What follows belongs to an exercise in optimizing a design on an open flow for small area, a short achievable clock period and few clock cycles per item; a production flow would make more cautious choices.
Where RTL was checked, it was by simulation tests only, not by an equivalence proof against the original.
The series may have gaps, and a smaller design here may also do less where the tests do not look.
Only the layout flow was run in runs 7 to 11; the RTL was not checked for function there.
The clock cells of runs 10 and 11 come from the design's own scripts or RTL, not from TritonCTS.
The clock port is modelled as an ideal driver, which makes a skipped or thinned clock tree look cheaper than it is; a real chip needs a root buffer or a tree.

**Run 1: wires at chosen ports, followed through buffers**

(1 px per µm)
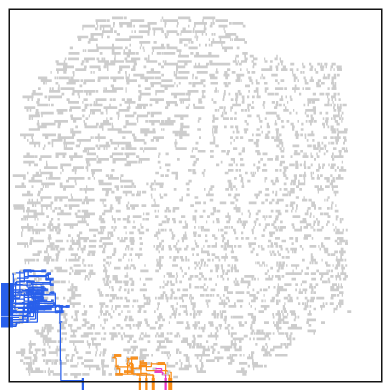
**Run 1: routed clock nets over the placement**

(1.5 px per µm)
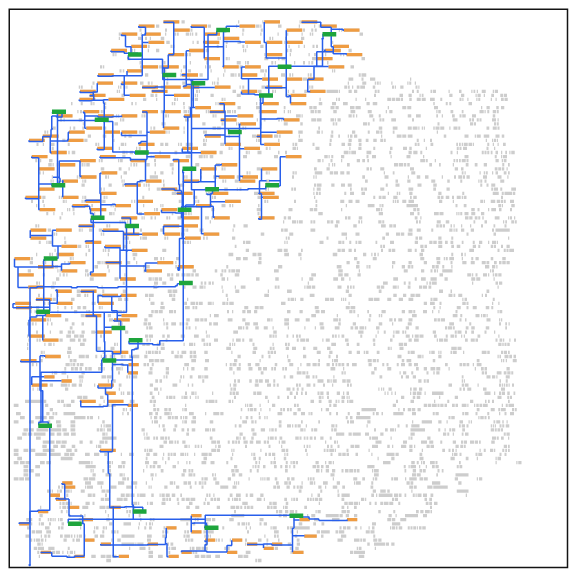
**Run 1: placement by cell class**

(1 px per µm) Fill, decap, tap and diode cells in gray.
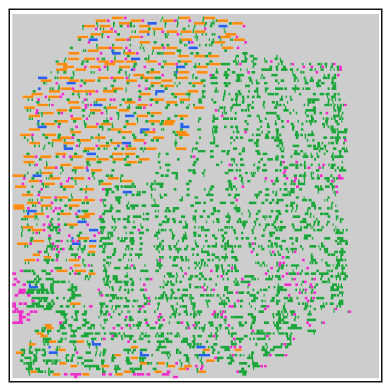
<file path="design/flow/design.v">
`timescale 1ns / 1ps
module automaton(
    input               clk,             
    input               rst,             
    input      [31:0]   rule,            
    output reg [5:0]    row,             
    output reg [5:0]    col,             
    output reg          world_we,        
    input               world_in,        
    output reg          world_out,       
    output reg          update_done);    
	reg [ 2:0]       state, next_state;
	reg [ 4:0]		  NVCES;
	integer 			  k;
	integer 			  buff_row;					 		 
	integer 			  buff_col;
	reg  buffer[ 2:0][65:0];						 	 
	always @(posedge clk) 
	begin
	 if(rst)
	 begin
		state  		= 0;		 				 
		row			= 1'b0;
		col			= 1'b0;
		buff_row	   = 1; 									 
		buff_col    = 0; 									
		update_done = 1'b0;
		world_we		= 1'b0;
		buffer[0][0]  = 1'b0;	buffer[1][0]  = 1'b0;   buffer[2][0]  = 1'b0;   
		buffer[0][65] = 1'b0;   buffer[1][65] = 1'b0;   buffer[2][65] = 1'b0;   
	 end
	 else
	 case(state)
		0:
		begin
			if(row == 0 && col == 0)
			begin
				for(k = 1; k < 65; k = k + 1)
						buffer[0][k] = 1'b0;
				buff_col = 1;
			end
			buffer[buff_row][buff_col] = world_in;  
			if(col < 63) 									 
			begin			 									 
				buff_col = buff_col + 1; 				 
				col = col + 1; 							 
				world_we = 1'b0;
				update_done = 1'b0;
				state = 0; 						 
			end
			else if(col == 63 && row == 0)          
			begin
				row = row + 1;     					    
				buff_row = buff_row + 1;             
				col = 0; 		                      
				buff_col = 1;		                   
				world_we = 1'b0;
				update_done = 1'b0;
				state = 0;
			end
			else if(col == 63)                       
			begin
				buff_col = 1; 								  
				buff_row = 1;								  
				NVCES[4] = buffer[0][buff_col];		    
				NVCES[3] = buffer[1][buff_col - 1];  	 
				NVCES[2] = buffer[1][buff_col];         
				NVCES[1] = buffer[1][buff_col + 1];     
				NVCES[0] = buffer[2][buff_col];	   	 
				world_out = rule[NVCES];  					 
				row = row - 1;
				col = 0;
				world_we = 1'b1;
				update_done = 1'b0;
				state = 1;
			end
		end
		1: 
		begin													 
			buff_col = buff_col + 1;					 
			NVCES[4] = buffer[0][buff_col];		    
			NVCES[3] = buffer[1][buff_col - 1];  	 
			NVCES[2] = buffer[1][buff_col];         
			NVCES[1] = buffer[1][buff_col + 1];     
			NVCES[0] = buffer[2][buff_col];	   	 
			world_out = rule[NVCES];  					 
			if(col < 63) 									 
			begin
				col = col + 1; 							 
				world_we = 1'b1;    
				update_done = 1'b0;
				state = 1;		
			end
			else if(col == 63 && row == 63)
			begin
				world_we = 1'b0;
				update_done = 1'b1;						 
				state = 2;
			end
			else if(col == 63) 							 
			begin
				if(row < 62)								 
				begin
					col = 0;
					row = row + 2; 						 
					for( k = 1; k < 65; k = k + 1)
					begin
						buffer[0][k] = buffer[1][k];   
						buffer[1][k] = buffer[2][k];
					end
					buff_row = 2;
					buff_col = 1;
					world_we = 1'b0;
					update_done = 1'b0;
					state = 0;
				end
				else if(row == 62)						 
				begin											 
					row = 63;
					col = 0;
					for( k = 1; k < 65; k = k + 1)
					begin
						buffer[0][k] = buffer[1][k];   
						buffer[1][k] = buffer[2][k];
					end
					for(k = 1; k < 65; k = k + 1)
						buffer[2][k] = 1'b0;				 
					buff_col = 1;
					buff_row = 1;
					NVCES[4] = buffer[0][buff_col];		  
					NVCES[3] = buffer[1][buff_col - 1];   
					NVCES[2] = buffer[1][buff_col];       
					NVCES[1] = buffer[1][buff_col + 1];   
					NVCES[0] = buffer[2][buff_col];		  
					world_out = rule[NVCES];   
					world_we = 1'b1;    
					update_done = 1'b0;
					state = 1;
				end
			end
		end
		2: 									 
		begin											 
			row = 0;
			col = 0;
			buff_col = 1;
			buff_row = 1;
			world_we = 1'b0;
			update_done = 1'b0;
			state = 0;
		end
	 endcase
	end
endmodule
</file>
<file path="design/flow/run.sh">
#!/bin/bash
# synth_recipe.tcl (not shown) runs the flow's synth.tcl, then flattens the netlist and writes it again
# the make line also repeats each setting of config.mk as NAME=value (left out here)
make -C /OpenROAD-flow-scripts/flow DESIGN_CONFIG=/design/flow/config.mk WORK_HOME=/design/flow/orfs CLKGATE_MAP_FILE= SYNTH_SCRIPT=/design/flow/synth_recipe.tcl finish
</file>
<file path="design/flow/config.mk">
export PLATFORM = sky130hd
export DESIGN_NAME = automaton
export DESIGN_NICKNAME = automaton
export VERILOG_FILES = /design/flow/design.v
export SDC_FILE = /design/flow/constraint.sdc
export NUM_CORES = 8
export LEC_CHECK = 0
export CAP_MARGIN = 20
export CORE_MARGIN = 2
export CORE_UTILIZATION = 20
export GPL_ROUTABILITY_DRIVEN = 1
export GPL_TIMING_DRIVEN = 1
export PLACE_DENSITY = 0.3
export SLEW_MARGIN = 20
</file>
<file path="design/flow/constraint.sdc">
create_clock -name core_clock -period 10.0 [get_ports {clk}]
set_input_delay 2.0000 -clock core_clock [delete_from_list [all_inputs] [get_ports {clk}]]
set_output_delay 2.0000 -clock core_clock [all_outputs]
set_load 0.01 [all_outputs]
</file>
==> impl_metrics.csv, run 1 <==
group,metric,value,unit
run_status,status,"complete, no violations",
logic_synthesis,yosysTopAreaCellShare,21.50,%
floorplan,die-height,371.1,µm
timing,final.hold.worst_slack,0.5086,ns
drt,final_antenna_net_count,0,
logic_synthesis,synth_enable_flop_cells,193,
timing,report.final.slew_viol_count,0,
logic_synthesis,syn_avg_cell_area,7.294,µm²
floorplan,die-area,0.1377,mm²
logic_synthesis,largest_cells_by_area_after_synthesis,"edfxtp_1 (22%), nand2_1 (9.1%), a21oi_1 (7.4%)",
clock_tree,cts.sink_count,229,
clock_tree,tritoncts,"built",
worst_setup_path,arrival,8.44,ns
drt,wl,238000,µm
logic_synthesis,syn-instance-count,3695,
logic_synthesis,post_syn_nets,3766,
clock_tree,cts-buffers-inserted,29,
place,dpl_worst_slack,1.972,ns
logic_synthesis,synthFlopType,"edfxtp_1",
logic_synthesis,synth.cells.most_frequent,"nand2_1 (652), a21oi_1 (398), clkbuf_1 (297)",
clock_tree,htree_num_levels,1,
layout,instances_no_fill,5504,
timing,min_period_over_period,80.56,%
logic_synthesis,yosys_register_bits,229,
global_routing,track_usage,33.20,%
hold_path,hold_path.class,"reg2reg",
worst_setup_path,critPathCaptureType,"flop",
place,post_dp_cell_area,0.03067,mm²
drt,detail_route.vias_per_cell,6.616,
logic_synthesis,synth_most_common_cell,"nand2_1",
global_routing,global_route.usage.met3,10.70,%
drt,via_count,36410,
worst_setup_path,category_of_cells_accounting_for_the_largest_share_of_critical_path_delay,"simple AND/OR/NAND/NOR gates",
worst_setup_path,crit_buf_inv,3,
global_routing,grt_first_pass_wirelength,316200,µm
timing,layout_setup_ws,1.944,ns
floorplan,placeableCoreArea,0.1336,mm²
timing,rsz0062_at_grt,"no",
job,cap_viol_max_count,0,
global_routing,first_global_vias,33210,
logic_synthesis,yosysSeqAreaShare,24.18,%
place,globalplace.congestion,1.064,
worst_setup_path,timing.critical_path.slowest_cell_delay,0.70,ns
layout,multi_input_area,0.01915,mm²
timing,finalHoldViolCount,0,
worst_setup_path,timing_worst_setup_path_type,"reg2reg",
drt,drt_pass1_iterations,13,
worst_setup_path,crit_path_cell_trace,"buf_4 > ha_2 > xor2_2 > inv_1 > ha_1 > xnor2_1 > xor2_4 > buf_12 > nand2_1 > a211oi_4 > nor3_1 > o21ai_0 > nor2_1 > or4_1 > nor4_1 > nand4_1 > mux2i_4 > and2b_2 > a32o_2 > a2111oi_4 > nor3_2",
layout,finalCoreUtilization,23.66,%
global_routing,antenna_found_initial,45,
clock_tree,ctsResizeCount,0,
layout,layout_cell_share_with_drive_strength_beyond_1,12.88,%
drt,first_iter_violations,6033,
timing,tns,0,ns
drt,wire_per_inst,43.24,µm
logic_synthesis,synth_cell_type_count,112,
worst_setup_path,critPathRequiredTime,10.38,ns
worst_setup_path,critical_path.max_fanout,67,
place,hpwl,162800,µm
logic_synthesis,synthesis.yosys.warnings,2,
clock_tree,post_cts.repair.setup_buffers,0,
Testbench counts for the RTL of run 1, summed over its fixed seeds: cycles 3,146,112, generations 384.
-- 'wires at chosen ports, followed through buffers' (at the start) --
- update_done: magenta (bits 1; direction output; edge bottom; end cells 1; buffers 1; wire 18.4 µm)
- rule: blue (bits 32; direction input; edge 31 left, 1 bottom; end cells 30; buffers 32; wire 1790 µm)
- col: orange (bits 6; direction output; edge bottom; end cells 6; buffers 6; wire 326 µm)
count of pins on the block boundary: 50
number of I/O port buffers: 49

-- 'routed clock nets over the placement' (at the start) --
- clock wires: blue (length 4850 µm)
- flip-flops: orange (count 229)
- clock drivers: green (count 29)
- routed clock nets: 30
worst-skew pair later-pin latency: 0.63 ns

-- 'placement by cell class' (at the start) --
- combinational and other logic: green (cells 3095)
- remaining buffers and delay cells: magenta (cells 335)
- clock drivers and dummy loads: blue (cells 52)
- sequential cells: orange (cells 229)
post-route cell area: 0.03162 mm²
number of core rows: 134

[run 1: layout make-up]
class,count,share of cell area [%]
well taps,1768,6.996
clock buffers,36,2.378
repair buffers,335,8.366
diodes,25,0.1979
inverters,39,0.4630
clock inverters,16,0.3957
multi-input cells,3056,60.58
flip-flops and latches,229,20.63
[run 1: final timing paths]
| check | startpoint | to | depth (start not counted) |
|---|---|---|---|
| hold reg to reg | update_done | update_done | 2 |
| setup reg to reg | buff_col[1] | world_out | 21 |
| hold / removal | update_done | update_done | 2 |
| setup / recovery | buff_col[1] | world_out | 21 |
[run 1: tightest hold or removal path: cells and delay by family (launching register included)]
family / cells / cell delay, ns
DFF: 1 / 0.31
and+or+nand+nor: 2 / 0.16
[run 1: layer usage]
| layer | share of wire, % | wire length (µm) |
|---|---|---|
| met1 | 42 | 98870 |
| met2 | 40 | 95130 |
| met3 | 11 | 26500 |
| met4 | 7.2 | 17060 |
| met5 | 0.19 | 449 |
[run 1: kinds of logic after synthesis]
| kind of cell | share of synthesized area [%] |
|---|---|
| simple gates | 25.26 |
| compound gates | 37.00 |
| buf+inv | 6.124 |
| flops | 24.18 |
| mux | 3.728 |
| xor+xnor | 2.006 |
| fa+ha+maj | 1.699 |
[run 1: registers in the layout, summed over array words and instances (netlist names)]
register	count
buff_row	7
col	6
state	2
row	6
world_out	1
update_done	1
buffer	198
buff_col	8
[run 1: cells in the final DEF, fill, tap and decap left out, drive strengths merged, types with 19 or more instances in the layout]
master	count
nand4	64
ha	35
inv	37
o21ai	156
and2	28
nand2	653
buf	287
a211oi	52
nor3	123
nand3	167
a31oi	49
and3	41
nand2b	19
nor4	66
o211ai	39
a222oi	65
nor2	233
mux2i	53
o22ai	53
diode	25
a22o	114
dfxtp	36
clkbuf	36
a22oi	154
edfxtp	193
a221oi	66
a21oi	400
xnor2	36
clkdlybuf4s50	48
a32oi	39
**Run 1: congestion heat map**

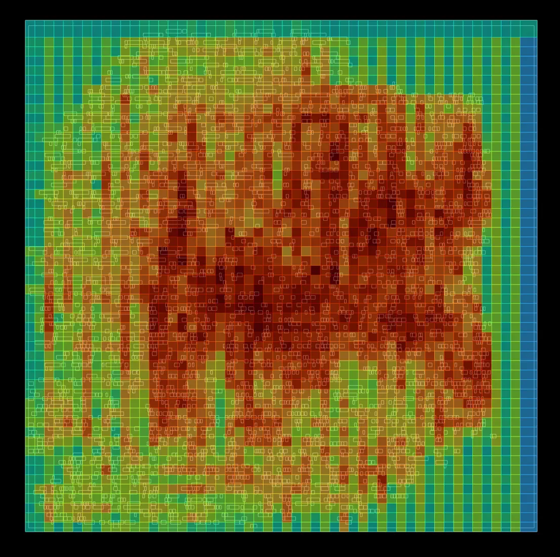

## Run 2: what changed since run 1
==> design/flow/design.v (replaced) <==
`timescale 1ns / 1ps
module automaton(
    input               clk,
    input               rst,
    input      [31:0]   rule,
    output reg [5:0]    row,
    output reg [5:0]    col,
    output reg          world_we,
    input               world_in,
    output reg          world_out,
    output reg          update_done);
    reg [127:0] sr;         
    reg         c0, c1;     
    reg         we_d;       
    reg         first;      
    reg         d1, d2;     
    wire        is_read = ~world_we;
    wire mN = (row == 6'd1);                
    wire mS = (row == 6'd0);                
    wire mW = (col == 6'd0);
    wire mE = (col == 6'd63);
    wire supp = first & mS;                 
    wire bN = sr[127] & ~mN;
    wire bW = sr[64]  & ~mW;
    wire bC = sr[63];
    wire bE = sr[62]  & ~mE;
    wire r0 = rule[{bN, bW, bC, bE, 1'b0}];
    wire r1 = rule[{bN, bW, bC, bE, 1'b1}];
    wire ch      = sr[0] ? c1 : c0;
    wire do_wr   = ~we_d & ch;
    wire [11:0] cur = {row, col};
    reg  [11:0] nxt;
    always @* begin
        if (is_read)
            nxt = do_wr ? cur - 12'd65 : cur + 12'd1;
        else if (~we_d)
            nxt = do_wr ? cur + 12'd1 : cur + 12'd66;
        else
            nxt = cur + 12'd65;
    end
    always @(posedge clk) begin
        if (is_read)
            sr <= {sr[126:0], world_in};
        c0 <= ~supp & (r0 ^ bC);
        c1 <= ~supp & ((mS ? r0 : r1) ^ bC);
        world_out <= ~sr[64];
        if (rst) begin
            row <= 6'd0;
            col <= 6'd0;
            world_we <= 1'b0;
            we_d <= 1'b1;
            first <= 1'b1;
            d1 <= 1'b0;
            d2 <= 1'b0;
            update_done <= 1'b0;
        end else begin
            {row, col} <= nxt;
            world_we <= do_wr;
            we_d <= world_we;
            first <= first & mS;
            d1 <= is_read & ~first & (cur == 12'd63);
            d2 <= d1;
            update_done <= d2;
        end
    end
endmodule
==> design/flow/flow/run.sh (new file) <==
#!/bin/bash
set -euo pipefail
bash standard.sh SETUP_SLACK_MARGIN=7.3 finish > standard.log 2>&1
==> design/flow/standard.sh (new file) <==
#!/bin/bash
# synth_recipe.tcl (not shown) runs the flow's synth.tcl, then flattens the netlist and writes it again
# the make line also repeats each setting of config.mk as NAME=value (left out here)
make -C /OpenROAD-flow-scripts/flow DESIGN_CONFIG=/design/flow/config.mk WORK_HOME=/design/flow/orfs CLKGATE_MAP_FILE= SYNTH_SCRIPT=/design/flow/synth_recipe.tcl "${@:-finish}"
removed: design/flow/run.sh
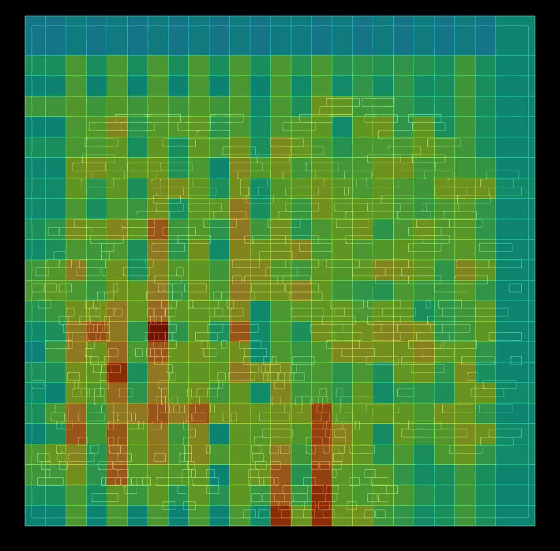
**Above:** run 2 (congestion heat map).
Avg WL per Cell: 14.98 µm
most congested layer reported by global routing: met1
met2 GRT Util: 12.10%

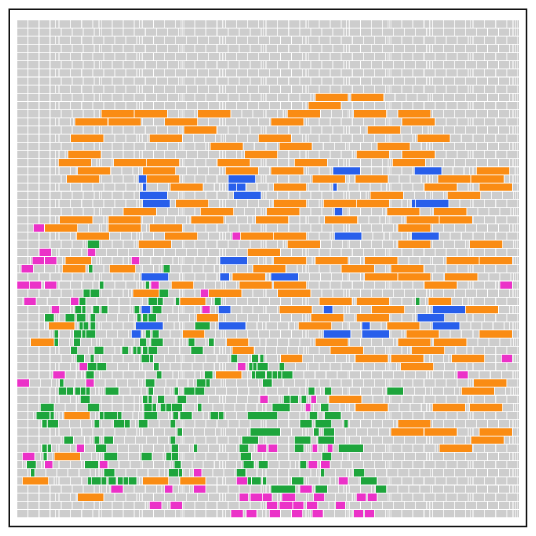
**Above:** run 2 (placement by cell class).
(3 px per µm) Fill, decap, tap and diode cells in gray.
- clock drivers and dummy loads: blue (cells 32)
- remaining buffers and delay cells: magenta (cells 66)
- combinational and other logic: green (cells 187)
- sequential cells: orange (cells 149)

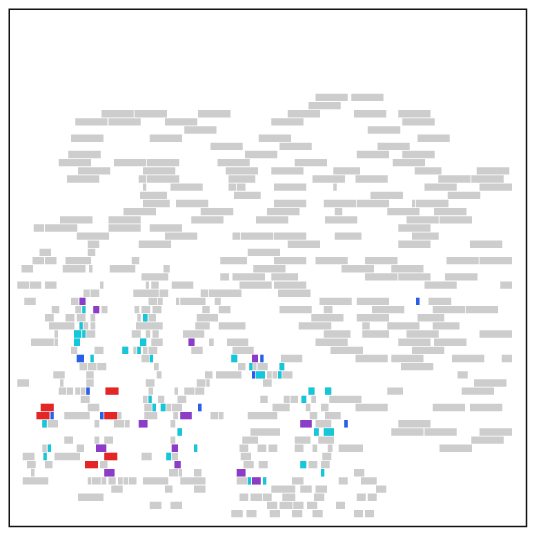
**Above:** run 2 (gate families picked out).
(3 px per µm)
- nand cells: cyan (cells 34)
- fa/ha/maj cells: red (cells 6; where bottom left)
- inv cells: blue (cells 9)
- and/or cells: purple (cells 13)

==> run 2 against run 1 <==
  * Still clean on timing, DRC and antenna
  * Routed wire length is 95% lower
  * Synthesized area fell by 79%
  * Non-clock buffer count decreased by 269
  * Fmax grew to 2.8 times the previous value
  * Critical path depth fell by 20
  * Worst hold slack got worse by 0.093 ns
  * Highest routed layer is now met4
==> impl_metrics.csv, run 2 <==
group,metric,value,unit
logic_synthesis,yosysSeqAreaShare,75.60,%
logic_synthesis,synth_cell_type_count,61,
worst_setup_path,critical_path.slowest_cell,"dfxtp_4",
timing,max_freq,345.7,MHz
place,post_dp_cell_area,0.006543,mm²
clock_tree,htree_num_levels,4,
logic_synthesis,syn_avg_cell_area,15.89,µm²
place,hpwl,6891,µm
timing,report.final.slew_viol_count,0,
floorplan,die-height,171.9,µm
global_routing,antenna_found_initial,1,
drt,wl,12180,µm
layout,post_route_cell_area,0.007392,mm²
worst_setup_path,critPathCaptureType,"output pin",
drt,first_iter_violations,243,
logic_synthesis,synth_most_common_cell,"edfxtp_1",
floorplan,num_rows,61,
timing,min_period_over_period,28.93,%
worst_setup_path,timing_worst_setup_path_type,"reg2out",
logic_synthesis,post_syn_nets,396,
floorplan,die-area,0.02956,mm²
drt,drt_pass1_iterations,4,
clock_tree,tritoncts,"built",
global_routing,grt_first_pass_wirelength,19020,µm
drt,detail_route.vias_per_cell,3.894,
job,cap_viol_max_count,0,
timing,tns,0,ns
logic_synthesis,largest_cells_by_area_after_synthesis,"edfxtp_1 (68%), dfxtp_1 (7.5%), ha_1 (1.3%)",
logic_synthesis,yosysTopAreaCellShare,68.15,%
floorplan,placeableCoreArea,0.02778,mm²
drt,via_count,3166,
global_routing,track_usage,8.601,%
logic_synthesis,syn_area,0.005640,mm²
worst_setup_path,arrival,0.89,ns
hold_path,hold_path.class,"reg2reg",
drt,final_antenna_net_count,0,
global_routing,first_global_vias,3241,
floorplan,design.portCount,50,
place,number_of_i_o_port_buffers,49,
timing,finalHoldViolCount,0,
worst_setup_path,crit_path_cell_trace,"buf_6",
logic_synthesis,syn-instance-count,355,
clock_tree,clk_latency,0.43,ns
place,globalplace.congestion,0.7338,
clock_tree,cts.sink_count,149,
logic_synthesis,synthesis.yosys.warnings,1,
layout,layout_cell_share_with_drive_strength_beyond_1,27.65,%
worst_setup_path,path_depth,1,
hold_path,worst_hold_stages,0,
layout,most_common_cell_after_layout_fill_and_taps_aside,"edfxtp_1",
timing,rsz0062_at_grt,"yes",
logic_synthesis,synthFlopType,"edfxtp_1",
timing,layout_setup_ws,7.107,ns
run_status,status,"complete, no violations",
layout,finalCoreUtilization,26.61,%
logic_synthesis,yosys_register_bits,149,
worst_setup_path,crit_buf_inv,1,
clock_tree,cts-buffers-inserted,17,
worst_setup_path,timing.critical_path.slowest_cell_delay,0.35,ns
Testbench counts for the RTL of run 2, summed over its fixed seeds: cycles 2,305,733, generations 384.
## run 2: cells by family after synthesis
family | synth area share, %
compound gates | 8.119
xor+xnor | 1.863
fa+ha+maj | 1.331
buf+inv | 2.196
flops | 75.60
mux | 3.505
simple gates | 7.387
## run 2: final timing paths
kind,end,from,slack (ns)
max,row[3],row[3],7.11
min,sr[46],sr[45],0.42
max reg2reg,c1,col[0],7.26
min reg2reg,sr[46],sr[45],0.42
## run 2: timing repair
action                                  in CTS  in global routing
pin swaps                                   13                 10
endpoints found under the setup margin      35                 21
setup buffers                               15                  0
resized for setup                          167                 13
## run 2: metrics by stage
stage | cells | hold WS (ns)
final | 813 | 0.4161
after global placement | 765 | 0.4009
after CTS | 812 | 0.4188
after floorplan | 355 | 0.4003
after detailed placement | 765 | 0.4045
after global routing | 813 | 0.4253
## run 2: per-layer routing
| metal | track usage (%) | vias to the layer above | share of wire (%) |
|---|---|---|---|
| met3 | 2.495 | 14 | 3.0 |
| met2 | 12.10 | 40 | 43 |
| met1 | 12.33 | 1603 | 53 |
| li1 | - | 1509 | - |
| met4 | 3.398 | 0 | 1.6 |
| met5 | 0 | - | 0 |
## run 2: area by class of cell
cell class / count / area [µm²]
Fill cell: 2894 / 20390
Sequential cell: 149 / 4313
Multi-Input combinational cell: 178 / 1373
Timing Repair Buffer: 66 / 611.8
Tap cell: 378 / 473.0
Clock buffer: 19 / 432.9
Clock inverter: 13 / 148.9
Inverter: 9 / 37.54
Antenna cell: 1 / 2.502
**Run 2: wires at chosen ports, followed through buffers**

(2 px per µm)
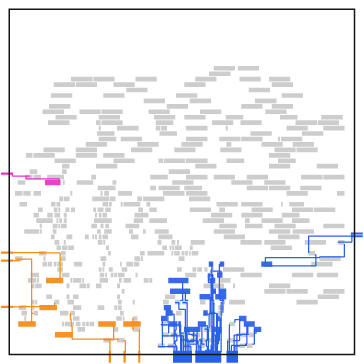

## Run 3: what changed since run 2
==> design/flow/flow/run.sh (replaced) <==
#!/bin/bash
set -euo pipefail
bash standard.sh SETUP_SLACK_MARGIN=7.3 BUFFER_PORTS_ARGS="-buffer_cell sky130_fd_sc_hd__buf_1" finish > standard.log 2>&1
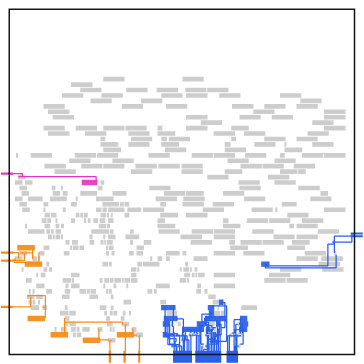
**Above:** run 3 (wires at chosen ports, followed through buffers).
(2 px per µm)
- rule: blue (bits 32; direction input; edge 30 bottom, 2 right; end cells 25; buffers 32; wire 747 µm)
- col: orange (bits 6; direction output; edge 3 left, 3 bottom; end cells 6; buffers 6; wire 168 µm)
- update_done: magenta (bits 1; direction output; edge left; end cells 1; buffers 1; wire 47.6 µm)

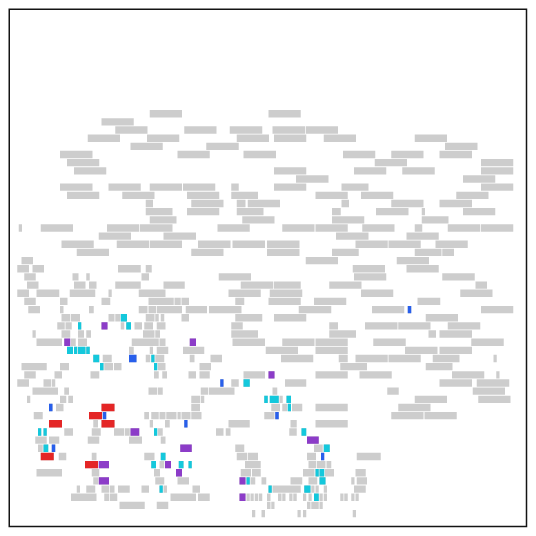
**Above:** run 3 (gate families picked out).
(3 px per µm)
- fa/ha/maj cells: red (cells 6; where bottom left)
- and/or cells: purple (cells 13)
- inv cells: blue (cells 9)
- nand cells: cyan (cells 34)

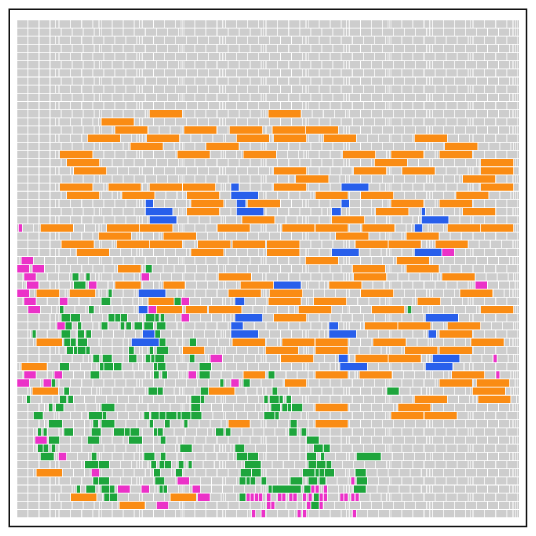
**Above:** run 3 (placement by cell class).
(3 px per µm) Fill, decap, tap and diode cells in gray.
- clock drivers and dummy loads: blue (cells 32)
- combinational and other logic: green (cells 187)
- sequential cells: orange (cells 149)
- remaining buffers and delay cells: magenta (cells 66)

==> run 3 against run 2 <==
  * Critical path depth stayed put
  * Final cell count is 0.12% lower
  * Global-route usage is 0.22 points lower
  * Fmax is 0.17% lower
  * Via count hardly changed
  * Die area stayed put
  * Cell area is 3.8% lower
  * Setup slack worse by 0.0050 ns
  * Register-to-register slack hardly changed
  * Clock skew is 0.0029 ns higher
==> impl_metrics.csv, run 3 <==
group,metric,value,unit
floorplan,initial_util,20.30,%
layout,antenna_cells,0,
worst_setup_path,critical_path.startpoint_type,"flop",
clock_tree,cts.path.max_buffers,2,
logic_synthesis,yosys_register_bits,149,
logic_synthesis,syn_area,0.005640,mm²
worst_setup_path,critical_path.slowest_cell,"dfxtp_4",
drt,remaining_drc_errors,0,
floorplan,design.portCount,50,
drt,drt_pass1_iterations,4,
logic_synthesis,synth_top_family_by_area,"compound AO/OA/AOI/OAI gates",
worst_setup_path,r2r_setup_slack,7.27,ns
worst_setup_path,critical_path.max_fanout,2,
job,cap_viol_max_count,0,
logic_synthesis,synth.cells.most_frequent,"edfxtp_1 (128), dfxtp_1 (21), nand2_1 (17)",
floorplan,die-area,0.02956,mm²
clock_tree,htree_num_levels,4,
global_routing,globalRouteOverflowTotal,0,
logic_synthesis,synth_most_common_cell,"edfxtp_1",
clock_tree,cts-buffers-inserted,17,
place,dpl_worst_slack,6.683,ns
timing,timing.max_slew.rel_slack,51.82,%
layout,finalCoreUtilization,25.59,%
worst_setup_path,critPathCaptureType,"output pin",
global_routing,first_global_vias,3254,
logic_synthesis,synth.largest_area_cell,"edfxtp_1",
logic_synthesis,synth-adder-area-share,1.331,%
layout,multi_input_area,0.001275,mm²
worst_setup_path,arrival,0.90,ns
layout,final.fill_count,2902,
global_routing,antenna_found_initial,0,
worst_setup_path,worst_r2r_path_depth,8,
worst_setup_path,timing.critical_path.slowest_cell_delay,0.36,ns
place,globalplace.congestion,0.6903,
layout,layout.area.seq,0.004313,mm²
timing,layout_setup_ws,7.102,ns
drt,final_antenna_net_count,0,
hold_path,hold_path_startpoint,"sr[94]",
timing,max_freq,345.1,MHz
logic_synthesis,syn-instance-count,355,
logic_synthesis,yosysTopAreaCellShare,68.15,%
place,post_dp_cell_area,0.006243,mm²
place,hpwl,6740,µm
worst_setup_path,timing_worst_setup_path_type,"reg2out",
worst_setup_path,path_depth,1,
worst_setup_path,startpoint_of_the_most_critical_register_to_register_path,"col[0]",
layout,largest_reg_flops,128,
drt,wire_per_inst,14.56,µm
logic_synthesis,synth_enable_flop_cells,128,
logic_synthesis,synth-xor-area-share,1.863,%
logic_synthesis,postSynth.asyncResetShare,0,%
logic_synthesis,synthesis.yosys.warnings,1,
timing,worst_max_slew_pin_slew,0.7137,ns
layout,post_route_cell_area,0.007109,mm²
logic_synthesis,post_syn_nets,396,
place,number_of_i_o_port_buffers,49,
clock_tree,tritoncts,"built",
global_routing,grt_first_pass_wirelength,18570,µm
logic_synthesis,synth_simple_gate_area_share,7.387,%
floorplan,placeableCoreArea,0.02778,mm²
worst_setup_path,crit_path_cell_trace,"buf_6",
layout,most_common_cell_after_layout_fill_and_taps_aside,"edfxtp_1",
clock_tree,path_clk_slew,0.07,ns
timing,tns,0,ns
timing,report.final.slew_viol_count,0,
timing,finalHoldViolCount,0,
timing,min_period,2.898,ns
timing,min_period_over_period,28.98,%
logic_synthesis,syn_avg_cell_area,15.89,µm²
layout,mostFrequentLayoutCells,"edfxtp_1 (128), buf_1 (33), clkbuf_16 (17), buf_6 (17)",
floorplan,die-height,171.9,µm
run_status,status,"complete, no violations",
logic_synthesis,synthFlopType,"edfxtp_1",
drt,detail_route.vias_per_cell,3.897,
logic_synthesis,largest_cells_by_area_after_synthesis,"edfxtp_1 (68%), dfxtp_1 (7.5%), ha_1 (1.3%)",
worst_setup_path,category_of_cells_accounting_for_the_largest_share_of_critical_path_delay,"flip-flops",
logic_synthesis,synth_cell_type_count,61,
worst_setup_path,cp-startpoint,"col[3]",
logic_synthesis,yosysSeqAreaShare,75.60,%
global_routing,track_usage,8.386,%
layout,layout_cell_share_with_drive_strength_beyond_1,22.81,%
hold_path,hold_path.class,"reg2reg",
worst_setup_path,crit_buf_inv,1,
layout,layout-area-overhead-vs-synth,26.04,%
drt,wl,11820,µm
timing,rsz0062_at_grt,"yes",
timing,worst_clock_skew,0.01972,ns
floorplan,die-width,171.9,µm
worst_setup_path,critPathRequiredTime,8.00,ns
clock_tree,root_buffer,"clkbuf_16",
drt,first_iter_violations,280,
logic_synthesis,synthMuxAreaShare,3.505,%
timing,report.final.setup_viol,0,
global_routing,grt_max_degree,72,
clock_tree,clk_latency,0.43,ns
clock_tree,cts.sink_count,149,
floorplan,num_rows,61,
drt,via_count,3164,
layout,nNetsFinal,462,
logic_synthesis,area_fraction_in_compound_gates_after_synthesis,8.119,%
worst_setup_path,reg2reg_to,"c1",
worst_setup_path,critical_path_end,"col[3]",
-- run 3: cell counts after synthesis --
No cell type changed its count.
-- run 3: logic make-up (layout without fill, tap and decap cells) --
family	Yosys count	in the layout
flops	149	149
simple gates	80	80
compound gates	64	64
buf+inv	28	107
mux	16	16
xor+xnor	12	12
fa+ha+maj	6	6
-- run 3: layer usage --
| metal | track usage (%) | wire length [µm] |
|---|---|---|
| met2 | 11.93 | 5042 |
| met4 | 3.033 | 149 |
| met3 | 2.632 | 361 |
| met1 | 11.90 | 6268 |
| met5 | 0 | 0 |
-- run 3: area by class of cell --
| cell class | count | area share (%) |
|---|---|---|
| clock inverters | 14 | 2.006 |
| repair buffers | 66 | 6.177 |
| well taps | 378 | 6.653 |
| flip-flops and latches | 149 | 60.67 |
| inverters | 9 | 0.5280 |
| clock buffers | 18 | 6.037 |
| multi-input cells | 178 | 17.93 |
-- run 3: what timing repair did --
action                     CTS  global route
buffers inserted            14             0
resized for setup           59             5
gates cloned                 0             0
setup endpoints to repair   22            20
pin swaps                    1             0
hold buffers                 0             0
-- run 3: per-stage QoR --
stage	hold slack, ns	instances
2_1_floorplan	0.4003	355
3_3_place_gp	0.4039	766
3_5_place_dp	0.4045	766
4_1_cts	0.4167	812
5_1_grt	0.4228	812
6_report	0.4195	812
-- run 3: worst min path at each step --
stage | endpoint | cells after the start
2_1_floorplan | sr[100] | 0
3_3_place_gp | sr[6] | 0
3_5_place_dp | sr[105] | 0
4_1_cts | sr[108] | 0
5_1_grt | sr[83] | 0
6_report | sr[95] | 0
**Run 3: routed clock nets over the placement**

(3 px per µm)
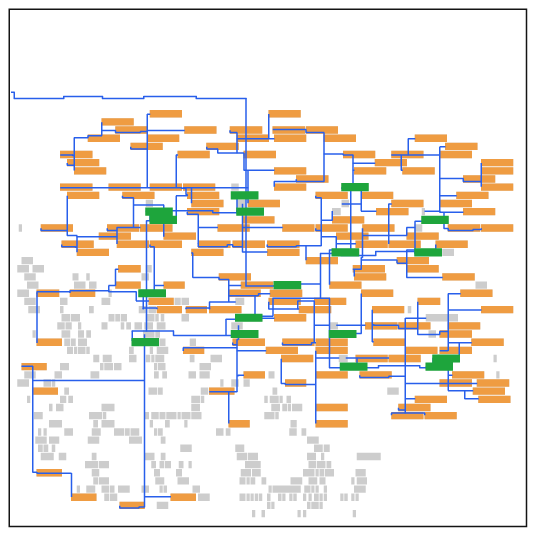

## Run 4: what changed since run 3
==> design/flow/run.sh (new file) <==
#!/bin/bash
# synth_recipe.tcl (not shown) runs the flow's synth.tcl, then flattens the netlist and writes it again
# the make line also repeats each setting of config.mk as NAME=value (left out here)
make -C /OpenROAD-flow-scripts/flow DESIGN_CONFIG=/design/flow/config.mk WORK_HOME=/design/flow/orfs CLKGATE_MAP_FILE= SYNTH_SCRIPT=/design/flow/synth_recipe.tcl finish
removed: design/flow/flow/run.sh
removed: design/flow/standard.sh
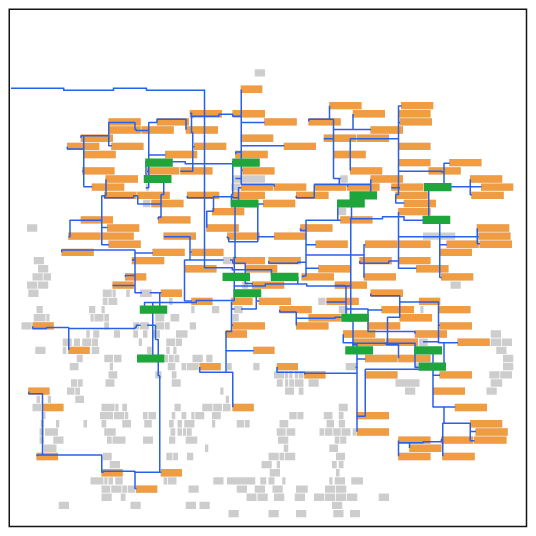
**Above:** run 4 (routed clock nets over the placement).
(3 px per µm)
- clock wires: blue (length 1990 µm)
- flip-flops: orange (count 149)
- clock drivers: green (count 17)
- routed clock nets: 18
worst-skew pair later-pin latency: 0.42 ns
Layout Skew: 0.01635 ns

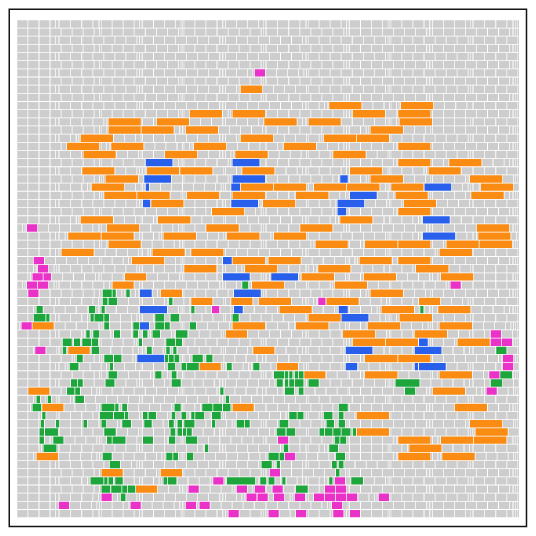
**Above:** run 4 (placement by cell class).
(3 px per µm) Fill, decap, tap and diode cells in gray.
- remaining buffers and delay cells: magenta (cells 52)
- clock drivers and dummy loads: blue (cells 32)
- combinational and other logic: green (cells 187)
- sequential cells: orange (cells 149)
Core Region: 0.02778 mm²
number of core rows: 61
Seq area share: 59.80%

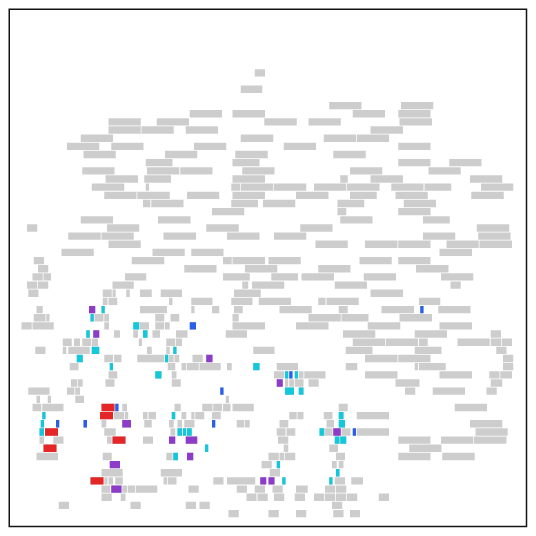
**Above:** run 4 (gate families picked out).
(3 px per µm)
- and/or cells: purple (cells 13)
- nand cells: cyan (cells 34)
- fa/ha/maj cells: red (cells 6; where bottom left)
- inv cells: blue (cells 9)
most common cell after layout, fill and taps aside: edfxtp_1
proportion of cell area occupied by multi-input gates: 17.56%

==> run 4 against run 3 <==
  * Non-clock buffer count is 14 lower
  * Cell area is 0.30% higher
  * Global-route usage hardly changed
  * Sequential share of layout area is 0.87 points lower
  * Setup slack worse by 0.88 ns
  * Via count is 1.3% lower
  * Worst hold slack worse by 0.0041 ns
  * Synthesized area stayed put
  * Synthesized cell count stayed put
  * Die area stayed put
  * Register-to-register slack worse by 0.29 ns
  * Critical path type unchanged
  * Critical endpoint is now row[0]
==> impl_metrics.csv, run 4 <==
group,metric,value,unit
drt,dr_wl_met3,378,µm
layout,layout_cell_share_with_drive_strength_beyond_1,11.43,%
worst_setup_path,critPathRequiredTime,8.00,ns
run_status,status,"complete, no violations",
logic_synthesis,yosysSeqAreaShare,75.60,%
logic_synthesis,synth.largest_area_cell,"edfxtp_1",
drt,via_count,3123,
logic_synthesis,yosys_register_bits,149,
logic_synthesis,syn_area,0.005640,mm²
global_routing,track_usage,8.395,%
floorplan,die-area,0.02956,mm²
layout,largest_reg_flops,128,
layout,multi_input_area,0.001252,mm²
clock_tree,ctsResizeCount,0,
drt,wire_per_inst,14.52,µm
worst_setup_path,critical_path.startpoint_type,"flop",
logic_synthesis,synthesis.yosys.warnings,1,
worst_setup_path,critical_path.max_fanout,15,
place,hpwl,7045,µm
layout,nNetsFinal,448,
timing,max_freq,265.0,MHz
layout,mostFrequentLayoutCells,"edfxtp_1 (128), clkdlybuf4s50_1 (49), dfxtp_1 (21)",
floorplan,design.portCount,50,
timing,rsz0062_at_grt,"no",
place,globalplace.congestion,0.6813,
clock_tree,cts.sink_count,149,
layout,antenna_cells,0,
worst_setup_path,arrival,1.77,ns
clock_tree,cts-buffers-inserted,17,
drt,final_antenna_net_count,0,
drt,met2_length,4970,µm
job,cap_viol_max_count,0,
clock_tree,post_cts.repair.setup_buffers,0,
global_routing,grt_first_pass_wirelength,18640,µm
timing,final.hold.worst_slack,0.4155,ns
place,number_of_i_o_port_buffers,49,
layout,layout.area.seq,0.004264,mm²
timing,report.final.setup_viol,0,
floorplan,die-width,171.9,µm
global_routing,grt_max_degree,72,
logic_synthesis,synthFlopType,"edfxtp_1",
drt,detail_route.vias_per_cell,3.914,
global_routing,globalRouteOverflowTotal,0,
timing,min_period,3.774,ns
logic_synthesis,synth_most_common_cell,"edfxtp_1",
drt,first_iter_violations,220,
place,dpl_worst_slack,6.182,ns
drt,drt_pass1_iterations,4,
clock_tree,cts.path.max_buffers,2,
logic_synthesis,synth.cells.most_frequent,"edfxtp_1 (128), dfxtp_1 (21), nand2_1 (17)",
floorplan,initial_util,20.30,%
drt,post_route_met1_wirelength,6121,µm
timing,report.final.slew_viol_count,0,
logic_synthesis,postSynth.asyncResetShare,0,%
logic_synthesis,synth_cell_type_count,61,
worst_setup_path,crit_path_cell_trace,"clkdlybuf4s50_1",
drt,wl,11590,µm
drt,routed.top_layer,"met4",
drt,remaining_drc_errors,0,
clock_tree,htree_num_levels,4,
layout,final.fill_count,2910,
layout,layout-area-overhead-vs-synth,26.42,%
worst_setup_path,timing.critical_path.slowest_cell_delay,0.71,ns
timing,finalHoldViolCount,0,
clock_tree,path_clk_slew,0.06,ns
logic_synthesis,synth_enable_flop_cells,128,
clock_tree,cts_hold_buffers,0,
timing,worst_max_slew_pin_slew,0.9190,ns
worst_setup_path,category_of_cells_accounting_for_the_largest_share_of_critical_path_delay,"flip-flops",
timing,layout_setup_ws,6.226,ns
logic_synthesis,syn-instance-count,355,
hold_path,hold_path.class,"reg2reg",
clock_tree,root_buffer,"clkbuf_16",
logic_synthesis,syn_avg_cell_area,15.89,µm²
global_routing,first_global_vias,3291,
logic_synthesis,largest_cells_by_area_after_synthesis,"edfxtp_1 (68%), dfxtp_1 (7.5%), ha_1 (1.3%)",
logic_synthesis,yosysTopAreaCellShare,68.15,%
worst_setup_path,critPathCaptureType,"output pin",
timing,timing.max_slew.rel_slack,36.98,%
floorplan,die-height,171.9,µm
logic_synthesis,post_syn_nets,396,
timing,tns,0,ns
clock_tree,tritoncts,"built",
worst_setup_path,crit_buf_inv,1,
global_routing,antenna_found_initial,0,
worst_setup_path,critical_path.slowest_cell,"dfxtp_1",
timing,min_period_over_period,37.74,%
worst_setup_path,timing_worst_setup_path_type,"reg2out",
-- run 4: cell types whose count changed in the layout (fill, tap and decap cells not counted), sizes merged --
cell and delta:
bufinv +1, inv +3, clkdlybuf4s15 -1, clkinv +1, buf -62, clkbuf -1, clkdlybuf4s50 +49, clkinvlp -4
-- run 4: per-stage QoR --
step	instances	cell area (µm²)	util (%)
floorplan	355	5640	-
global placement	766	6539	23.54
detailed placement	766	6539	23.54
CTS	798	7131	25.67
global route	798	7131	25.67
finish	798	7131	25.67
-- run 4: final timing paths --
| kind | endpoint | slack [ns] | from | cells after the start |
|---|---|---|---|---|
| max | row[0] | 6.23 | row[0] | 1 |
| min | sr[67] | 0.42 | sr[66] | 0 |
| max reg2reg | c1 | 6.98 | col[0] | 7 |
| min reg2reg | sr[67] | 0.42 | sr[66] | 0 |
-- run 4: cell type report --
class,instances,area share (%)
repair buffers,52,7.194
inverters,9,0.5089
flip-flops and latches,149,59.80
multi-input cells,178,17.56
clock inverters,15,2.334
well taps,378,6.633
clock buffers,17,5.966
-- run 4: kinds of logic (layout without fill, tap and decap cells) --
logic type,after synthesis,count (layout),share of synthesized area [%]
xor gates and xnor gates,12,12,1.863
AOI/OAI and AO/OA,64,64,8.119
buffers and inverters,28,93,2.196
and+or+nand+nor,80,80,7.387
DFF,149,149,75.60
adders and majority gates,6,6,1.331
muxes,16,16,3.505
-- run 4: metal layers --
metal	up-vias	track usage, %
li1	1477	-
met5	-	0
met2	49	11.96
met3	9	2.380
met1	1588	12.01
met4	0	3.179
**Run 4: wires at chosen ports, followed through buffers**

(2 px per µm)
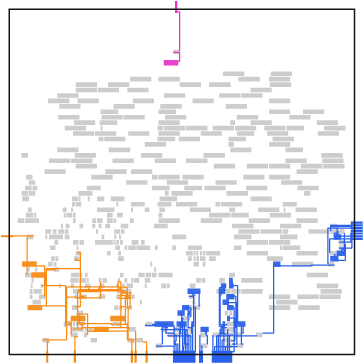

## Run 5: what changed since run 4
==> design/flow/flow/run.sh (new file) <==
#!/bin/bash
set -euo pipefail
bash standard.sh SETUP_SLACK_MARGIN=7.3  finish > standard.log 2>&1
==> design/flow/standard.sh (new file) <==
#!/bin/bash
# synth_recipe.tcl (not shown) runs the flow's synth.tcl, then flattens the netlist and writes it again
# the make line also repeats each setting of config.mk as NAME=value (left out here)
make -C /OpenROAD-flow-scripts/flow DESIGN_CONFIG=/design/flow/config.mk WORK_HOME=/design/flow/orfs CLKGATE_MAP_FILE= SYNTH_SCRIPT=/design/flow/synth_recipe.tcl "${@:-finish}"
--- a/design/flow/config.mk
+++ b/design/flow/config.mk
@@ -8,6 +8,9 @@
 export CAP_MARGIN = 20
 export CORE_MARGIN = 2
 export CORE_UTILIZATION = 20
+export CTS_BUF_LIST = sky130_fd_sc_hd__clkbuf_4 sky130_fd_sc_hd__clkbuf_8
+export CTS_CLUSTER_DIAMETER = 100
+export CTS_CLUSTER_SIZE = 40
 export GPL_ROUTABILITY_DRIVEN = 1
 export GPL_TIMING_DRIVEN = 1
 export PLACE_DENSITY = 0.3
removed: design/flow/run.sh
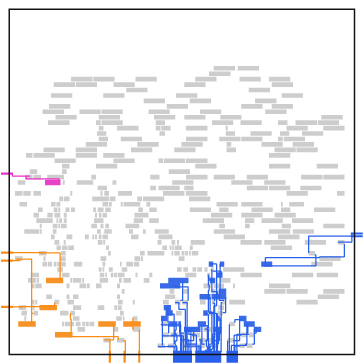
**Above:** run 5 (wires at chosen ports, followed through buffers).
(2 px per µm)
- rule: blue (bits 32; direction input; edge 30 bottom, 2 right; end cells 25; buffers 32; wire 912 µm)
- update_done: magenta (bits 1; direction output; edge left; end cells 1; buffers 1; wire 29.6 µm)
- col: orange (bits 6; direction output; edge 3 left, 3 bottom; end cells 6; buffers 6; wire 193 µm)

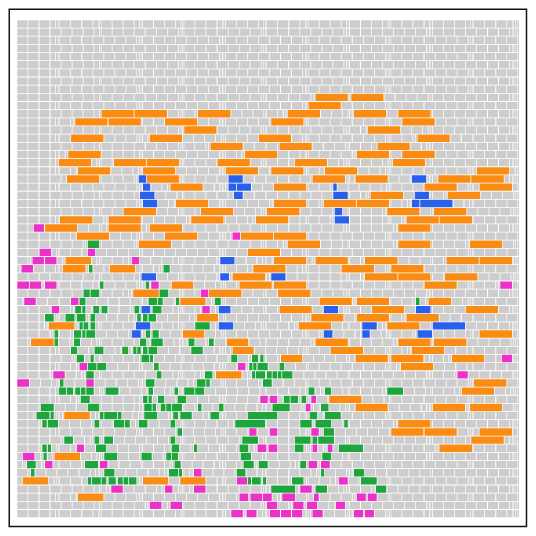
**Above:** run 5 (placement by cell class).
(3 px per µm) Fill, decap, tap and diode cells in gray.
- remaining buffers and delay cells: magenta (cells 70)
- sequential cells: orange (cells 149)
- clock drivers and dummy loads: blue (cells 32)
- combinational and other logic: green (cells 187)

==> run 5 against run 4 <==
  * Synthesized area unchanged
  * Sequential share of layout area shrank 0.20 points
  * Critical endpoint is now col[3]
  * Largest cell class unchanged
  * Highest routed layer unchanged
==> impl_metrics.csv, run 5 <==
group,metric,value,unit
worst_setup_path,critical_path.startpoint_type,"flop",
clock_tree,path_clk_slew,0.11,ns
clock_tree,cts-buffers-inserted,17,
worst_setup_path,worst_r2r_path_depth,7,
global_routing,first_global_vias,3250,
clock_tree,root_buffer,"clkbuf_8",
global_routing,track_usage,8.488,%
global_routing,grt_first_pass_wirelength,18900,µm
hold_path,worst_hold_stages,0,
clock_tree,cts.path.max_buffers,2,
layout,largest_reg_flops,128,
timing,max_freq,341.2,MHz
logic_synthesis,syn_avg_cell_area,15.89,µm²
timing,worst_max_slew_pin_slew,0.8528,ns
layout,final.fill_count,2911,
worst_setup_path,critical_path.max_fanout,2,
hold_path,hold_path.class,"reg2reg",
logic_synthesis,synth_cell_type_count,61,
logic_synthesis,syn_area,0.005640,mm²
layout,layout-area-overhead-vs-synth,28.31,%
floorplan,design.portCount,50,
clock_tree,tritoncts,"built",
timing,report.final.slew_viol_count,0,
drt,wire_per_inst,14.95,µm
worst_setup_path,critical_path_end,"col[3]",
drt,detail_route.vias_per_cell,3.928,
logic_synthesis,synth.cells.most_frequent,"edfxtp_1 (128), dfxtp_1 (21), nand2_1 (17)",
worst_setup_path,critPathCaptureType,"output pin",
timing,min_period_over_period,29.31,%
place,number_of_i_o_port_buffers,49,
global_routing,antenna_found_initial,1,
timing,finalHoldViolCount,0,
logic_synthesis,synth_enable_flop_cells,128,
worst_setup_path,path_depth,1,
clock_tree,clk_latency,0.45,ns
worst_setup_path,r2r_setup_slack,7.28,ns
drt,wl,12210,µm
worst_setup_path,startpoint_of_the_most_critical_register_to_register_path,"col[4]",
run_status,status,"complete, no violations",
layout,mostFrequentLayoutCells,"edfxtp_1 (128), buf_4 (21), buf_6 (18)",
logic_synthesis,yosysTopAreaCellShare,68.15,%
floorplan,num_rows,61,
logic_synthesis,yosysSeqAreaShare,75.60,%
worst_setup_path,crit_buf_inv,1,
clock_tree,cts.sink_count,149,
drt,first_iter_violations,243,
worst_setup_path,critical_path.slowest_cell,"dfxtp_4",
logic_synthesis,post_syn_nets,396,
logic_synthesis,synthFlopType,"edfxtp_1",
logic_synthesis,yosys_register_bits,149,
global_routing,grt_max_degree,69,
logic_synthesis,postSynth.asyncResetShare,0,%
worst_setup_path,reg2reg_to,"c1",
drt,remaining_drc_errors,0,
timing,min_period,2.931,ns
global_routing,globalRouteOverflowTotal,0,
logic_synthesis,synth.largest_area_cell,"edfxtp_1",
place,globalplace.congestion,0.7338,
place,hpwl,6891,µm
worst_setup_path,critPathRequiredTime,8.00,ns
timing,rsz0062_at_grt,"yes",
floorplan,initial_util,20.30,%
layout,layout_cell_share_with_drive_strength_beyond_1,29.68,%
drt,via_count,3209,
layout,nNetsFinal,466,
worst_setup_path,cp-startpoint,"col[3]",
timing,report.final.setup_viol,0,
floorplan,placeableCoreArea,0.02778,mm²
clock_tree,htree_num_levels,4,
drt,drt_pass1_iterations,5,
worst_setup_path,timing.critical_path.slowest_cell_delay,0.37,ns
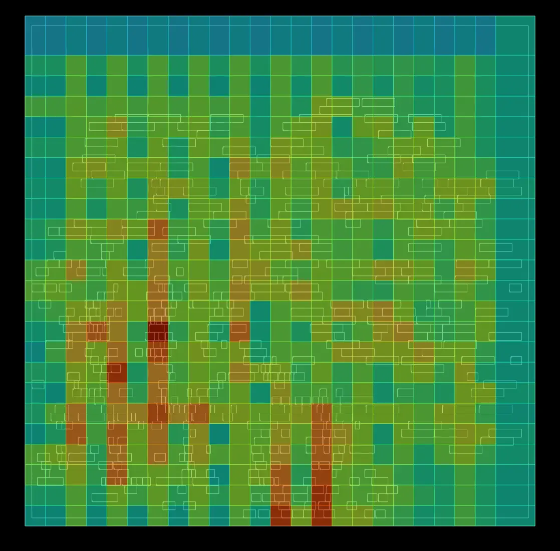
**Above:** run 5 (congestion heat map).
met2 GRT Util: 11.89%
met3 usage: 2.289%

[run 5: stage by stage]
stage	util (%)	setup WS (ns)	area [µm²]	hold WS, ns	instances
final	26.05	7.069	7237	0.4211	817
after global routing	26.05	7.026	7237	0.4283	817
after CTS	25.86	6.890	7184	0.4220	812
after detailed placement	23.55	6.291	6543	0.4045	765
after global placement	23.55	6.283	6543	0.4009	765
after floorplan	-	6.298	5664	0.4003	355
[run 5: cells by family (layout without fill, tap and decap cells)]
| family | count (synthesis) | in the layout | share of synthesized area (%) |
|---|---|---|---|
| other | 0 | 1 | 0 |
| flip-flops | 149 | 149 | 75.60 |
| AND/OR/NAND/NOR | 80 | 80 | 7.387 |
| buffers and inverters | 28 | 111 | 2.196 |
| XOR/XNOR | 12 | 12 | 1.863 |
| AO/OA/AOI/OAI | 64 | 64 | 8.119 |
| multiplexers | 16 | 16 | 3.505 |
| adder cells (fa/ha/maj) | 6 | 6 | 1.331 |
[run 5: worst min path at each step]
stage             from  endpoint  slack [ns]
2_1_floorplan   sr[99]   sr[100]        0.40
3_3_place_gp    sr[33]    sr[34]        0.40
3_5_place_dp   sr[101]   sr[102]        0.40
4_1_cts        sr[100]   sr[101]        0.42
5_1_grt         sr[32]    sr[33]        0.43
6_report        sr[34]    sr[35]        0.42
[run 5: area by class of cell]
class | instances | area (µm²) | area share, %
inverters | 9 | 41.29 | 0.5705
well taps | 378 | 473.0 | 6.535
diodes | 1 | 2.502 | 0.03458
clock inverters | 13 | 148.9 | 2.057
repair buffers | 70 | 634.4 | 8.766
multi-input cells | 178 | 1375 | 19.00
clock buffers | 19 | 249.0 | 3.441
flip-flops and latches | 149 | 4313 | 59.60
[run 5: what timing repair did]
action                                  4_1_cts  5_1_grt
setup buffers                                15        4
gates resized for setup                     163       20
hold buffers                                  0        0
pin swaps                                    14       12
endpoints found under the setup margin       35       21
[run 5: routing by layer]
layer	share of wire, %	GRT usage, %	vias to the layer above
met5	0	0	-
met4	1.6	3.544	0
met3	3.0	2.289	11
met2	43	11.89	45
met1	52	12.24	1644
li1	-	-	1509
**Run 5: routed clock nets over the placement**

(3 px per µm)
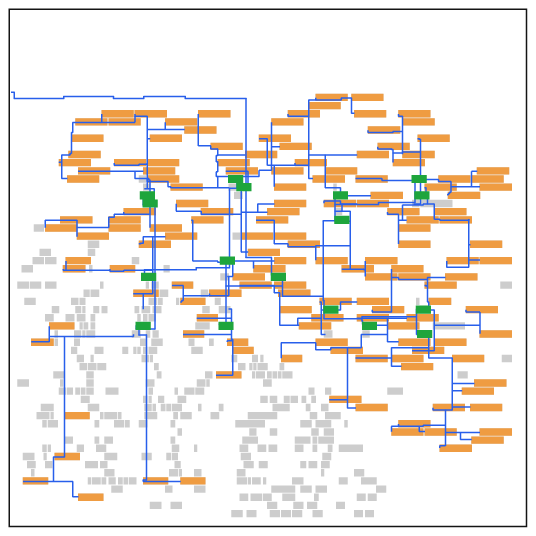

## Run 6: what changed since run 5
==> design/flow/config.mk (replaced) <==
export PLATFORM = sky130hd
export DESIGN_NAME = automaton
export DESIGN_NICKNAME = automaton
export VERILOG_FILES = /design/flow/design.v
export SDC_FILE = /design/flow/constraint.sdc
export NUM_CORES = 8
export LEC_CHECK = 0
export CAP_MARGIN = 20
export CORE_MARGIN = 2
export CORE_UTILIZATION = 60
export GPL_ROUTABILITY_DRIVEN = 1
export GPL_TIMING_DRIVEN = 1
export PLACE_DENSITY = 0.7
export SLEW_MARGIN = 20
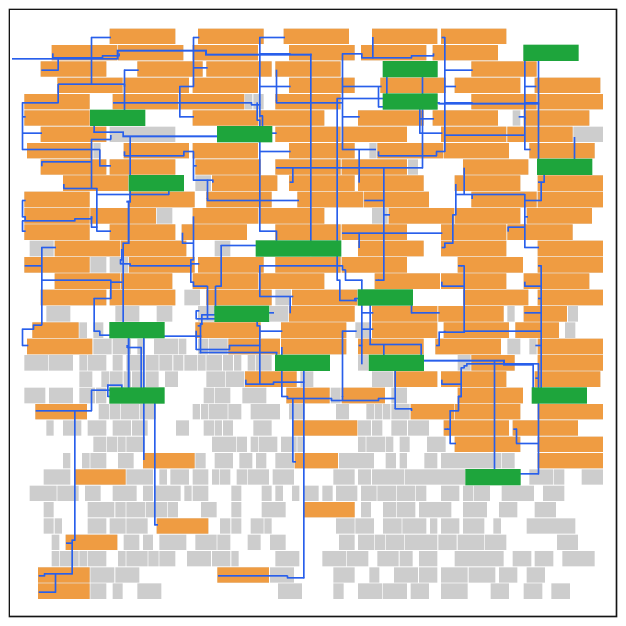
**Above:** run 6 (routed clock nets over the placement).
(6 px per µm)
- clock wires: blue (length 1630 µm)
- clock drivers: green (count 17)
- flip-flops: orange (count 149)
- routed clock nets: 18

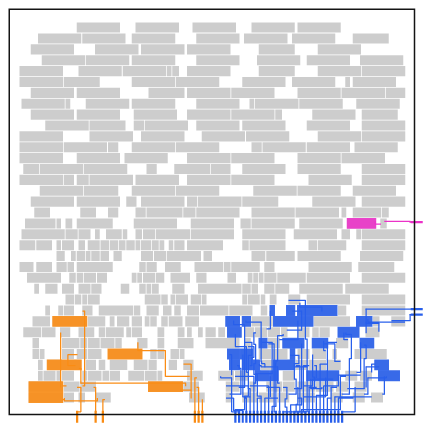
**Above:** run 6 (wires at chosen ports, followed through buffers).
(4 px per µm)
- col: orange (bits 6; direction output; edge bottom; end cells 6; buffers 6; wire 154 µm)
- rule: blue (bits 32; direction input; edge 30 bottom, 2 right; end cells 25; buffers 32; wire 735 µm)
- update_done: magenta (bits 1; direction output; edge right; end cells 1; buffers 1; wire 9.40 µm)

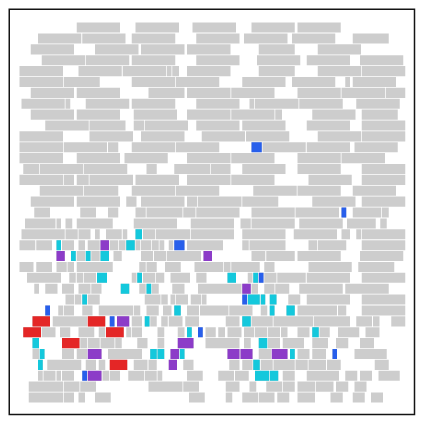
**Above:** run 6 (gate families picked out).
(4 px per µm)
- and/or cells: purple (cells 13)
- nand cells: cyan (cells 34)
- inv cells: blue (cells 10)
- fa/ha/maj cells: red (cells 6; where bottom left)

==> run 6 against run 5 <==
  * Final cell count shrank 33%
  * Still clean on timing, DRC and antenna
  * Via count down 0.50%
  * Global-route usage grew 13 points
  * Die area shrank 66%
==> impl_metrics.csv, run 6 <==
group,metric,value,unit
place,number_of_i_o_port_buffers,49,
global_routing,grt_first_pass_wirelength,15740,µm
layout,instances_no_fill,547,
timing,finalHoldViolCount,0,
layout,final.fill_count,548,
floorplan,design.portCount,50,
drt,remaining_drc_errors,0,
worst_setup_path,critical_path_end,"row[4]",
drt,via_count,3193,
floorplan,num_rows,35,
worst_setup_path,path_depth,1,
worst_setup_path,critical_path.startpoint_type,"flop",
hold_path,hold_path.class,"reg2reg",
worst_setup_path,critPathRequiredTime,8.00,ns
timing,worst_max_slew_pin_slew,0.8904,ns
logic_synthesis,synth.largest_area_cell,"edfxtp_1",
worst_setup_path,critPathCaptureType,"output pin",
logic_synthesis,synth_simple_gate_area_share,7.387,%
worst_setup_path,startpoint_of_the_most_critical_register_to_register_path,"col[0]",
worst_setup_path,critical_path.slowest_cell,"dfxtp_4",
clock_tree,htree_num_levels,4,
clock_tree,cts.sink_count,149,
global_routing,antenna_found_initial,0,
logic_synthesis,syn_area,0.005640,mm²
logic_synthesis,synth_enable_flop_cells,128,
drt,drt_pass1_iterations,5,
floorplan,placeableCoreArea,0.009196,mm²
logic_synthesis,synth-adder-area-share,1.331,%
worst_setup_path,r2r_setup_slack,7.35,ns
logic_synthesis,postSynth.asyncResetShare,0,%
clock_tree,path_clk_slew,0.06,ns
timing,max_freq,334.2,MHz
clock_tree,root_buffer,"clkbuf_8",
global_routing,first_global_vias,3019,
logic_synthesis,yosysTopAreaCellShare,68.15,%
timing,min_period_over_period,29.92,%
layout,layout-area-overhead-vs-synth,23.85,%
global_routing,grt_max_degree,78,
layout,most_common_cell_after_layout_fill_and_taps_aside,"edfxtp_1",
logic_synthesis,synth.cells.most_frequent,"edfxtp_1 (128), dfxtp_1 (21), nand2_1 (17)",
worst_setup_path,reg2reg_to,"c0",
logic_synthesis,syn_avg_cell_area,15.89,µm²
drt,detail_route.vias_per_cell,5.837,
drt,wl,10070,µm
worst_setup_path,crit_buf_inv,1,
global_routing,globalRouteOverflowTotal,0,
floorplan,die-height,101.0,µm
place,globalplace.congestion,0.8407,
worst_setup_path,timing.critical_path.slowest_cell_delay,0.36,ns
logic_synthesis,syn-instance-count,355,
place,dp.cells,497,
clock_tree,cts-buffers-inserted,17,
logic_synthesis,post_syn_nets,396,
layout,layout_cell_share_with_drive_strength_beyond_1,26.83,%
place,hpwl,5187,µm
logic_synthesis,yosysSeqAreaShare,75.60,%
drt,wire_per_inst,18.41,µm
layout,largest_reg_flops,128,
layout,mostFrequentLayoutCells,"edfxtp_1 (128), buf_4 (18), nor2_1 (16), clkbuf_16 (16), buf_6 (16)",
logic_synthesis,synth-xor-area-share,1.863,%
logic_synthesis,area_fraction_in_compound_gates_after_synthesis,8.119,%
timing,report.final.setup_viol,0,
clock_tree,tritoncts,"built",
drt,first_iter_violations,177,
global_routing,track_usage,21.25,%
timing,min_period,2.992,ns
layout,nNetsFinal,464,
worst_setup_path,worst_r2r_path_depth,8,
clock_tree,cts.path.max_buffers,2,
worst_setup_path,cp-startpoint,"row[4]",
timing,report.final.slew_viol_count,0,
worst_setup_path,critical_path.max_fanout,2,
clock_tree,clk_latency,0.52,ns
run_status,status,"complete, no violations",
layout,antenna_cells,0,
floorplan,die-area,0.01019,mm²
timing,rsz0062_at_grt,"yes",
logic_synthesis,synth_cell_type_count,61,
logic_synthesis,synthFlopType,"edfxtp_1",
logic_synthesis,synth_most_common_cell,"edfxtp_1",
logic_synthesis,synth_top_family_by_area,"compound AO/OA/AOI/OAI gates",
-- run 6: final cells by class --
| type | count | area [µm²] | share of cell area, % |
|---|---|---|---|
| clock buffers | 23 | 446.7 | 6.394 |
| repair buffers | 67 | 604.3 | 8.651 |
| well taps | 111 | 138.9 | 1.988 |
| repair inverters | 1 | 7.507 | 0.1075 |
| flip-flops and latches | 149 | 4310 | 61.71 |
| clock inverters | 9 | 82.58 | 1.182 |
| inverters | 9 | 37.54 | 0.5373 |
| multi-input cells | 178 | 1358 | 19.43 |
-- run 6: per-stage QoR --
stage	hold slack (ns)	worst slack (ns)	cell area [µm²]
after floorplan	0.4003	6.298	5664
after global placement	0.4052	6.347	6201
after detailed placement	0.4045	6.311	6201
after CTS	0.4138	6.977	6944
after global routing	0.4202	6.970	6985
final	0.4166	7.008	6985
-- run 6: metal layers --
metal / part of all wire (%) / track usage (%) / up-vias
met5: 0 / 0 / -
met4: 1.2 / 8.732 / 0
met3: 5.6 / 7.836 / 16
met2: 44 / 28.67 / 105
met1: 49 / 31.41 / 1568
li1: - / - / 1504
-- run 6: logic make-up (layout without fill, tap and decap cells) --
kind of cell | Yosys count | count (layout)
muxes | 16 | 16
adders and majority gates | 6 | 6
and+or+nand+nor | 80 | 80
AOI/OAI and AO/OA | 64 | 64
buffers and inverters | 28 | 109
DFF | 149 | 149
xor gates and xnor gates | 12 | 12
-- run 6: worst min-delay path by stage --
stage               startpoint  endpoint  slack (ns)  cells after the start
floorplan               sr[99]   sr[100]        0.40                      0
global placement        sr[81]    sr[82]        0.41                      0
detailed placement     sr[106]   sr[107]        0.40                      0
CTS                     sr[84]    sr[85]        0.41                      0
global route             sr[9]    sr[10]        0.42                      0
finish                 sr[121]   sr[122]        0.42                      0
-- run 6: timing repair --
| item | 4_1_cts | 5_1_grt |
|---|---|---|
| setup buffers | 16 | 1 |
| gates resized for setup | 161 | 15 |
| endpoints found under the setup margin | 103 | 20 |
| pin swaps | 16 | 11 |
| hold buffers | 0 | 0 |
| cloned | 1 | 0 |
**Run 6: placement by cell class**

(4 px per µm) Fill, decap, tap and diode cells in gray.
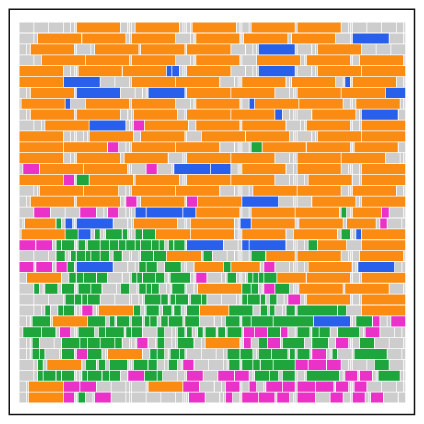

## Run 7: what changed since run 6
--- a/design/flow/design.v
+++ b/design/flow/design.v
@@ -29,15 +29,16 @@
     wire ch      = sr[0] ? c1 : c0;
     wire do_wr   = ~we_d & ch;
     wire [11:0] cur = {row, col};
-    reg  [11:0] nxt;
+    reg  [11:0] k;
     always @* begin
         if (is_read)
-            nxt = do_wr ? cur - 12'd65 : cur + 12'd1;
+            k = do_wr ? -12'd65 : 12'd1;
         else if (~we_d)
-            nxt = do_wr ? cur + 12'd1 : cur + 12'd66;
+            k = do_wr ? 12'd1 : 12'd66;
         else
-            nxt = cur + 12'd65;
+            k = 12'd65;
     end
+    wire [11:0] nxt = cur + k;
     always @(posedge clk) begin
         if (is_read)
             sr <= {sr[126:0], world_in};
==> design/flow/flow/run.sh (replaced) <==
#!/bin/bash
set -euo pipefail
bash standard.sh SETUP_SLACK_MARGIN=7.0 BUFFER_PORTS_ARGS="-buffer_cell sky130_fd_sc_hd__buf_1" finish > standard.log 2>&1
==> design/flow/config.mk (replaced) <==
export PLATFORM = sky130hd
export DESIGN_NAME = automaton
export DESIGN_NICKNAME = automaton
export VERILOG_FILES = /design/flow/design.v
export SDC_FILE = /design/flow/constraint.sdc
export NUM_CORES = 8
export LEC_CHECK = 0
export ABC_AREA = 1
export CAP_MARGIN = 20
export CORE_MARGIN = 2
export CORE_UTILIZATION = 20
export GPL_ROUTABILITY_DRIVEN = 1
export GPL_TIMING_DRIVEN = 1
export PLACE_DENSITY = 0.3
export SLEW_MARGIN = 20
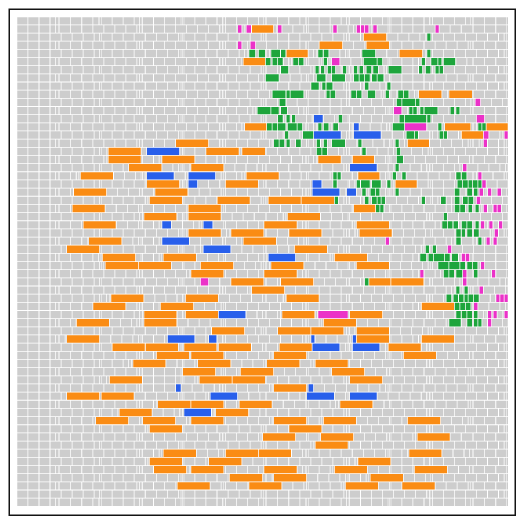
**Above:** run 7 (placement by cell class).
(3 px per µm) Fill, decap, tap and diode cells in gray.
- clock drivers and dummy loads: blue (cells 30)
- sequential cells: orange (cells 149)
- combinational and other logic: green (cells 201)
- remaining buffers and delay cells: magenta (cells 55)

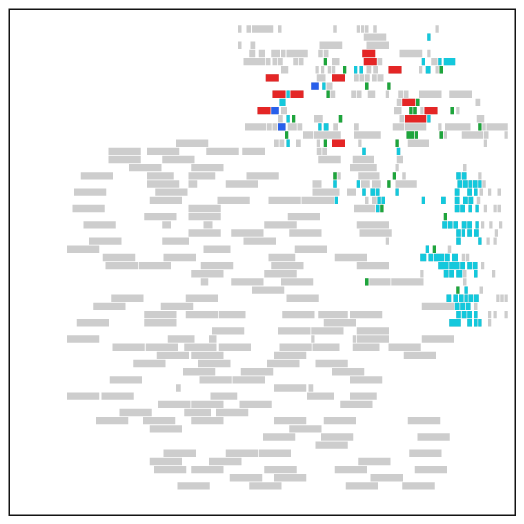
**Above:** run 7 (gate families picked out).
(3 px per µm)
- inv cells: green (cells 27; where top right)
- fa/ha/maj cells: red (cells 12)
- nand cells: cyan (cells 91)
- non-inverting ao/oa cells: blue (cells 3)
proportion of cell area occupied by multi-input gates: 14.87%
number of standard cells in the layout, taps in and fillers out: 776

==> run 7 against run 6 <==
  * Non-clock buffer count shrank 12
  * Die area grew to 2.8 times the previous value
  * Worst hold slack got worse by 0.013 ns
  * Fmax rose by 1.7%
  * First-iteration DRC count is 38% higher
  * Critical path type unchanged
  * Core utilization is 51 points lower
  * Cell area is 5.6% lower
==> impl_metrics.csv, run 7 <==
group,metric,value,unit
run_status,status,"complete, no violations",
logic_synthesis,postSynth.asyncResetShare,0,%
drt,detail_route.vias_per_cell,3.768,
logic_synthesis,syn-instance-count,356,
floorplan,placeableCoreArea,0.02673,mm²
clock_tree,root_buffer,"clkbuf_16",
timing,report.final.setup_viol,0,
clock_tree,clk_latency,0.41,ns
logic_synthesis,syn_avg_cell_area,15.14,µm²
worst_setup_path,category_of_cells_accounting_for_the_largest_share_of_critical_path_delay,"flip-flops",
logic_synthesis,yosysSeqAreaShare,79.11,%
global_routing,first_global_vias,2805,
worst_setup_path,critical_path.slowest_cell,"dfxtp_1",
logic_synthesis,yosys_register_bits,149,
floorplan,die-height,168.2,µm
logic_synthesis,synth_most_common_cell,"edfxtp_1",
clock_tree,cts.path.max_buffers,2,
timing,worst_max_slew_pin_slew,0.9625,ns
timing,tns,0,ns
timing,min_period_over_period,29.41,%
timing,rsz0062_at_grt,"no",
logic_synthesis,syn_area,0.005390,mm²
worst_setup_path,timing_worst_setup_path_type,"reg2out",
layout,nNetsFinal,471,
clock_tree,path_clk_slew,0.06,ns
global_routing,globalRouteOverflowTotal,0,
floorplan,num_rows,60,
drt,final_antenna_net_count,0,
layout,final.fill_count,2802,
worst_setup_path,critical_path.max_fanout,3,
clock_tree,cts_hold_buffers,0,
timing,min_period,2.941,ns
drt,drt_pass1_iterations,6,
floorplan,die-width,168.2,µm
worst_setup_path,crit_buf_inv,1,
clock_tree,tritoncts,"built",
logic_synthesis,synth_cell_type_count,32,
drt,wl,9529,µm
clock_tree,cts-buffers-inserted,17,
global_routing,grt_first_pass_wirelength,15310,µm
timing,report.final.slew_viol_count,0,
worst_setup_path,critPathCaptureType,"output pin",
worst_setup_path,timing.critical_path.slowest_cell_delay,0.36,ns
logic_synthesis,largest_cells_by_area_after_synthesis,"edfxtp_1 (71%), dfxtp_1 (7.8%), nand3_1 (4.1%)",
layout,antenna_cells,0,
layout,mostFrequentLayoutCells,"edfxtp_1 (128), buf_1 (45), nand3_1 (44)",
drt,first_iter_violations,244,
place,number_of_i_o_port_buffers,49,
layout,most_common_cell_after_layout_fill_and_taps_aside,"edfxtp_1",
layout,multi_input_area,980.9,µm²
clock_tree,htree_num_levels,4,
logic_synthesis,synthesis.yosys.warnings,1,
logic_synthesis,synthFlopType,"edfxtp_1",
floorplan,die-area,0.02828,mm²
hold_path,hold_path.class,"reg2reg",
worst_setup_path,critical_path.startpoint_type,"flop",
logic_synthesis,synth_enable_flop_cells,128,
logic_synthesis,post_syn_nets,403,
worst_setup_path,arrival,0.94,ns
drt,wire_per_inst,12.28,µm
clock_tree,cts.sink_count,149,
place,dpl_worst_slack,6.760,ns
floorplan,initial_util,20.17,%
timing,max_freq,340.0,MHz
floorplan,design.portCount,50,
place,dp.cells,743,
layout,layout.area.seq,0.004278,mm²
layout,layout_cell_share_with_drive_strength_beyond_1,14.02,%
layout,largest_reg_flops,128,
worst_setup_path,critPathRequiredTime,8.00,ns
timing,finalHoldViolCount,0,
drt,via_count,2924,
logic_synthesis,synth.cells.most_frequent,"edfxtp_1 (128), nand3_1 (44), nand2_1 (38)",
job,cap_viol_max_count,0,
global_routing,grt_max_degree,80,
logic_synthesis,synth.largest_area_cell,"edfxtp_1",
worst_setup_path,crit_path_cell_trace,"buf_1",
drt,remaining_drc_errors,0,
timing,layout_setup_ws,7.059,ns
logic_synthesis,yosysTopAreaCellShare,71.31,%
place,hpwl,5647,µm
global_routing,antenna_found_initial,0,
layout,layout-area-overhead-vs-synth,22.35,%
timing,worst_clock_skew,0.01106,ns
timing,timing.max_slew.rel_slack,35.83,%
place,globalplace.congestion,0.7250,
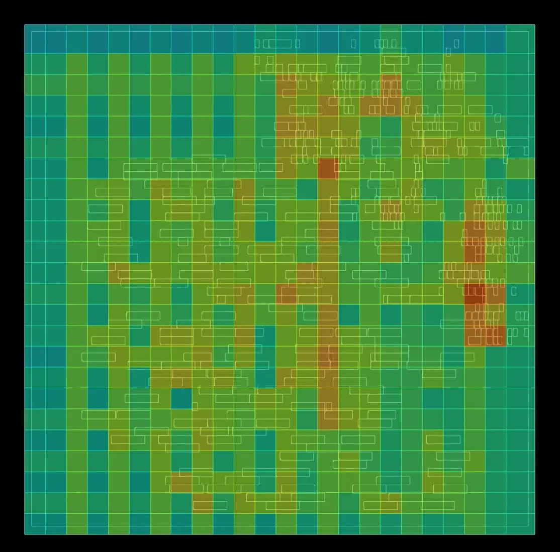
**Above:** run 7 (congestion heat map).
met1 track demand over resource in global routing: 9.730%
overall global routing resource usage: 7.053%

run 7: cell count changes in the layout (fill, tap and decap cells not counted), moves of 16 or more:
cell,change
buf_1,+45
buf_6,-16
inv_1,+18
nand2_1,+23
nand3_1,+36
run 7: timing repair:
item / 4_1_cts / 5_1_grt
buffers inserted: 0 / 3
resized for setup: 9 / 6
pin swaps: 0 / 1
setup endpoints to repair: 11 / 9
gates cloned: 0 / 0
run 7: final cells by class:
cell class	count	share of cell area [%]
flip-flops and latches	149	64.86
repair buffers	55	4.041
inverters	27	1.594
clock inverters	12	1.651
well taps	341	6.469
multi-input cells	174	14.87
clock buffers	18	6.507
run 7: path summary, 6_finish.rpt:
path | start | endpoint | slack [ns] | depth (start not counted)
worst max register to register | sr[0] | row[3] | 7.39 | 19
worst min register to register | d2 | update_done | 0.40 | 2
worst max-delay path | row[3] | row[3] | 7.06 | 1
worst min-delay path | d2 | update_done | 0.40 | 2
run 7: kinds of logic after synthesis:
logic type | share of synthesized area [%]
AOI/OAI and AO/OA | 4.387
xor gates and xnor gates | 0.3250
buffers and inverters | 2.971
adders and majority gates | 2.925
and+or+nand+nor | 10.28
DFF | 79.11
run 7: per-layer routing:
| layer | vias up | GRT usage (%) | part of all wire, % |
|---|---|---|---|
| met1 | 1404 | 9.730 | 53 |
| met3 | 14 | 2.562 | 5.0 |
| met2 | 70 | 9.540 | 40 |
| li1 | 1436 | - | - |
| met5 | - | 0 | 0 |
| met4 | 0 | 3.823 | 2.1 |
run 7: per-stage QoR:
stage	util (%)	hold slack (ns)	cell area, µm²
after global placement	22.31	0.3930	5962
final	24.68	0.4032	6595
after CTS	24.55	0.4042	6560
after global routing	24.68	0.4241	6595
after detailed placement	22.49	0.3950	6010
after floorplan	-	0.3883	5403
**Run 7: wires at chosen ports, followed through buffers**

(2 px per µm)
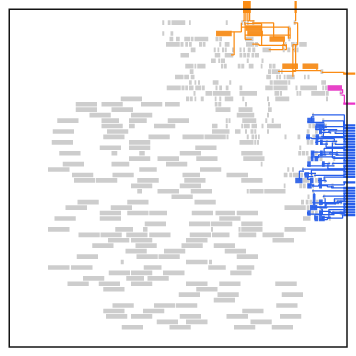

## Run 8: what changed since run 7
==> design/flow/flow/run.sh (replaced) <==
#!/bin/bash
set -euo pipefail
bash standard.sh SETUP_SLACK_MARGIN=7.3 BUFFER_PORTS_ARGS="-buffer_cell sky130_fd_sc_hd__buf_1" finish > standard.log 2>&1
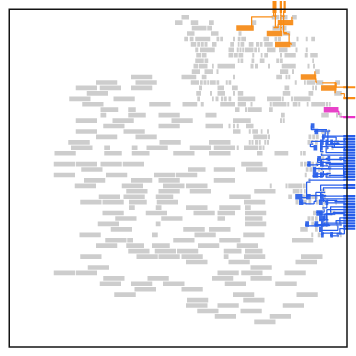
**Above:** run 8 (wires at chosen ports, followed through buffers).
(2 px per µm)
- col: orange (bits 6; direction output; edge 4 top, 2 right; end cells 6; buffers 6; wire 108 µm)
- update_done: magenta (bits 1; direction output; edge right; end cells 1; buffers 1; wire 4.90 µm)
- rule: blue (bits 32; direction input; edge right; end cells 32; buffers 32; wire 606 µm)

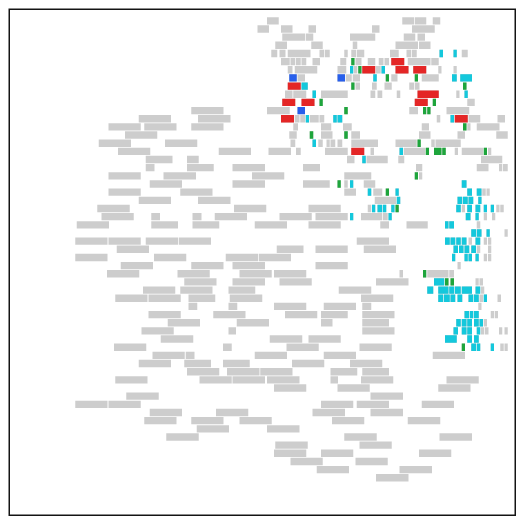
**Above:** run 8 (gate families picked out).
(3 px per µm)
- fa/ha/maj cells: red (cells 12; where top right)
- inv cells: green (cells 27)
- nand cells: cyan (cells 91)
- non-inverting ao/oa cells: blue (cells 3)
number of standard cells in the layout, taps in and fillers out: 791
proportion of cell area occupied by multi-input gates: 14.86%

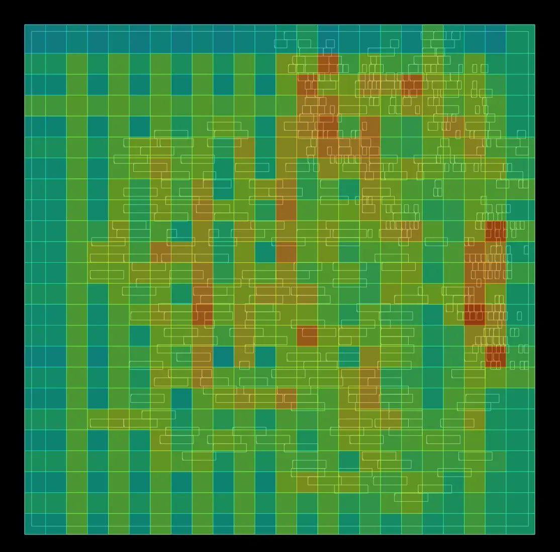
**Above:** run 8 (congestion heat map).
met2 GRT Util: 9.792%
met1 track demand over resource in global routing: 9.807%

==> run 8 against run 7 <==
  * First-iteration DRC count grew 29%
  * Final cell count rose by 1.9%
  * Synthesized area did not move
  * Flip-flop and latch count stayed put
  * Critical path depth is the same
  * Fmax increased by 2.2%
  * Largest cell class unchanged
  * Via count grew 3.1%
  * Critical endpoint unchanged
  * Global-route usage rose by 0.090 points
  * Sequential share of layout area is 2.3 points lower
  * Register-to-register slack improved by 0.06 ns
==> impl_metrics.csv, run 8 <==
group,metric,value,unit
layout,mostFrequentLayoutCells,"edfxtp_1 (128), nand3_1 (44), nand2_1 (38)",
layout,post_route_cell_area,0.006847,mm²
timing,layout_setup_ws,7.122,ns
global_routing,globalRouteOverflowTotal,0,
place,dpl_worst_slack,6.758,ns
clock_tree,path_clk_slew,0.07,ns
logic_synthesis,synth.cells.most_frequent,"edfxtp_1 (128), nand3_1 (44), nand2_1 (38)",
worst_setup_path,timing_worst_setup_path_type,"reg2out",
clock_tree,cts.path.max_buffers,2,
worst_setup_path,critical_path.slowest_cell,"dfxtp_2",
timing,min_period_over_period,28.78,%
logic_synthesis,largest_cells_by_area_after_synthesis,"edfxtp_1 (71%), dfxtp_1 (7.8%), nand3_1 (4.1%)",
timing,final.hold.worst_slack,0.4003,ns
drt,first_iter_violations,315,
clock_tree,cts.sink_count,149,
logic_synthesis,post_syn_nets,403,
global_routing,track_usage,7.144,%
clock_tree,tritoncts,"built",
layout,layout_cell_share_with_drive_strength_beyond_1,22.67,%
place,dp.cells,742,
logic_synthesis,synth.largest_area_cell,"edfxtp_1",
worst_setup_path,critical_path.startpoint_type,"flop",
logic_synthesis,yosysSeqAreaShare,79.11,%
clock_tree,cts-buffers-inserted,17,
worst_setup_path,critPathRequiredTime,8.00,ns
logic_synthesis,postSynth.asyncResetShare,0,%
logic_synthesis,syn_area,0.005390,mm²
drt,wl,9848,µm
timing,rsz0062_at_grt,"yes",
global_routing,grt_max_degree,80,
floorplan,initial_util,20.17,%
logic_synthesis,synth_cell_type_count,32,
floorplan,design.portCount,50,
worst_setup_path,critical_path.max_fanout,2,
layout,largest_reg_flops,128,
timing,max_freq,347.4,MHz
place,hpwl,5617,µm
logic_synthesis,syn_avg_cell_area,15.14,µm²
clock_tree,root_buffer,"clkbuf_16",
logic_synthesis,yosys_register_bits,149,
worst_setup_path,critPathCaptureType,"output pin",
drt,detail_route.vias_per_cell,3.813,
timing,timing.max_slew.rel_slack,36.03,%
floorplan,num_rows,60,
timing,min_period,2.878,ns
drt,via_count,3016,
timing,worst_max_slew_pin_slew,0.9595,ns
layout,layout-area-overhead-vs-synth,27.02,%
global_routing,grt_first_pass_wirelength,15640,µm
floorplan,die-height,168.2,µm
worst_setup_path,crit_path_cell_trace,"buf_6",
place,number_of_i_o_port_buffers,49,
timing,report.final.setup_viol,0,
hold_path,hold_path.class,"reg2reg",
drt,wire_per_inst,12.45,µm
drt,drt_pass1_iterations,4,
logic_synthesis,syn-instance-count,356,
layout,nNetsFinal,484,
layout,antenna_cells,0,
place,post_dp_cell_area,0.005982,mm²
place,globalplace.congestion,0.7230,
clock_tree,htree_num_levels,4,
logic_synthesis,synth_most_common_cell,"edfxtp_1",
drt,final_antenna_net_count,0,
layout,finalCoreUtilization,25.62,%
drt,remaining_drc_errors,0,
worst_setup_path,timing.critical_path.slowest_cell_delay,0.36,ns
clock_tree,cts_hold_buffers,0,
worst_setup_path,category_of_cells_accounting_for_the_largest_share_of_critical_path_delay,"flip-flops",
floorplan,die-width,168.2,µm
logic_synthesis,yosysTopAreaCellShare,71.31,%
timing,report.final.slew_viol_count,0,
floorplan,die-area,0.02828,mm²
timing,worst_clock_skew,0.01056,ns
logic_synthesis,synth_enable_flop_cells,128,
logic_synthesis,synthesis.yosys.warnings,1,
job,cap_viol_max_count,0,
global_routing,antenna_found_initial,0,
timing,finalHoldViolCount,0,
global_routing,first_global_vias,2917,
timing,tns,0,ns
run_status,status,"complete, no violations",
layout,most_common_cell_after_layout_fill_and_taps_aside,"edfxtp_1",
worst_setup_path,arrival,0.88,ns
logic_synthesis,synthFlopType,"edfxtp_1",
worst_setup_path,crit_buf_inv,1,
floorplan,placeableCoreArea,0.02673,mm²
clock_tree,clk_latency,0.42,ns
run 8: path summary, 6_finish.rpt:
path         startpoint          end  slack [ns]  cells past startpoint
max              row[3]       row[3]        7.12                      1
min                  d2  update_done        0.40                      2
max reg2reg       sr[0]       row[5]        7.45                     16
min reg2reg          d2  update_done        0.40                      2
run 8: routing by layer:
metal | global-route usage [%] | part of all wire [%] | vias to the layer above
met5 | 0 | 0 | -
met1 | 9.807 | 52 | 1462
li1 | - | - | 1467
met2 | 9.792 | 41 | 74
met4 | 3.598 | 1.8 | 0
met3 | 2.680 | 5.2 | 13
run 8: worst min-delay path, stage by stage (launching register included):
cell and delay, ns:
dfxtp_1 0.30, inv_1 0.04, nor2_1 0.03
run 8: kinds of logic after synthesis:
kind of cell	count (synthesis)	share of synthesized area [%]
buf+inv	33	2.971
xor+xnor	2	0.3250
simple gates	118	10.28
compound gates	42	4.387
fa+ha+maj	12	2.925
flops	149	79.11
run 8: repair_timing:
| item | in CTS | in global routing |
|---|---|---|
| setup endpoints to repair | 24 | 19 |
| setup buffers | 15 | 2 |
| hold endpoints to repair | 0 | 0 |
| pin swaps | 1 | 3 |
| gates resized for setup | 44 | 14 |
| cloned | 0 | 0 |
run 8: final cells by class:
type / count / area [µm²]
inverter: 27 / 105.1
timing repair buffer: 68 / 439.2
sequential: 149 / 4285
multi-input combinational: 174 / 1017
tap: 341 / 426.7
fill: 2743 / 19880
clock buffer: 17 / 425.4
clock inverter: 15 / 147.6
**Run 8: routed clock nets over the placement**

(3 px per µm)
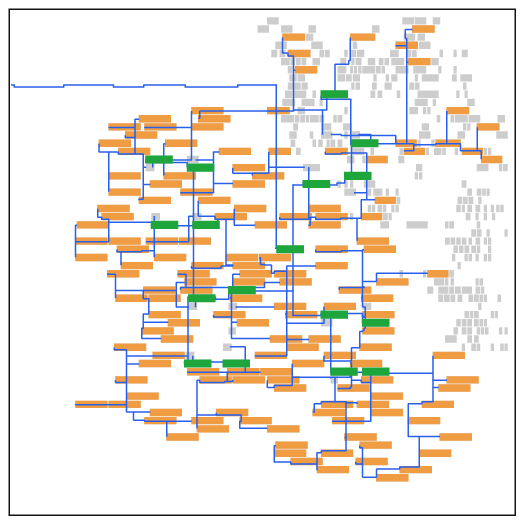

## Run 9: what changed since run 8
--- a/design/flow/config.mk
+++ b/design/flow/config.mk
@@ -8,8 +8,8 @@
 export ABC_AREA = 1
 export CAP_MARGIN = 20
 export CORE_MARGIN = 2
-export CORE_UTILIZATION = 20
+export CORE_UTILIZATION = 40
 export GPL_ROUTABILITY_DRIVEN = 1
 export GPL_TIMING_DRIVEN = 1
-export PLACE_DENSITY = 0.3
+export PLACE_DENSITY = 0.5
 export SLEW_MARGIN = 20
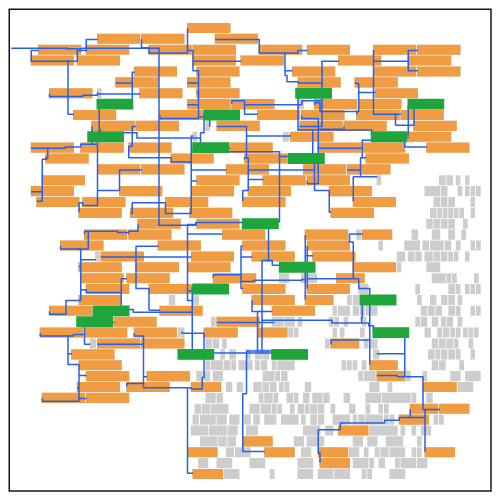
**Above:** run 9 (routed clock nets over the placement).
(4 px per µm)
- flip-flops: orange (count 149)
- clock drivers: green (count 17)
- clock wires: blue (length 1700 µm)
- flops lie: all over the die
- routed clock nets: 18

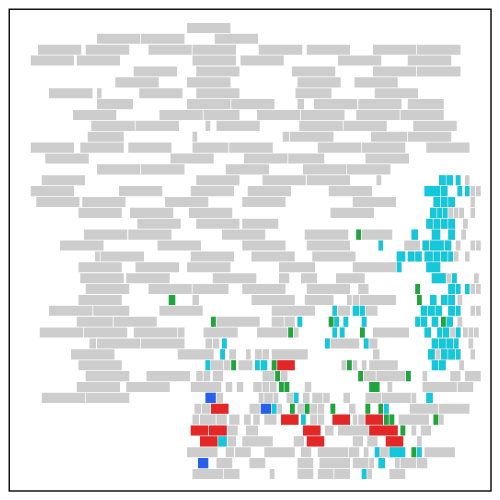
**Above:** run 9 (gate families picked out).
(4 px per µm)
- nand cells: cyan (cells 91)
- inv cells: green (cells 28)
- fa/ha/maj cells: red (cells 12)
- non-inverting ao/oa cells: blue (cells 3)

==> run 9 against run 8 <==
  * Still clean
  * Worst hold slack worse by 0.0061 ns
  * Flip-flop and latch count did not move
  * Routed wire length fell by 13%
  * Critical path type unchanged
  * Synthesized cell count stayed put
  * First-iteration DRC count down 43%
  * Critical path depth is the same
  * Core utilization increased by 24 points
  * Via count shrank 1.2%
  * Setup slack improved by 0.010 ns
  * Clock skew is 0.0054 ns lower
  * Final cell count shrank 21%
==> impl_metrics.csv, run 9 <==
group,metric,value,unit
logic_synthesis,synth_most_common_cell,"edfxtp_1",
logic_synthesis,synth.largest_area_cell,"edfxtp_1",
clock_tree,root_buffer,"clkbuf_16",
global_routing,track_usage,12.48,%
floorplan,die-area,0.01442,mm²
layout,antenna_cells,0,
hold_path,hold_path.class,"reg2reg",
floorplan,placeableCoreArea,0.01319,mm²
worst_setup_path,critical_path.startpoint_type,"flop",
floorplan,die-height,120.1,µm
layout,most_common_cell_after_layout_fill_and_taps_aside,"edfxtp_1",
worst_setup_path,timing.critical_path.slowest_cell_delay,0.35,ns
global_routing,first_global_vias,2701,
logic_synthesis,syn_avg_cell_area,15.14,µm²
global_routing,grt_first_pass_wirelength,13560,µm
global_routing,grt_max_degree,97,
place,number_of_i_o_port_buffers,49,
clock_tree,clk_latency,0.40,ns
logic_synthesis,yosysTopAreaCellShare,71.31,%
worst_setup_path,critical_path.slowest_cell,"dfxtp_4",
drt,wire_per_inst,13.78,µm
logic_synthesis,synth_cell_type_count,32,
timing,report.final.setup_viol,0,
logic_synthesis,yosysSeqAreaShare,79.11,%
layout,nNetsFinal,481,
timing,final.hold.worst_slack,0.3942,ns
drt,first_iter_violations,181,
run_status,status,"complete, no violations",
layout,largest_reg_flops,128,
timing,timing.max_slew.rel_slack,44.25,%
drt,wl,8573,µm
worst_setup_path,crit_path_cell_trace,"buf_6",
timing,max_freq,348.7,MHz
logic_synthesis,yosys_register_bits,149,
logic_synthesis,syn-instance-count,356,
timing,finalHoldViolCount,0,
logic_synthesis,synth.cells.most_frequent,"edfxtp_1 (128), nand3_1 (44), nand2_1 (38)",
logic_synthesis,synthesis.yosys.warnings,1,
drt,detail_route.vias_per_cell,4.789,
floorplan,num_rows,42,
logic_synthesis,syn_area,0.005390,mm²
layout,finalCoreUtilization,49.53,%
place,hpwl,4780,µm
drt,drt_pass1_iterations,4,
worst_setup_path,crit_buf_inv,1,
worst_setup_path,critical_path.max_fanout,3,
global_routing,antenna_found_initial,0,
timing,min_period_over_period,28.68,%
worst_setup_path,critPathRequiredTime,8.00,ns
clock_tree,cts.path.max_buffers,2,
worst_setup_path,category_of_cells_accounting_for_the_largest_share_of_critical_path_delay,"flip-flops",
place,globalplace.congestion,0.7772,
global_routing,globalRouteOverflowTotal,0,
drt,final_antenna_net_count,0,
layout,layout-area-overhead-vs-synth,21.19,%
timing,rsz0062_at_grt,"yes",
drt,via_count,2979,
floorplan,die-width,120.1,µm
layout,layout_cell_share_with_drive_strength_beyond_1,19.96,%
timing,min_period,2.868,ns
layout,mostFrequentLayoutCells,"edfxtp_1 (128), nand3_1 (44), nand2_1 (38)",
clock_tree,htree_num_levels,4,
worst_setup_path,timing_worst_setup_path_type,"reg2out",
place,post_dp_cell_area,0.005756,mm²
clock_tree,path_clk_slew,0.06,ns
timing,worst_clock_skew,0.005175,ns
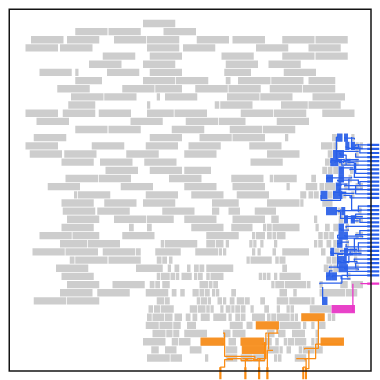
**Above:** run 9 (wires at chosen ports, followed through buffers).
(3 px per µm)
- col: orange (bits 6; direction output; edge bottom; end cells 6; buffers 6; wire 140 µm)
- update_done: magenta (bits 1; direction output; edge right; end cells 1; buffers 1; wire 12.0 µm)
- rule: blue (bits 32; direction input; edge right; end cells 32; buffers 32; wire 471 µm)

run 9: cell counts after synthesis:
Identical to the previous run, type by type.
run 9: cells by family after synthesis:
logic type | count (synthesis) | synth area share (%)
xor+xnor | 2 | 0.3250
flops | 149 | 79.11
compound gates | 42 | 4.387
buf+inv | 33 | 2.971
simple gates | 118 | 10.28
fa+ha+maj | 12 | 2.925
run 9: area by class of cell:
class | count | area [µm²]
Clock inverter | 13 | 68.82
Fill cell | 1124 | 6658
Sequential cell | 149 | 4288
Inverter | 27 | 105.1
Tap cell | 176 | 220.2
Timing Repair Buffer | 64 | 425.4
Clock buffer | 18 | 429.2
Multi-Input combinational cell | 174 | 991.0
Timing Repair inverter | 1 | 5.005
run 9: metrics by stage:
step           cells  worst slack (ns)
3_3_place_gp     576             7.000
5_1_grt          622             7.087
6_report         622             7.132
4_1_cts          619             7.111
3_5_place_dp     576             6.917
2_1_floorplan    356             6.596
run 9: routing by layer:
layer / track usage [%] / up-vias / share of wire (%)
met1: 18.14 / 1420 / 51
met2: 16.12 / 87 / 41
li1: - / 1460 / -
met3: 5.181 / 12 / 6.1
met4: 5.588 / 0 / 1.5
met5: 0 / - / 0
run 9: path summary, 6_finish.rpt:
kind / to / slack [ns] / depth (start not counted)
max: row[2] / 7.13 / 1
min: update_done / 0.39 / 2
max reg2reg: row[3] / 7.51 / 19
min reg2reg: update_done / 0.39 / 2
run 9: worst min-delay path, cell delays in order, from the launching register on:
cell and delay [ns]:
dfxtp_1 0.29, inv_1 0.04, nor2_1 0.03
run 9: repair_timing:
action / CTS / global route
pin swaps: 0 / 1
setup buffers: 12 / 2
gates cloned: 0 / 1
hold buffers: 0 / 0
endpoints found under the setup margin: 19 / 20
gates resized for setup: 42 / 10
**Run 9: placement by cell class**

(4 px per µm) Fill, decap, tap and diode cells in gray.
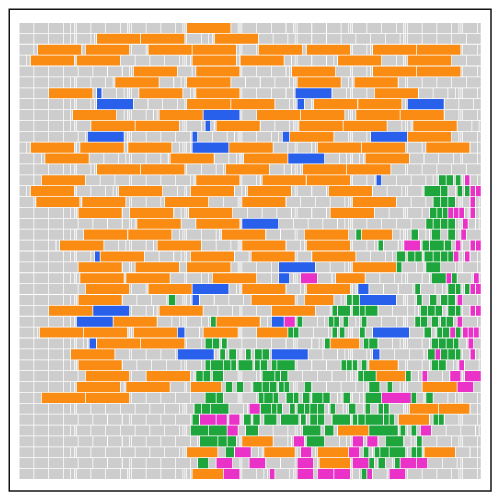

## Run 10: what changed since run 9
==> design/flow/flow/run.sh (replaced) <==
#!/bin/bash
set -euo pipefail
bash standard.sh SETUP_SLACK_MARGIN=7.3 BUFFER_PORTS_ARGS="-buffer_cell sky130_fd_sc_hd__buf_1" PRE_CTS_TCL=$(pwd)/flow/own_cts.tcl OWN_CTS_NBUF=4 OWN_CTS_BUF=sky130_fd_sc_hd__clkbuf_16 finish > standard.log 2>&1
==> design/flow/flow/own_cts.tcl (new file) <==
set nbuf 4
if {[info exists ::env(OWN_CTS_NBUF)]} { set nbuf $::env(OWN_CTS_NBUF) }
set bufcell sky130_fd_sc_hd__clkbuf_16
if {[info exists ::env(OWN_CTS_BUF)]} { set bufcell $::env(OWN_CTS_BUF) }

set db [ord::get_db]
set block [ord::get_db_block]
set master [$db findMaster $bufcell]
set clknet [$block findNet clk]

set sinks {}
foreach it [$clknet getITerms] {
  set inst [$it getInst]
  set bb [$inst getBBox]
  set x [expr {([$bb xMin] + [$bb xMax]) / 2}]
  set y [expr {([$bb yMin] + [$bb yMax]) / 2}]
  lappend sinks [list $x $y $it]
}
puts "own_cts: [llength $sinks] clock sinks, $nbuf buffers of $bufcell"

proc own_cts_split {pts n axis} {
  if {$n <= 1} { return [list $pts] }
  set pts [lsort -integer -index $axis $pts]
  set half [expr {[llength $pts] / 2}]
  set a [lrange $pts 0 [expr {$half - 1}]]
  set b [lrange $pts $half end]
  set na [expr {$n / 2}]
  set nb [expr {$n - $na}]
  set next [expr {1 - $axis}]
  return [concat [own_cts_split $a $na $next] [own_cts_split $b $nb $next]]
}

# first cut along the longer side of the sinks' bounding box
set xs [lsort -integer [lmap p $sinks {lindex $p 0}]]
set ys [lsort -integer [lmap p $sinks {lindex $p 1}]]
set axis [expr {([lindex $xs end] - [lindex $xs 0]) >= ([lindex $ys end] - [lindex $ys 0]) ? 0 : 1}]
set groups [own_cts_split $sinks $nbuf $axis]

set i 0
foreach g $groups {
  set sx 0; set sy 0
  foreach p $g { incr sx [lindex $p 0]; incr sy [lindex $p 1] }
  set cx [expr {$sx / [llength $g]}]
  set cy [expr {$sy / [llength $g]}]
  set inst [odb::dbInst_create $block $master "clkbuf_own_$i"]
  set net [odb::dbNet_create $block "clknet_own_$i"]
  $net setSigType CLOCK
  [$inst findITerm A] connect $clknet
  [$inst findITerm X] connect $net
  foreach p $g {
    set it [lindex $p 2]
    $it disconnect
    $it connect $net
  }
  $inst setLocation $cx $cy
  $inst setPlacementStatus PLACED
  puts "own_cts: buffer $i at ($cx, $cy) drives [llength $g] sinks"
  incr i
}

rename clock_tree_synthesis tritoncts_unused
proc clock_tree_synthesis {args} {
  puts "own_cts: clock tree built by own_cts.tcl, TritonCTS skipped"
  set_propagated_clock [all_clocks]
}
--- a/design/flow/config.mk
+++ b/design/flow/config.mk
@@ -8,8 +8,8 @@
 export ABC_AREA = 1
 export CAP_MARGIN = 20
 export CORE_MARGIN = 2
-export CORE_UTILIZATION = 40
+export CORE_UTILIZATION = 50
 export GPL_ROUTABILITY_DRIVEN = 1
 export GPL_TIMING_DRIVEN = 1
-export PLACE_DENSITY = 0.5
+export PLACE_DENSITY = 0.6
 export SLEW_MARGIN = 20
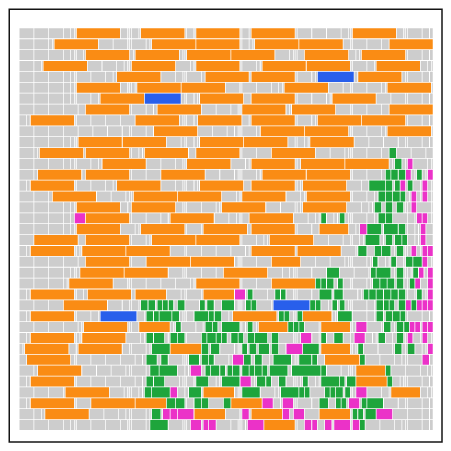
**Above:** run 10 (placement by cell class).
(4 px per µm) Fill, decap, tap and diode cells in gray.
- sequential cells: orange (cells 149)
- combinational and other logic: green (cells 201)
- clock drivers: blue (cells 4)
- remaining buffers and delay cells: magenta (cells 64)
post-route cell area: 0.006015 mm²
Core Region: 0.01042 mm²
post-route core utilization: 57.74%
Seq area share: 71.21%
number of core rows: 37

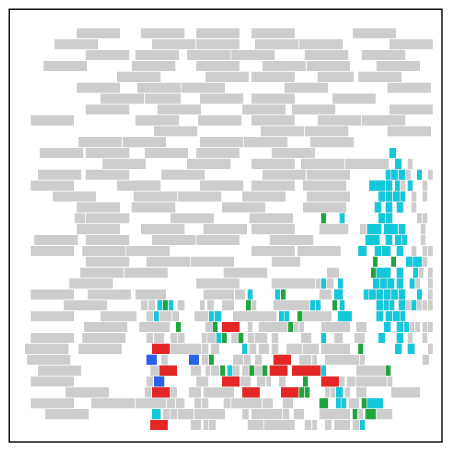
**Above:** run 10 (gate families picked out).
(4 px per µm)
- nand cells: cyan (cells 91)
- inv cells: green (cells 27)
- non-inverting ao/oa cells: blue (cells 3)
- fa/ha/maj cells: red (cells 12; where bottom middle)

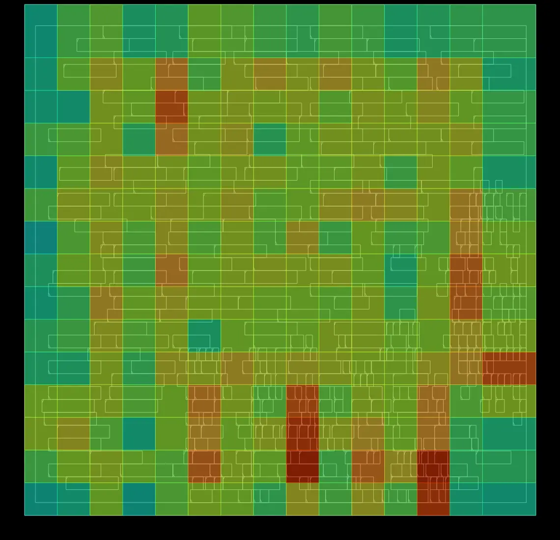
**Above:** run 10 (congestion heat map).
met2 GRT Util: 20.17%
Avg WL per Cell: 14.75 µm
met3 usage: 1.150%

==> run 10 against run 9 <==
  * Core utilization increased by 8.2 points
  * Synthesized cell count unchanged
  * Cell area decreased by 7.9%
  * Register-to-register slack about the same
  * First-iteration DRC count increased by 97%
  * Flip-flop and latch count unchanged
  * Global-route usage increased by 1.0 points
  * Final cell count decreased by 11%
  * Clock skew increased by 0.012 ns
  * Die area decreased by 19%
  * Critical endpoint is now c1
  * Largest cell class unchanged
  * Highest routed layer unchanged
==> impl_metrics.csv, run 10 <==
group,metric,value,unit
run_status,status,"complete, no violations",
logic_synthesis,yosysSeqAreaShare,79.11,%
logic_synthesis,synth.cells.most_frequent,"edfxtp_1 (128), nand3_1 (44), nand2_1 (38)",
timing,max_freq,368.7,MHz
worst_setup_path,arrival,2.80,ns
global_routing,grt_first_pass_wirelength,12810,µm
worst_setup_path,worst_r2r_path_depth,19,
timing,timing.max_slew.rel_slack,45.05,%
logic_synthesis,synth_most_common_cell,"edfxtp_1",
logic_synthesis,synthesis.yosys.warnings,1,
floorplan,die-area,0.01163,mm²
floorplan,die-width,107.8,µm
drt,via_count,2864,
drt,wl,8171,µm
hold_path,hold-path-endpoint,"update_done",
timing,min_period,2.712,ns
logic_synthesis,syn_area,0.005390,mm²
layout,layout_cell_share_with_drive_strength_beyond_1,16.75,%
hold_path,worst_hold_stages,2,
logic_synthesis,synth_cell_type_count,32,
layout,most_common_cell_after_layout_fill_and_taps_aside,"edfxtp_1",
floorplan,die-height,107.8,µm
drt,drt_pass1_iterations,4,
place,globalplace.congestion,0.8582,
global_routing,antenna_found_initial,0,
worst_setup_path,r2r_setup_slack,7.50,ns
layout,final.fill_count,866,
timing,rsz0062_at_grt,"yes",
logic_synthesis,synth.largest_area_cell,"edfxtp_1",
drt,first_iter_violations,356,
timing,layout_setup_ws,7.288,ns
place,dp.cells,537,
drt,remaining_drc_errors,0,
clock_tree,clk_latency,0.18,ns
worst_setup_path,timing_worst_setup_path_type,"in2reg",
job,cap_viol_max_count,0,
hold_path,hold_path.class,"reg2reg",
drt,final_antenna_net_count,0,
place,number_of_i_o_port_buffers,49,
logic_synthesis,syn_avg_cell_area,15.14,µm²
logic_synthesis,syn-instance-count,356,
layout,layout.area.seq,0.004283,mm²
clock_tree,path_clk_slew,0.12,ns
worst_setup_path,critPathRequiredTime,10.09,ns
layout,largest_reg_flops,128,
worst_setup_path,critical_path.startpoint_type,"input pin",
timing,final.hold.worst_slack,0.4144,ns
drt,detail_route.vias_per_cell,5.170,
timing,tns,0,ns
global_routing,track_usage,13.51,%
worst_setup_path,reg2reg_to,"row[3]",
timing,worst_clock_skew,0.01696,ns
timing,min_period_over_period,27.12,%
place,hpwl,4929,µm
logic_synthesis,yosys_register_bits,149,
logic_synthesis,yosysTopAreaCellShare,71.31,%
layout,instances_no_fill,554,
layout,layout-area-overhead-vs-synth,11.58,%
logic_synthesis,postSynth.asyncResetShare,0,%
layout,mostFrequentLayoutCells,"edfxtp_1 (128), nand3_1 (42), nand2_1 (37)",
layout,nNetsFinal,467,
worst_setup_path,critical_path.max_fanout,2,
place,dpl_worst_slack,6.869,ns
timing,report.final.setup_viol,0,
global_routing,grt_max_degree,72,
global_routing,globalRouteOverflowTotal,0,
global_routing,first_global_vias,2629,
timing,finalHoldViolCount,0,
layout,multi_input_area,0.001010,mm²
layout,antenna_cells,0,
## run 10: worst max path at each step
| stage | slack [ns] | cells after the start | startpoint | to |
|---|---|---|---|---|
| detailed placement | 6.87 | 20 | sr[0] | row[3] |
| finish | 7.29 | 10 | rule[19] | c1 |
| global route | 7.20 | 10 | rule[6] | c1 |
| floorplan | 6.60 | 10 | world_we | row[5] |
| global placement | 7.02 | 20 | sr[0] | row[3] |
| CTS | 7.29 | 10 | rule[18] | c1 |
## run 10: cells by family after synthesis
kind of cell	after synthesis	synth area share, %
xor+xnor	2	0.3250
buf+inv	33	2.971
flops	149	79.11
fa+ha+maj	12	2.925
simple gates	118	10.28
compound gates	42	4.387
## run 10: area by class of cell
cell class	count	area share, %
Buffer	4	1.664
Inverter	27	1.789
Multi-Input combinational cell	174	16.79
Sequential cell	149	71.21
Tap cell	136	2.829
Timing Repair Buffer	64	5.721
## run 10: metal layers
metal | wire length (µm) | GRT usage (%) | up-vias | share of wire (%)
li1 | - | - | 1413 | -
met1 | 4205 | 22.04 | 1372 | 51
met2 | 3467 | 20.17 | 69 | 42
met3 | 339 | 1.150 | 10 | 4.1
met4 | 158 | 2.381 | 0 | 1.9
met5 | 0 | 0 | - | 0
## run 10: repair_timing
action / CTS / global route
setup buffers: 9 / 4
hold buffers: 0 / 0
pin swaps: 5 / 8
resized for setup: 26 / 24
setup endpoints to repair: 23 / 17
## run 10: per-stage QoR
step / area [µm²] / utilization (%)
floorplan: 5403 / -
global placement: 5713 / 54.85
detailed placement: 5713 / 54.85
CTS: 5918 / 56.82
global route: 6015 / 57.74
finish: 6015 / 57.74
## run 10: critical path, cell delays in order
cell and delay [ns]:
buf_1 0.09, nand3_1 0.10, nand3_1 0.13, nand3_1 0.07
nand3_1 0.07, nand2_1 0.06, nand2_1 0.09, nand3_2 0.08
nand2_1 0.07, nor2_1 0.04
**Run 10: routed clock nets over the placement**

(6 px per µm)
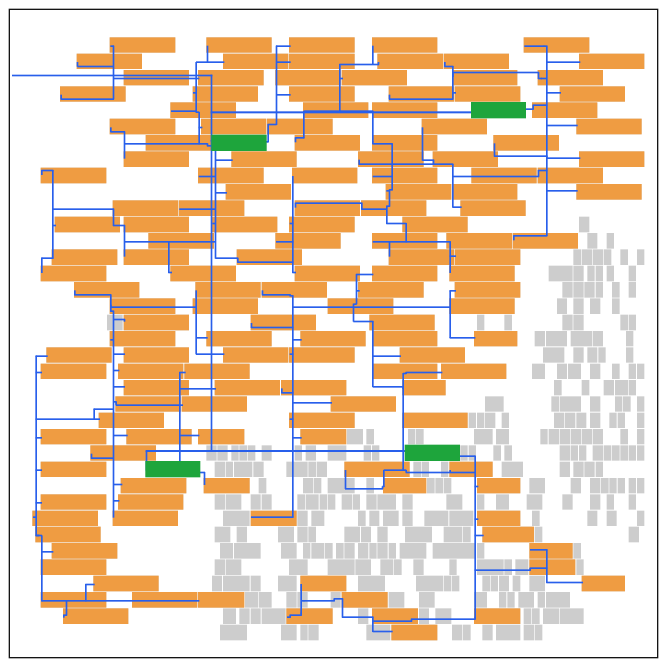

## Run 11: what changed since run 10
==> design/flow/flow/run.sh (replaced) <==
#!/bin/bash
set -euo pipefail
bash standard.sh SETUP_SLACK_MARGIN=7.3 BUFFER_PORTS_ARGS="-buffer_cell sky130_fd_sc_hd__buf_1" PRE_CTS_TCL=$(pwd)/flow/own_cts.tcl OWN_CTS_BUF=sky130_fd_sc_hd__clkbuf_16 finish > standard.log 2>&1
==> design/flow/flow/own_cts.tcl (replaced) <==
# Own clock tree, sourced as PRE_CTS_TCL. The clock port drives OWN_CTS_NBUF
# (4) clock buffers directly, and each buffer drives the clock pins of one
# group of flip-flops. The groups come from two cuts of the placed flip-flops:
# one across the longer or the shorter side, then one across each half. The
# cut positions are searched so that the group with the largest estimated
# load (pin capacitance plus the wire of a minimum spanning tree) is as light
# as it can be. Every flip-flop is one buffer away from the clock port.
# TritonCTS is then skipped; the rest of the CTS step (legalisation,
# repair_timing) runs as usual.
set bufcell sky130_fd_sc_hd__clkbuf_16
if {[info exists ::env(OWN_CTS_BUF)]} { set bufcell $::env(OWN_CTS_BUF) }

set db [ord::get_db]
set block [ord::get_db_block]
set master [$db findMaster $bufcell]
set clknet [$block findNet clk]
set dbu [$block getDbUnitsPerMicron]

set sinks {}
foreach it [$clknet getITerms] {
  set inst [$it getInst]
  set bb [$inst getBBox]
  set x [expr {([$bb xMin] + [$bb xMax]) / 2.0 / $dbu}]
  set y [expr {([$bb yMin] + [$bb yMax]) / 2.0 / $dbu}]
  lappend sinks [list $x $y $it]
}
puts "own_cts: [llength $sinks] clock sinks"

# estimated load of a group in fF: 1.8 fF per clock pin, 0.12 fF per um of
# the minimum spanning tree over the pins (Prim)
proc own_cts_cost {pts} {
  set n [llength $pts]
  if {$n == 0} { return 0 }
  set xs [lmap p $pts {lindex $p 0}]
  set ys [lmap p $pts {lindex $p 1}]
  set in [lrepeat $n 0]
  set d [lrepeat $n 1e18]
  lset d 0 0
  set tot 0.0
  for {set k 0} {$k < $n} {incr k} {
    set best -1; set bd 1e18
    for {set i 0} {$i < $n} {incr i} {
      if {![lindex $in $i] && [lindex $d $i] < $bd} { set bd [lindex $d $i]; set best $i }
    }
    lset in $best 1
    set tot [expr {$tot + $bd}]
    set bx [lindex $xs $best]; set by [lindex $ys $best]
    for {set i 0} {$i < $n} {incr i} {
      if {![lindex $in $i]} {
        set dd [expr {abs([lindex $xs $i] - $bx) + abs([lindex $ys $i] - $by)}]
        if {$dd < [lindex $d $i]} { lset d $i $dd }
      }
    }
  }
  return [expr {1.8 * $n + 0.12 * $tot}]
}

proc own_cts_cut {pts axis f} {
  set pts [lsort -real -index $axis $pts]
  set k [expr {int(round([llength $pts] * $f))}]
  return [list [lrange $pts 0 [expr {$k - 1}]] [lrange $pts $k end]]
}

set fracs {0.38 0.40 0.42 0.44 0.46 0.48 0.50 0.52 0.54 0.56 0.58 0.60 0.62}
set best {}
set bestcost 1e18
foreach axis {0 1} {
  foreach f1 $fracs {
    set halves [own_cts_cut $sinks $axis $f1]
    set sub {}
    set worst 0
    foreach h $halves {
      set hb {}; set hc 1e18
      foreach f2 $fracs {
        set q [own_cts_cut $h [expr {1 - $axis}] $f2]
        set c [expr {max([own_cts_cost [lindex $q 0]], [own_cts_cost [lindex $q 1]])}]
        if {$c < $hc} { set hc $c; set hb $q }
      }
      lappend sub {*}$hb
      set worst [expr {max($worst, $hc)}]
    }
    if {$worst < $bestcost} { set bestcost $worst; set best $sub }
  }
}
puts "own_cts: worst estimated group load [format %.1f $bestcost] fF"

set i 0
foreach g $best {
  set sx 0.0; set sy 0.0
  foreach p $g { set sx [expr {$sx + [lindex $p 0]}]; set sy [expr {$sy + [lindex $p 1]}] }
  set cx [expr {int($sx / [llength $g] * $dbu)}]
  set cy [expr {int($sy / [llength $g] * $dbu)}]
  set inst [odb::dbInst_create $block $master "clkbuf_own_$i"]
  set net [odb::dbNet_create $block "clknet_own_$i"]
  $net setSigType CLOCK
  [$inst findITerm A] connect $clknet
  [$inst findITerm X] connect $net
  foreach p $g {
    set it [lindex $p 2]
    $it disconnect
    $it connect $net
  }
  $inst setLocation $cx $cy
  $inst setPlacementStatus PLACED
  puts "own_cts: buffer $i at ($cx, $cy) drives [llength $g] sinks, estimated [format %.1f [own_cts_cost $g]] fF"
  incr i
}

rename clock_tree_synthesis tritoncts_unused
proc clock_tree_synthesis {args} {
  puts "own_cts: clock tree built by own_cts.tcl, TritonCTS skipped"
  set_propagated_clock [all_clocks]
}
--- a/design/flow/config.mk
+++ b/design/flow/config.mk
@@ -8,8 +8,8 @@
 export ABC_AREA = 1
 export CAP_MARGIN = 20
 export CORE_MARGIN = 2
-export CORE_UTILIZATION = 50
+export CORE_UTILIZATION = 60
 export GPL_ROUTABILITY_DRIVEN = 1
 export GPL_TIMING_DRIVEN = 1
-export PLACE_DENSITY = 0.6
+export PLACE_DENSITY = 0.65
 export SLEW_MARGIN = 20
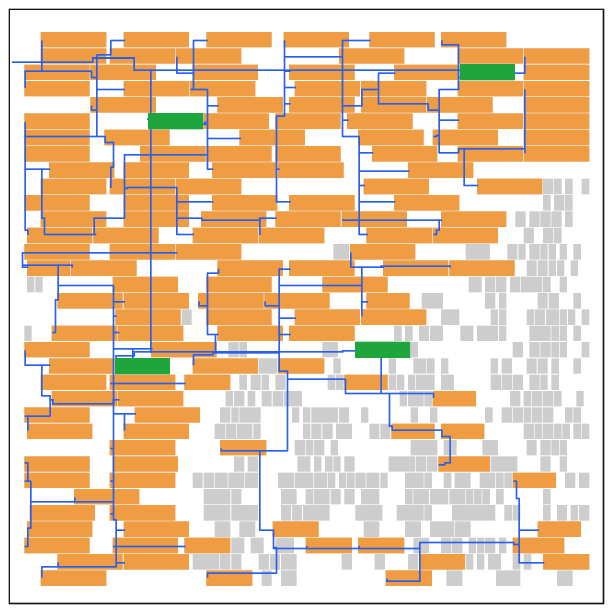
**Above:** run 11 (routed clock nets over the placement).
(6 px per µm)
- clock wires: blue (length 1170 µm)
- flip-flops: orange (count 149)
- clock drivers: green (count 4)
- routed clock nets: 5
- flops lie: all over the die

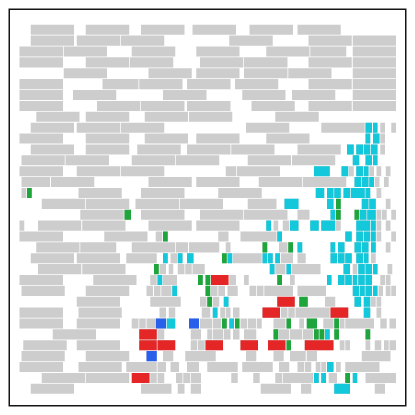
**Above:** run 11 (gate families picked out).
(4 px per µm)
- non-inverting ao/oa cells: blue (cells 3)
- inv cells: green (cells 28)
- fa/ha/maj cells: red (cells 12)
- nand cells: cyan (cells 91)

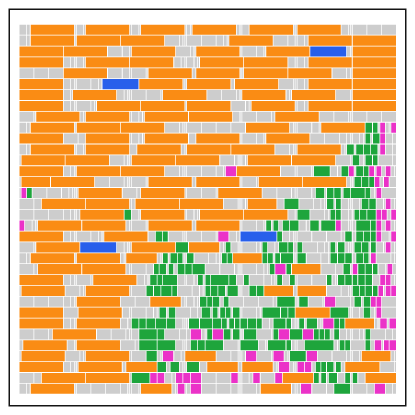
**Above:** run 11 (placement by cell class).
(4 px per µm) Fill, decap, tap and diode cells in gray.
- sequential cells: orange (cells 149)
- combinational and other logic: green (cells 202)
- clock drivers: blue (cells 4)
- remaining buffers and delay cells: magenta (cells 67)

==> run 11 against run 10 <==
  * Still clean on timing, DRC and antenna
  * First-iteration DRC count shrank 62%
  * Flip-flop and latch count stayed put
  * Largest cell class unchanged
  * Register-to-register slack hardly changed
  * Routed wire length down 2.0%
  * Core utilization is 11 points higher
  * Sequential share of layout area rose by 0.47 points
  * Setup slack better by 0.0088 ns
  * Final cell count down 4.3%
  * Critical path depth is 9 lower
  * Fmax grew 0.32%
==> impl_metrics.csv, run 11 <==
group,metric,value,unit
worst_setup_path,critPathRequiredTime,8.00,ns
logic_synthesis,syn_area,0.005390,mm²
logic_synthesis,yosysSeqAreaShare,79.11,%
floorplan,die-area,0.009757,mm²
layout,largest_reg_flops,128,
logic_synthesis,synthFlopType,"edfxtp_1",
place,hpwl,4709,µm
layout,post_route_cell_area,0.005978,mm²
timing,worst_max_slew_pin_slew,1.008,ns
drt,wire_per_inst,15.10,µm
timing,min_period_over_period,27.03,%
logic_synthesis,synth_enable_flop_cells,128,
floorplan,die-height,98.78,µm
timing,worst_clock_skew,0.007733,ns
drt,first_iter_violations,136,
logic_synthesis,largest_cells_by_area_after_synthesis,"edfxtp_1 (71%), dfxtp_1 (7.8%), nand3_1 (4.1%)",
drt,detail_route.vias_per_cell,5.362,
logic_synthesis,synth.largest_area_cell,"edfxtp_1",
place,globalplace.congestion,0.8101,
drt,drt_pass1_iterations,5,
global_routing,grt_max_degree,88,
timing,finalHoldViolCount,0,
logic_synthesis,synth_cell_type_count,32,
floorplan,initial_util,61.81,%
logic_synthesis,syn_avg_cell_area,15.14,µm²
hold_path,hold_path.class,"reg2reg",
logic_synthesis,yosys_register_bits,149,
timing,timing.max_slew.rel_slack,32.78,%
logic_synthesis,yosysTopAreaCellShare,71.31,%
floorplan,die-width,98.78,µm
layout,layout_cell_share_with_drive_strength_beyond_1,17.54,%
clock_tree,clk_latency,0.18,ns
global_routing,antenna_found_initial,0,
drt,final_antenna_net_count,0,
worst_setup_path,cp-startpoint,"col[0]",
worst_setup_path,timing_worst_setup_path_type,"reg2out",
global_routing,track_usage,15.10,%
layout,mostFrequentLayoutCells,"edfxtp_1 (128), nand3_1 (43), nand2_1 (37)",
worst_setup_path,critical_path.max_fanout,4,
logic_synthesis,syn-instance-count,356,
logic_synthesis,post_syn_nets,403,
layout,layout-area-overhead-vs-synth,10.91,%
timing,report.final.setup_viol,0,
floorplan,placeableCoreArea,0.008721,mm²
timing,max_freq,369.9,MHz
floorplan,design.portCount,50,
worst_setup_path,startpoint_of_the_most_critical_register_to_register_path,"sr[0]",
layout,most_common_cell_after_layout_fill_and_taps_aside,"edfxtp_1",
timing,tns,0,ns
timing,min_period,2.703,ns
floorplan,num_rows,34,
timing,rsz0062_at_grt,"yes",
worst_setup_path,arrival,0.70,ns
worst_setup_path,timing.critical_path.slowest_cell_delay,0.38,ns
drt,remaining_drc_errors,0,
layout,antenna_cells,0,
worst_setup_path,crit_buf_inv,1,
worst_setup_path,critical_path.slowest_cell,"dfxtp_2",
worst_setup_path,category_of_cells_accounting_for_the_largest_share_of_critical_path_delay,"flip-flops",
place,post_dp_cell_area,0.005670,mm²
logic_synthesis,postSynth.asyncResetShare,0,%
run_status,status,"complete, no violations",
global_routing,grt_first_pass_wirelength,12160,µm
worst_setup_path,critPathCaptureType,"output pin",
logic_synthesis,synth.cells.most_frequent,"edfxtp_1 (128), nand3_1 (44), nand2_1 (38)",
logic_synthesis,synthesis.yosys.warnings,1,
worst_setup_path,crit_path_cell_trace,"buf_2",
clock_tree,path_clk_slew,0.12,ns
job,cap_viol_max_count,0,
global_routing,first_global_vias,2532,
place,number_of_i_o_port_buffers,49,
layout,nNetsFinal,471,
drt,via_count,2842,
drt,wl,8005,µm
worst_setup_path,critical_path.startpoint_type,"flop",
timing,report.final.slew_viol_count,0,
hold_path,hold_path_startpoint,"d2",
global_routing,globalRouteOverflowTotal,0,
logic_synthesis,synth_most_common_cell,"edfxtp_1",
## run 11: layout make-up
type / instances / area (µm²)
Buffer: 4 / 100.1
Timing Repair Buffer: 67 / 336.6
Timing Repair inverter: 1 / 5.005
Fill cell: 618 / 2743
Multi-Input combinational cell: 174 / 1008
Tap cell: 108 / 135.1
Sequential cell: 149 / 4285
Inverter: 27 / 107.6
## run 11: through the flow
step	instances	utilization (%)	worst slack (ns)	hold slack, ns
after floorplan	356	-	6.596	0.3883
after global placement	508	65.02	7.033	0.3911
final	530	68.55	7.297	0.4134
after CTS	519	67.20	7.300	0.4173
after detailed placement	508	65.02	6.882	0.3989
after global routing	530	68.55	7.150	0.4403
## run 11: routing by layer
metal,wire length [µm],global-route usage (%),up-vias
met5,0,0,-
met4,93,1.475,0
met3,452,1.418,9
met2,3296,23.34,87
met1,4163,24.85,1327
li1,-,-,1419
## run 11: path summary, 6_finish.rpt
path	end	slack, ns	cells past startpoint
worst max-delay path	col[0]	7.30	1
worst min-delay path	update_done	0.41	2
worst max register to register	row[3]	7.49	20
worst min register to register	update_done	0.41	2
## run 11: cell families after synthesis
family / Yosys count / synth area share [%]
compound gates: 42 / 4.387
xor+xnor: 2 / 0.3250
fa+ha+maj: 12 / 2.925
buf+inv: 33 / 2.971
flops: 149 / 79.11
simple gates: 118 / 10.28
## run 11: repair_timing
item,4_1_cts,5_1_grt
cloned,0,1
pin swaps,1,11
gates resized for setup,26,17
endpoints found under the setup margin,21,18
setup buffers,7,10
hold buffers,0,0

[re-timing with driven ports]
How much do the figures lean on ideal ports? The routed layouts below were timed once more, with nothing changed but the port constraints. Step 1 (the two cells are an assumption about what drives the block):
set clk [get_ports {clk}]
set_driving_cell -lib_cell sky130_fd_sc_hd__clkbuf_16 $clk
set_driving_cell -lib_cell sky130_fd_sc_hd__buf_2 [delete_from_list [all_inputs] $clk]
Step 2 adds t to the input delays and takes it off the output delays; t is the mean of the earliest and latest rising clock arrival at the registers after step 1. Input paths then give back, and output paths get back, about the clock's delay inside the block. Three values: no drivers, after step 1, after step 2; two values: the first two.
run | t (ns) | setup slack, ns | clock arrival spread, ns
run 1 | 0.688 | 1.944 / 1.944 / 1.944 | 0.027 / 0.027
run 2 | 0.459 | 7.107 / 7.064 / 6.672 | 0.018 / 0.018
run 3 | 0.459 | 7.102 / 7.058 / 6.693 | 0.021 / 0.022
run 4 | 0.454 | 6.226 / 6.183 / 6.183 | 0.018 / 0.018
run 5 | 0.475 | 7.069 / 7.031 / 6.662 | 0.029 / 0.029
run 6 | 0.542 | 7.008 / 6.978 / 6.646 | 0.009 / 0.009
run 7 | 0.448 | 7.059 / 7.015 / 7.006 | 0.012 / 0.012
run 8 | 0.456 | 7.122 / 7.080 / 7.041 | 0.013 / 0.013
run 9 | 0.439 | 7.132 / 7.094 / 7.036 | 0.006 / 0.007
run 10 | 0.254 | 7.288 / 7.252 / 7.089 | 0.017 / 0.017
run 11 | 0.249 | 7.297 / 7.222 / 7.098 | 0.013 / 0.013
After both steps setup and hold are still met in every run listed. For run 2, which loses most, drivers alone change the setup slack by -0.043 ns; drivers and shift together by -0.435 ns.
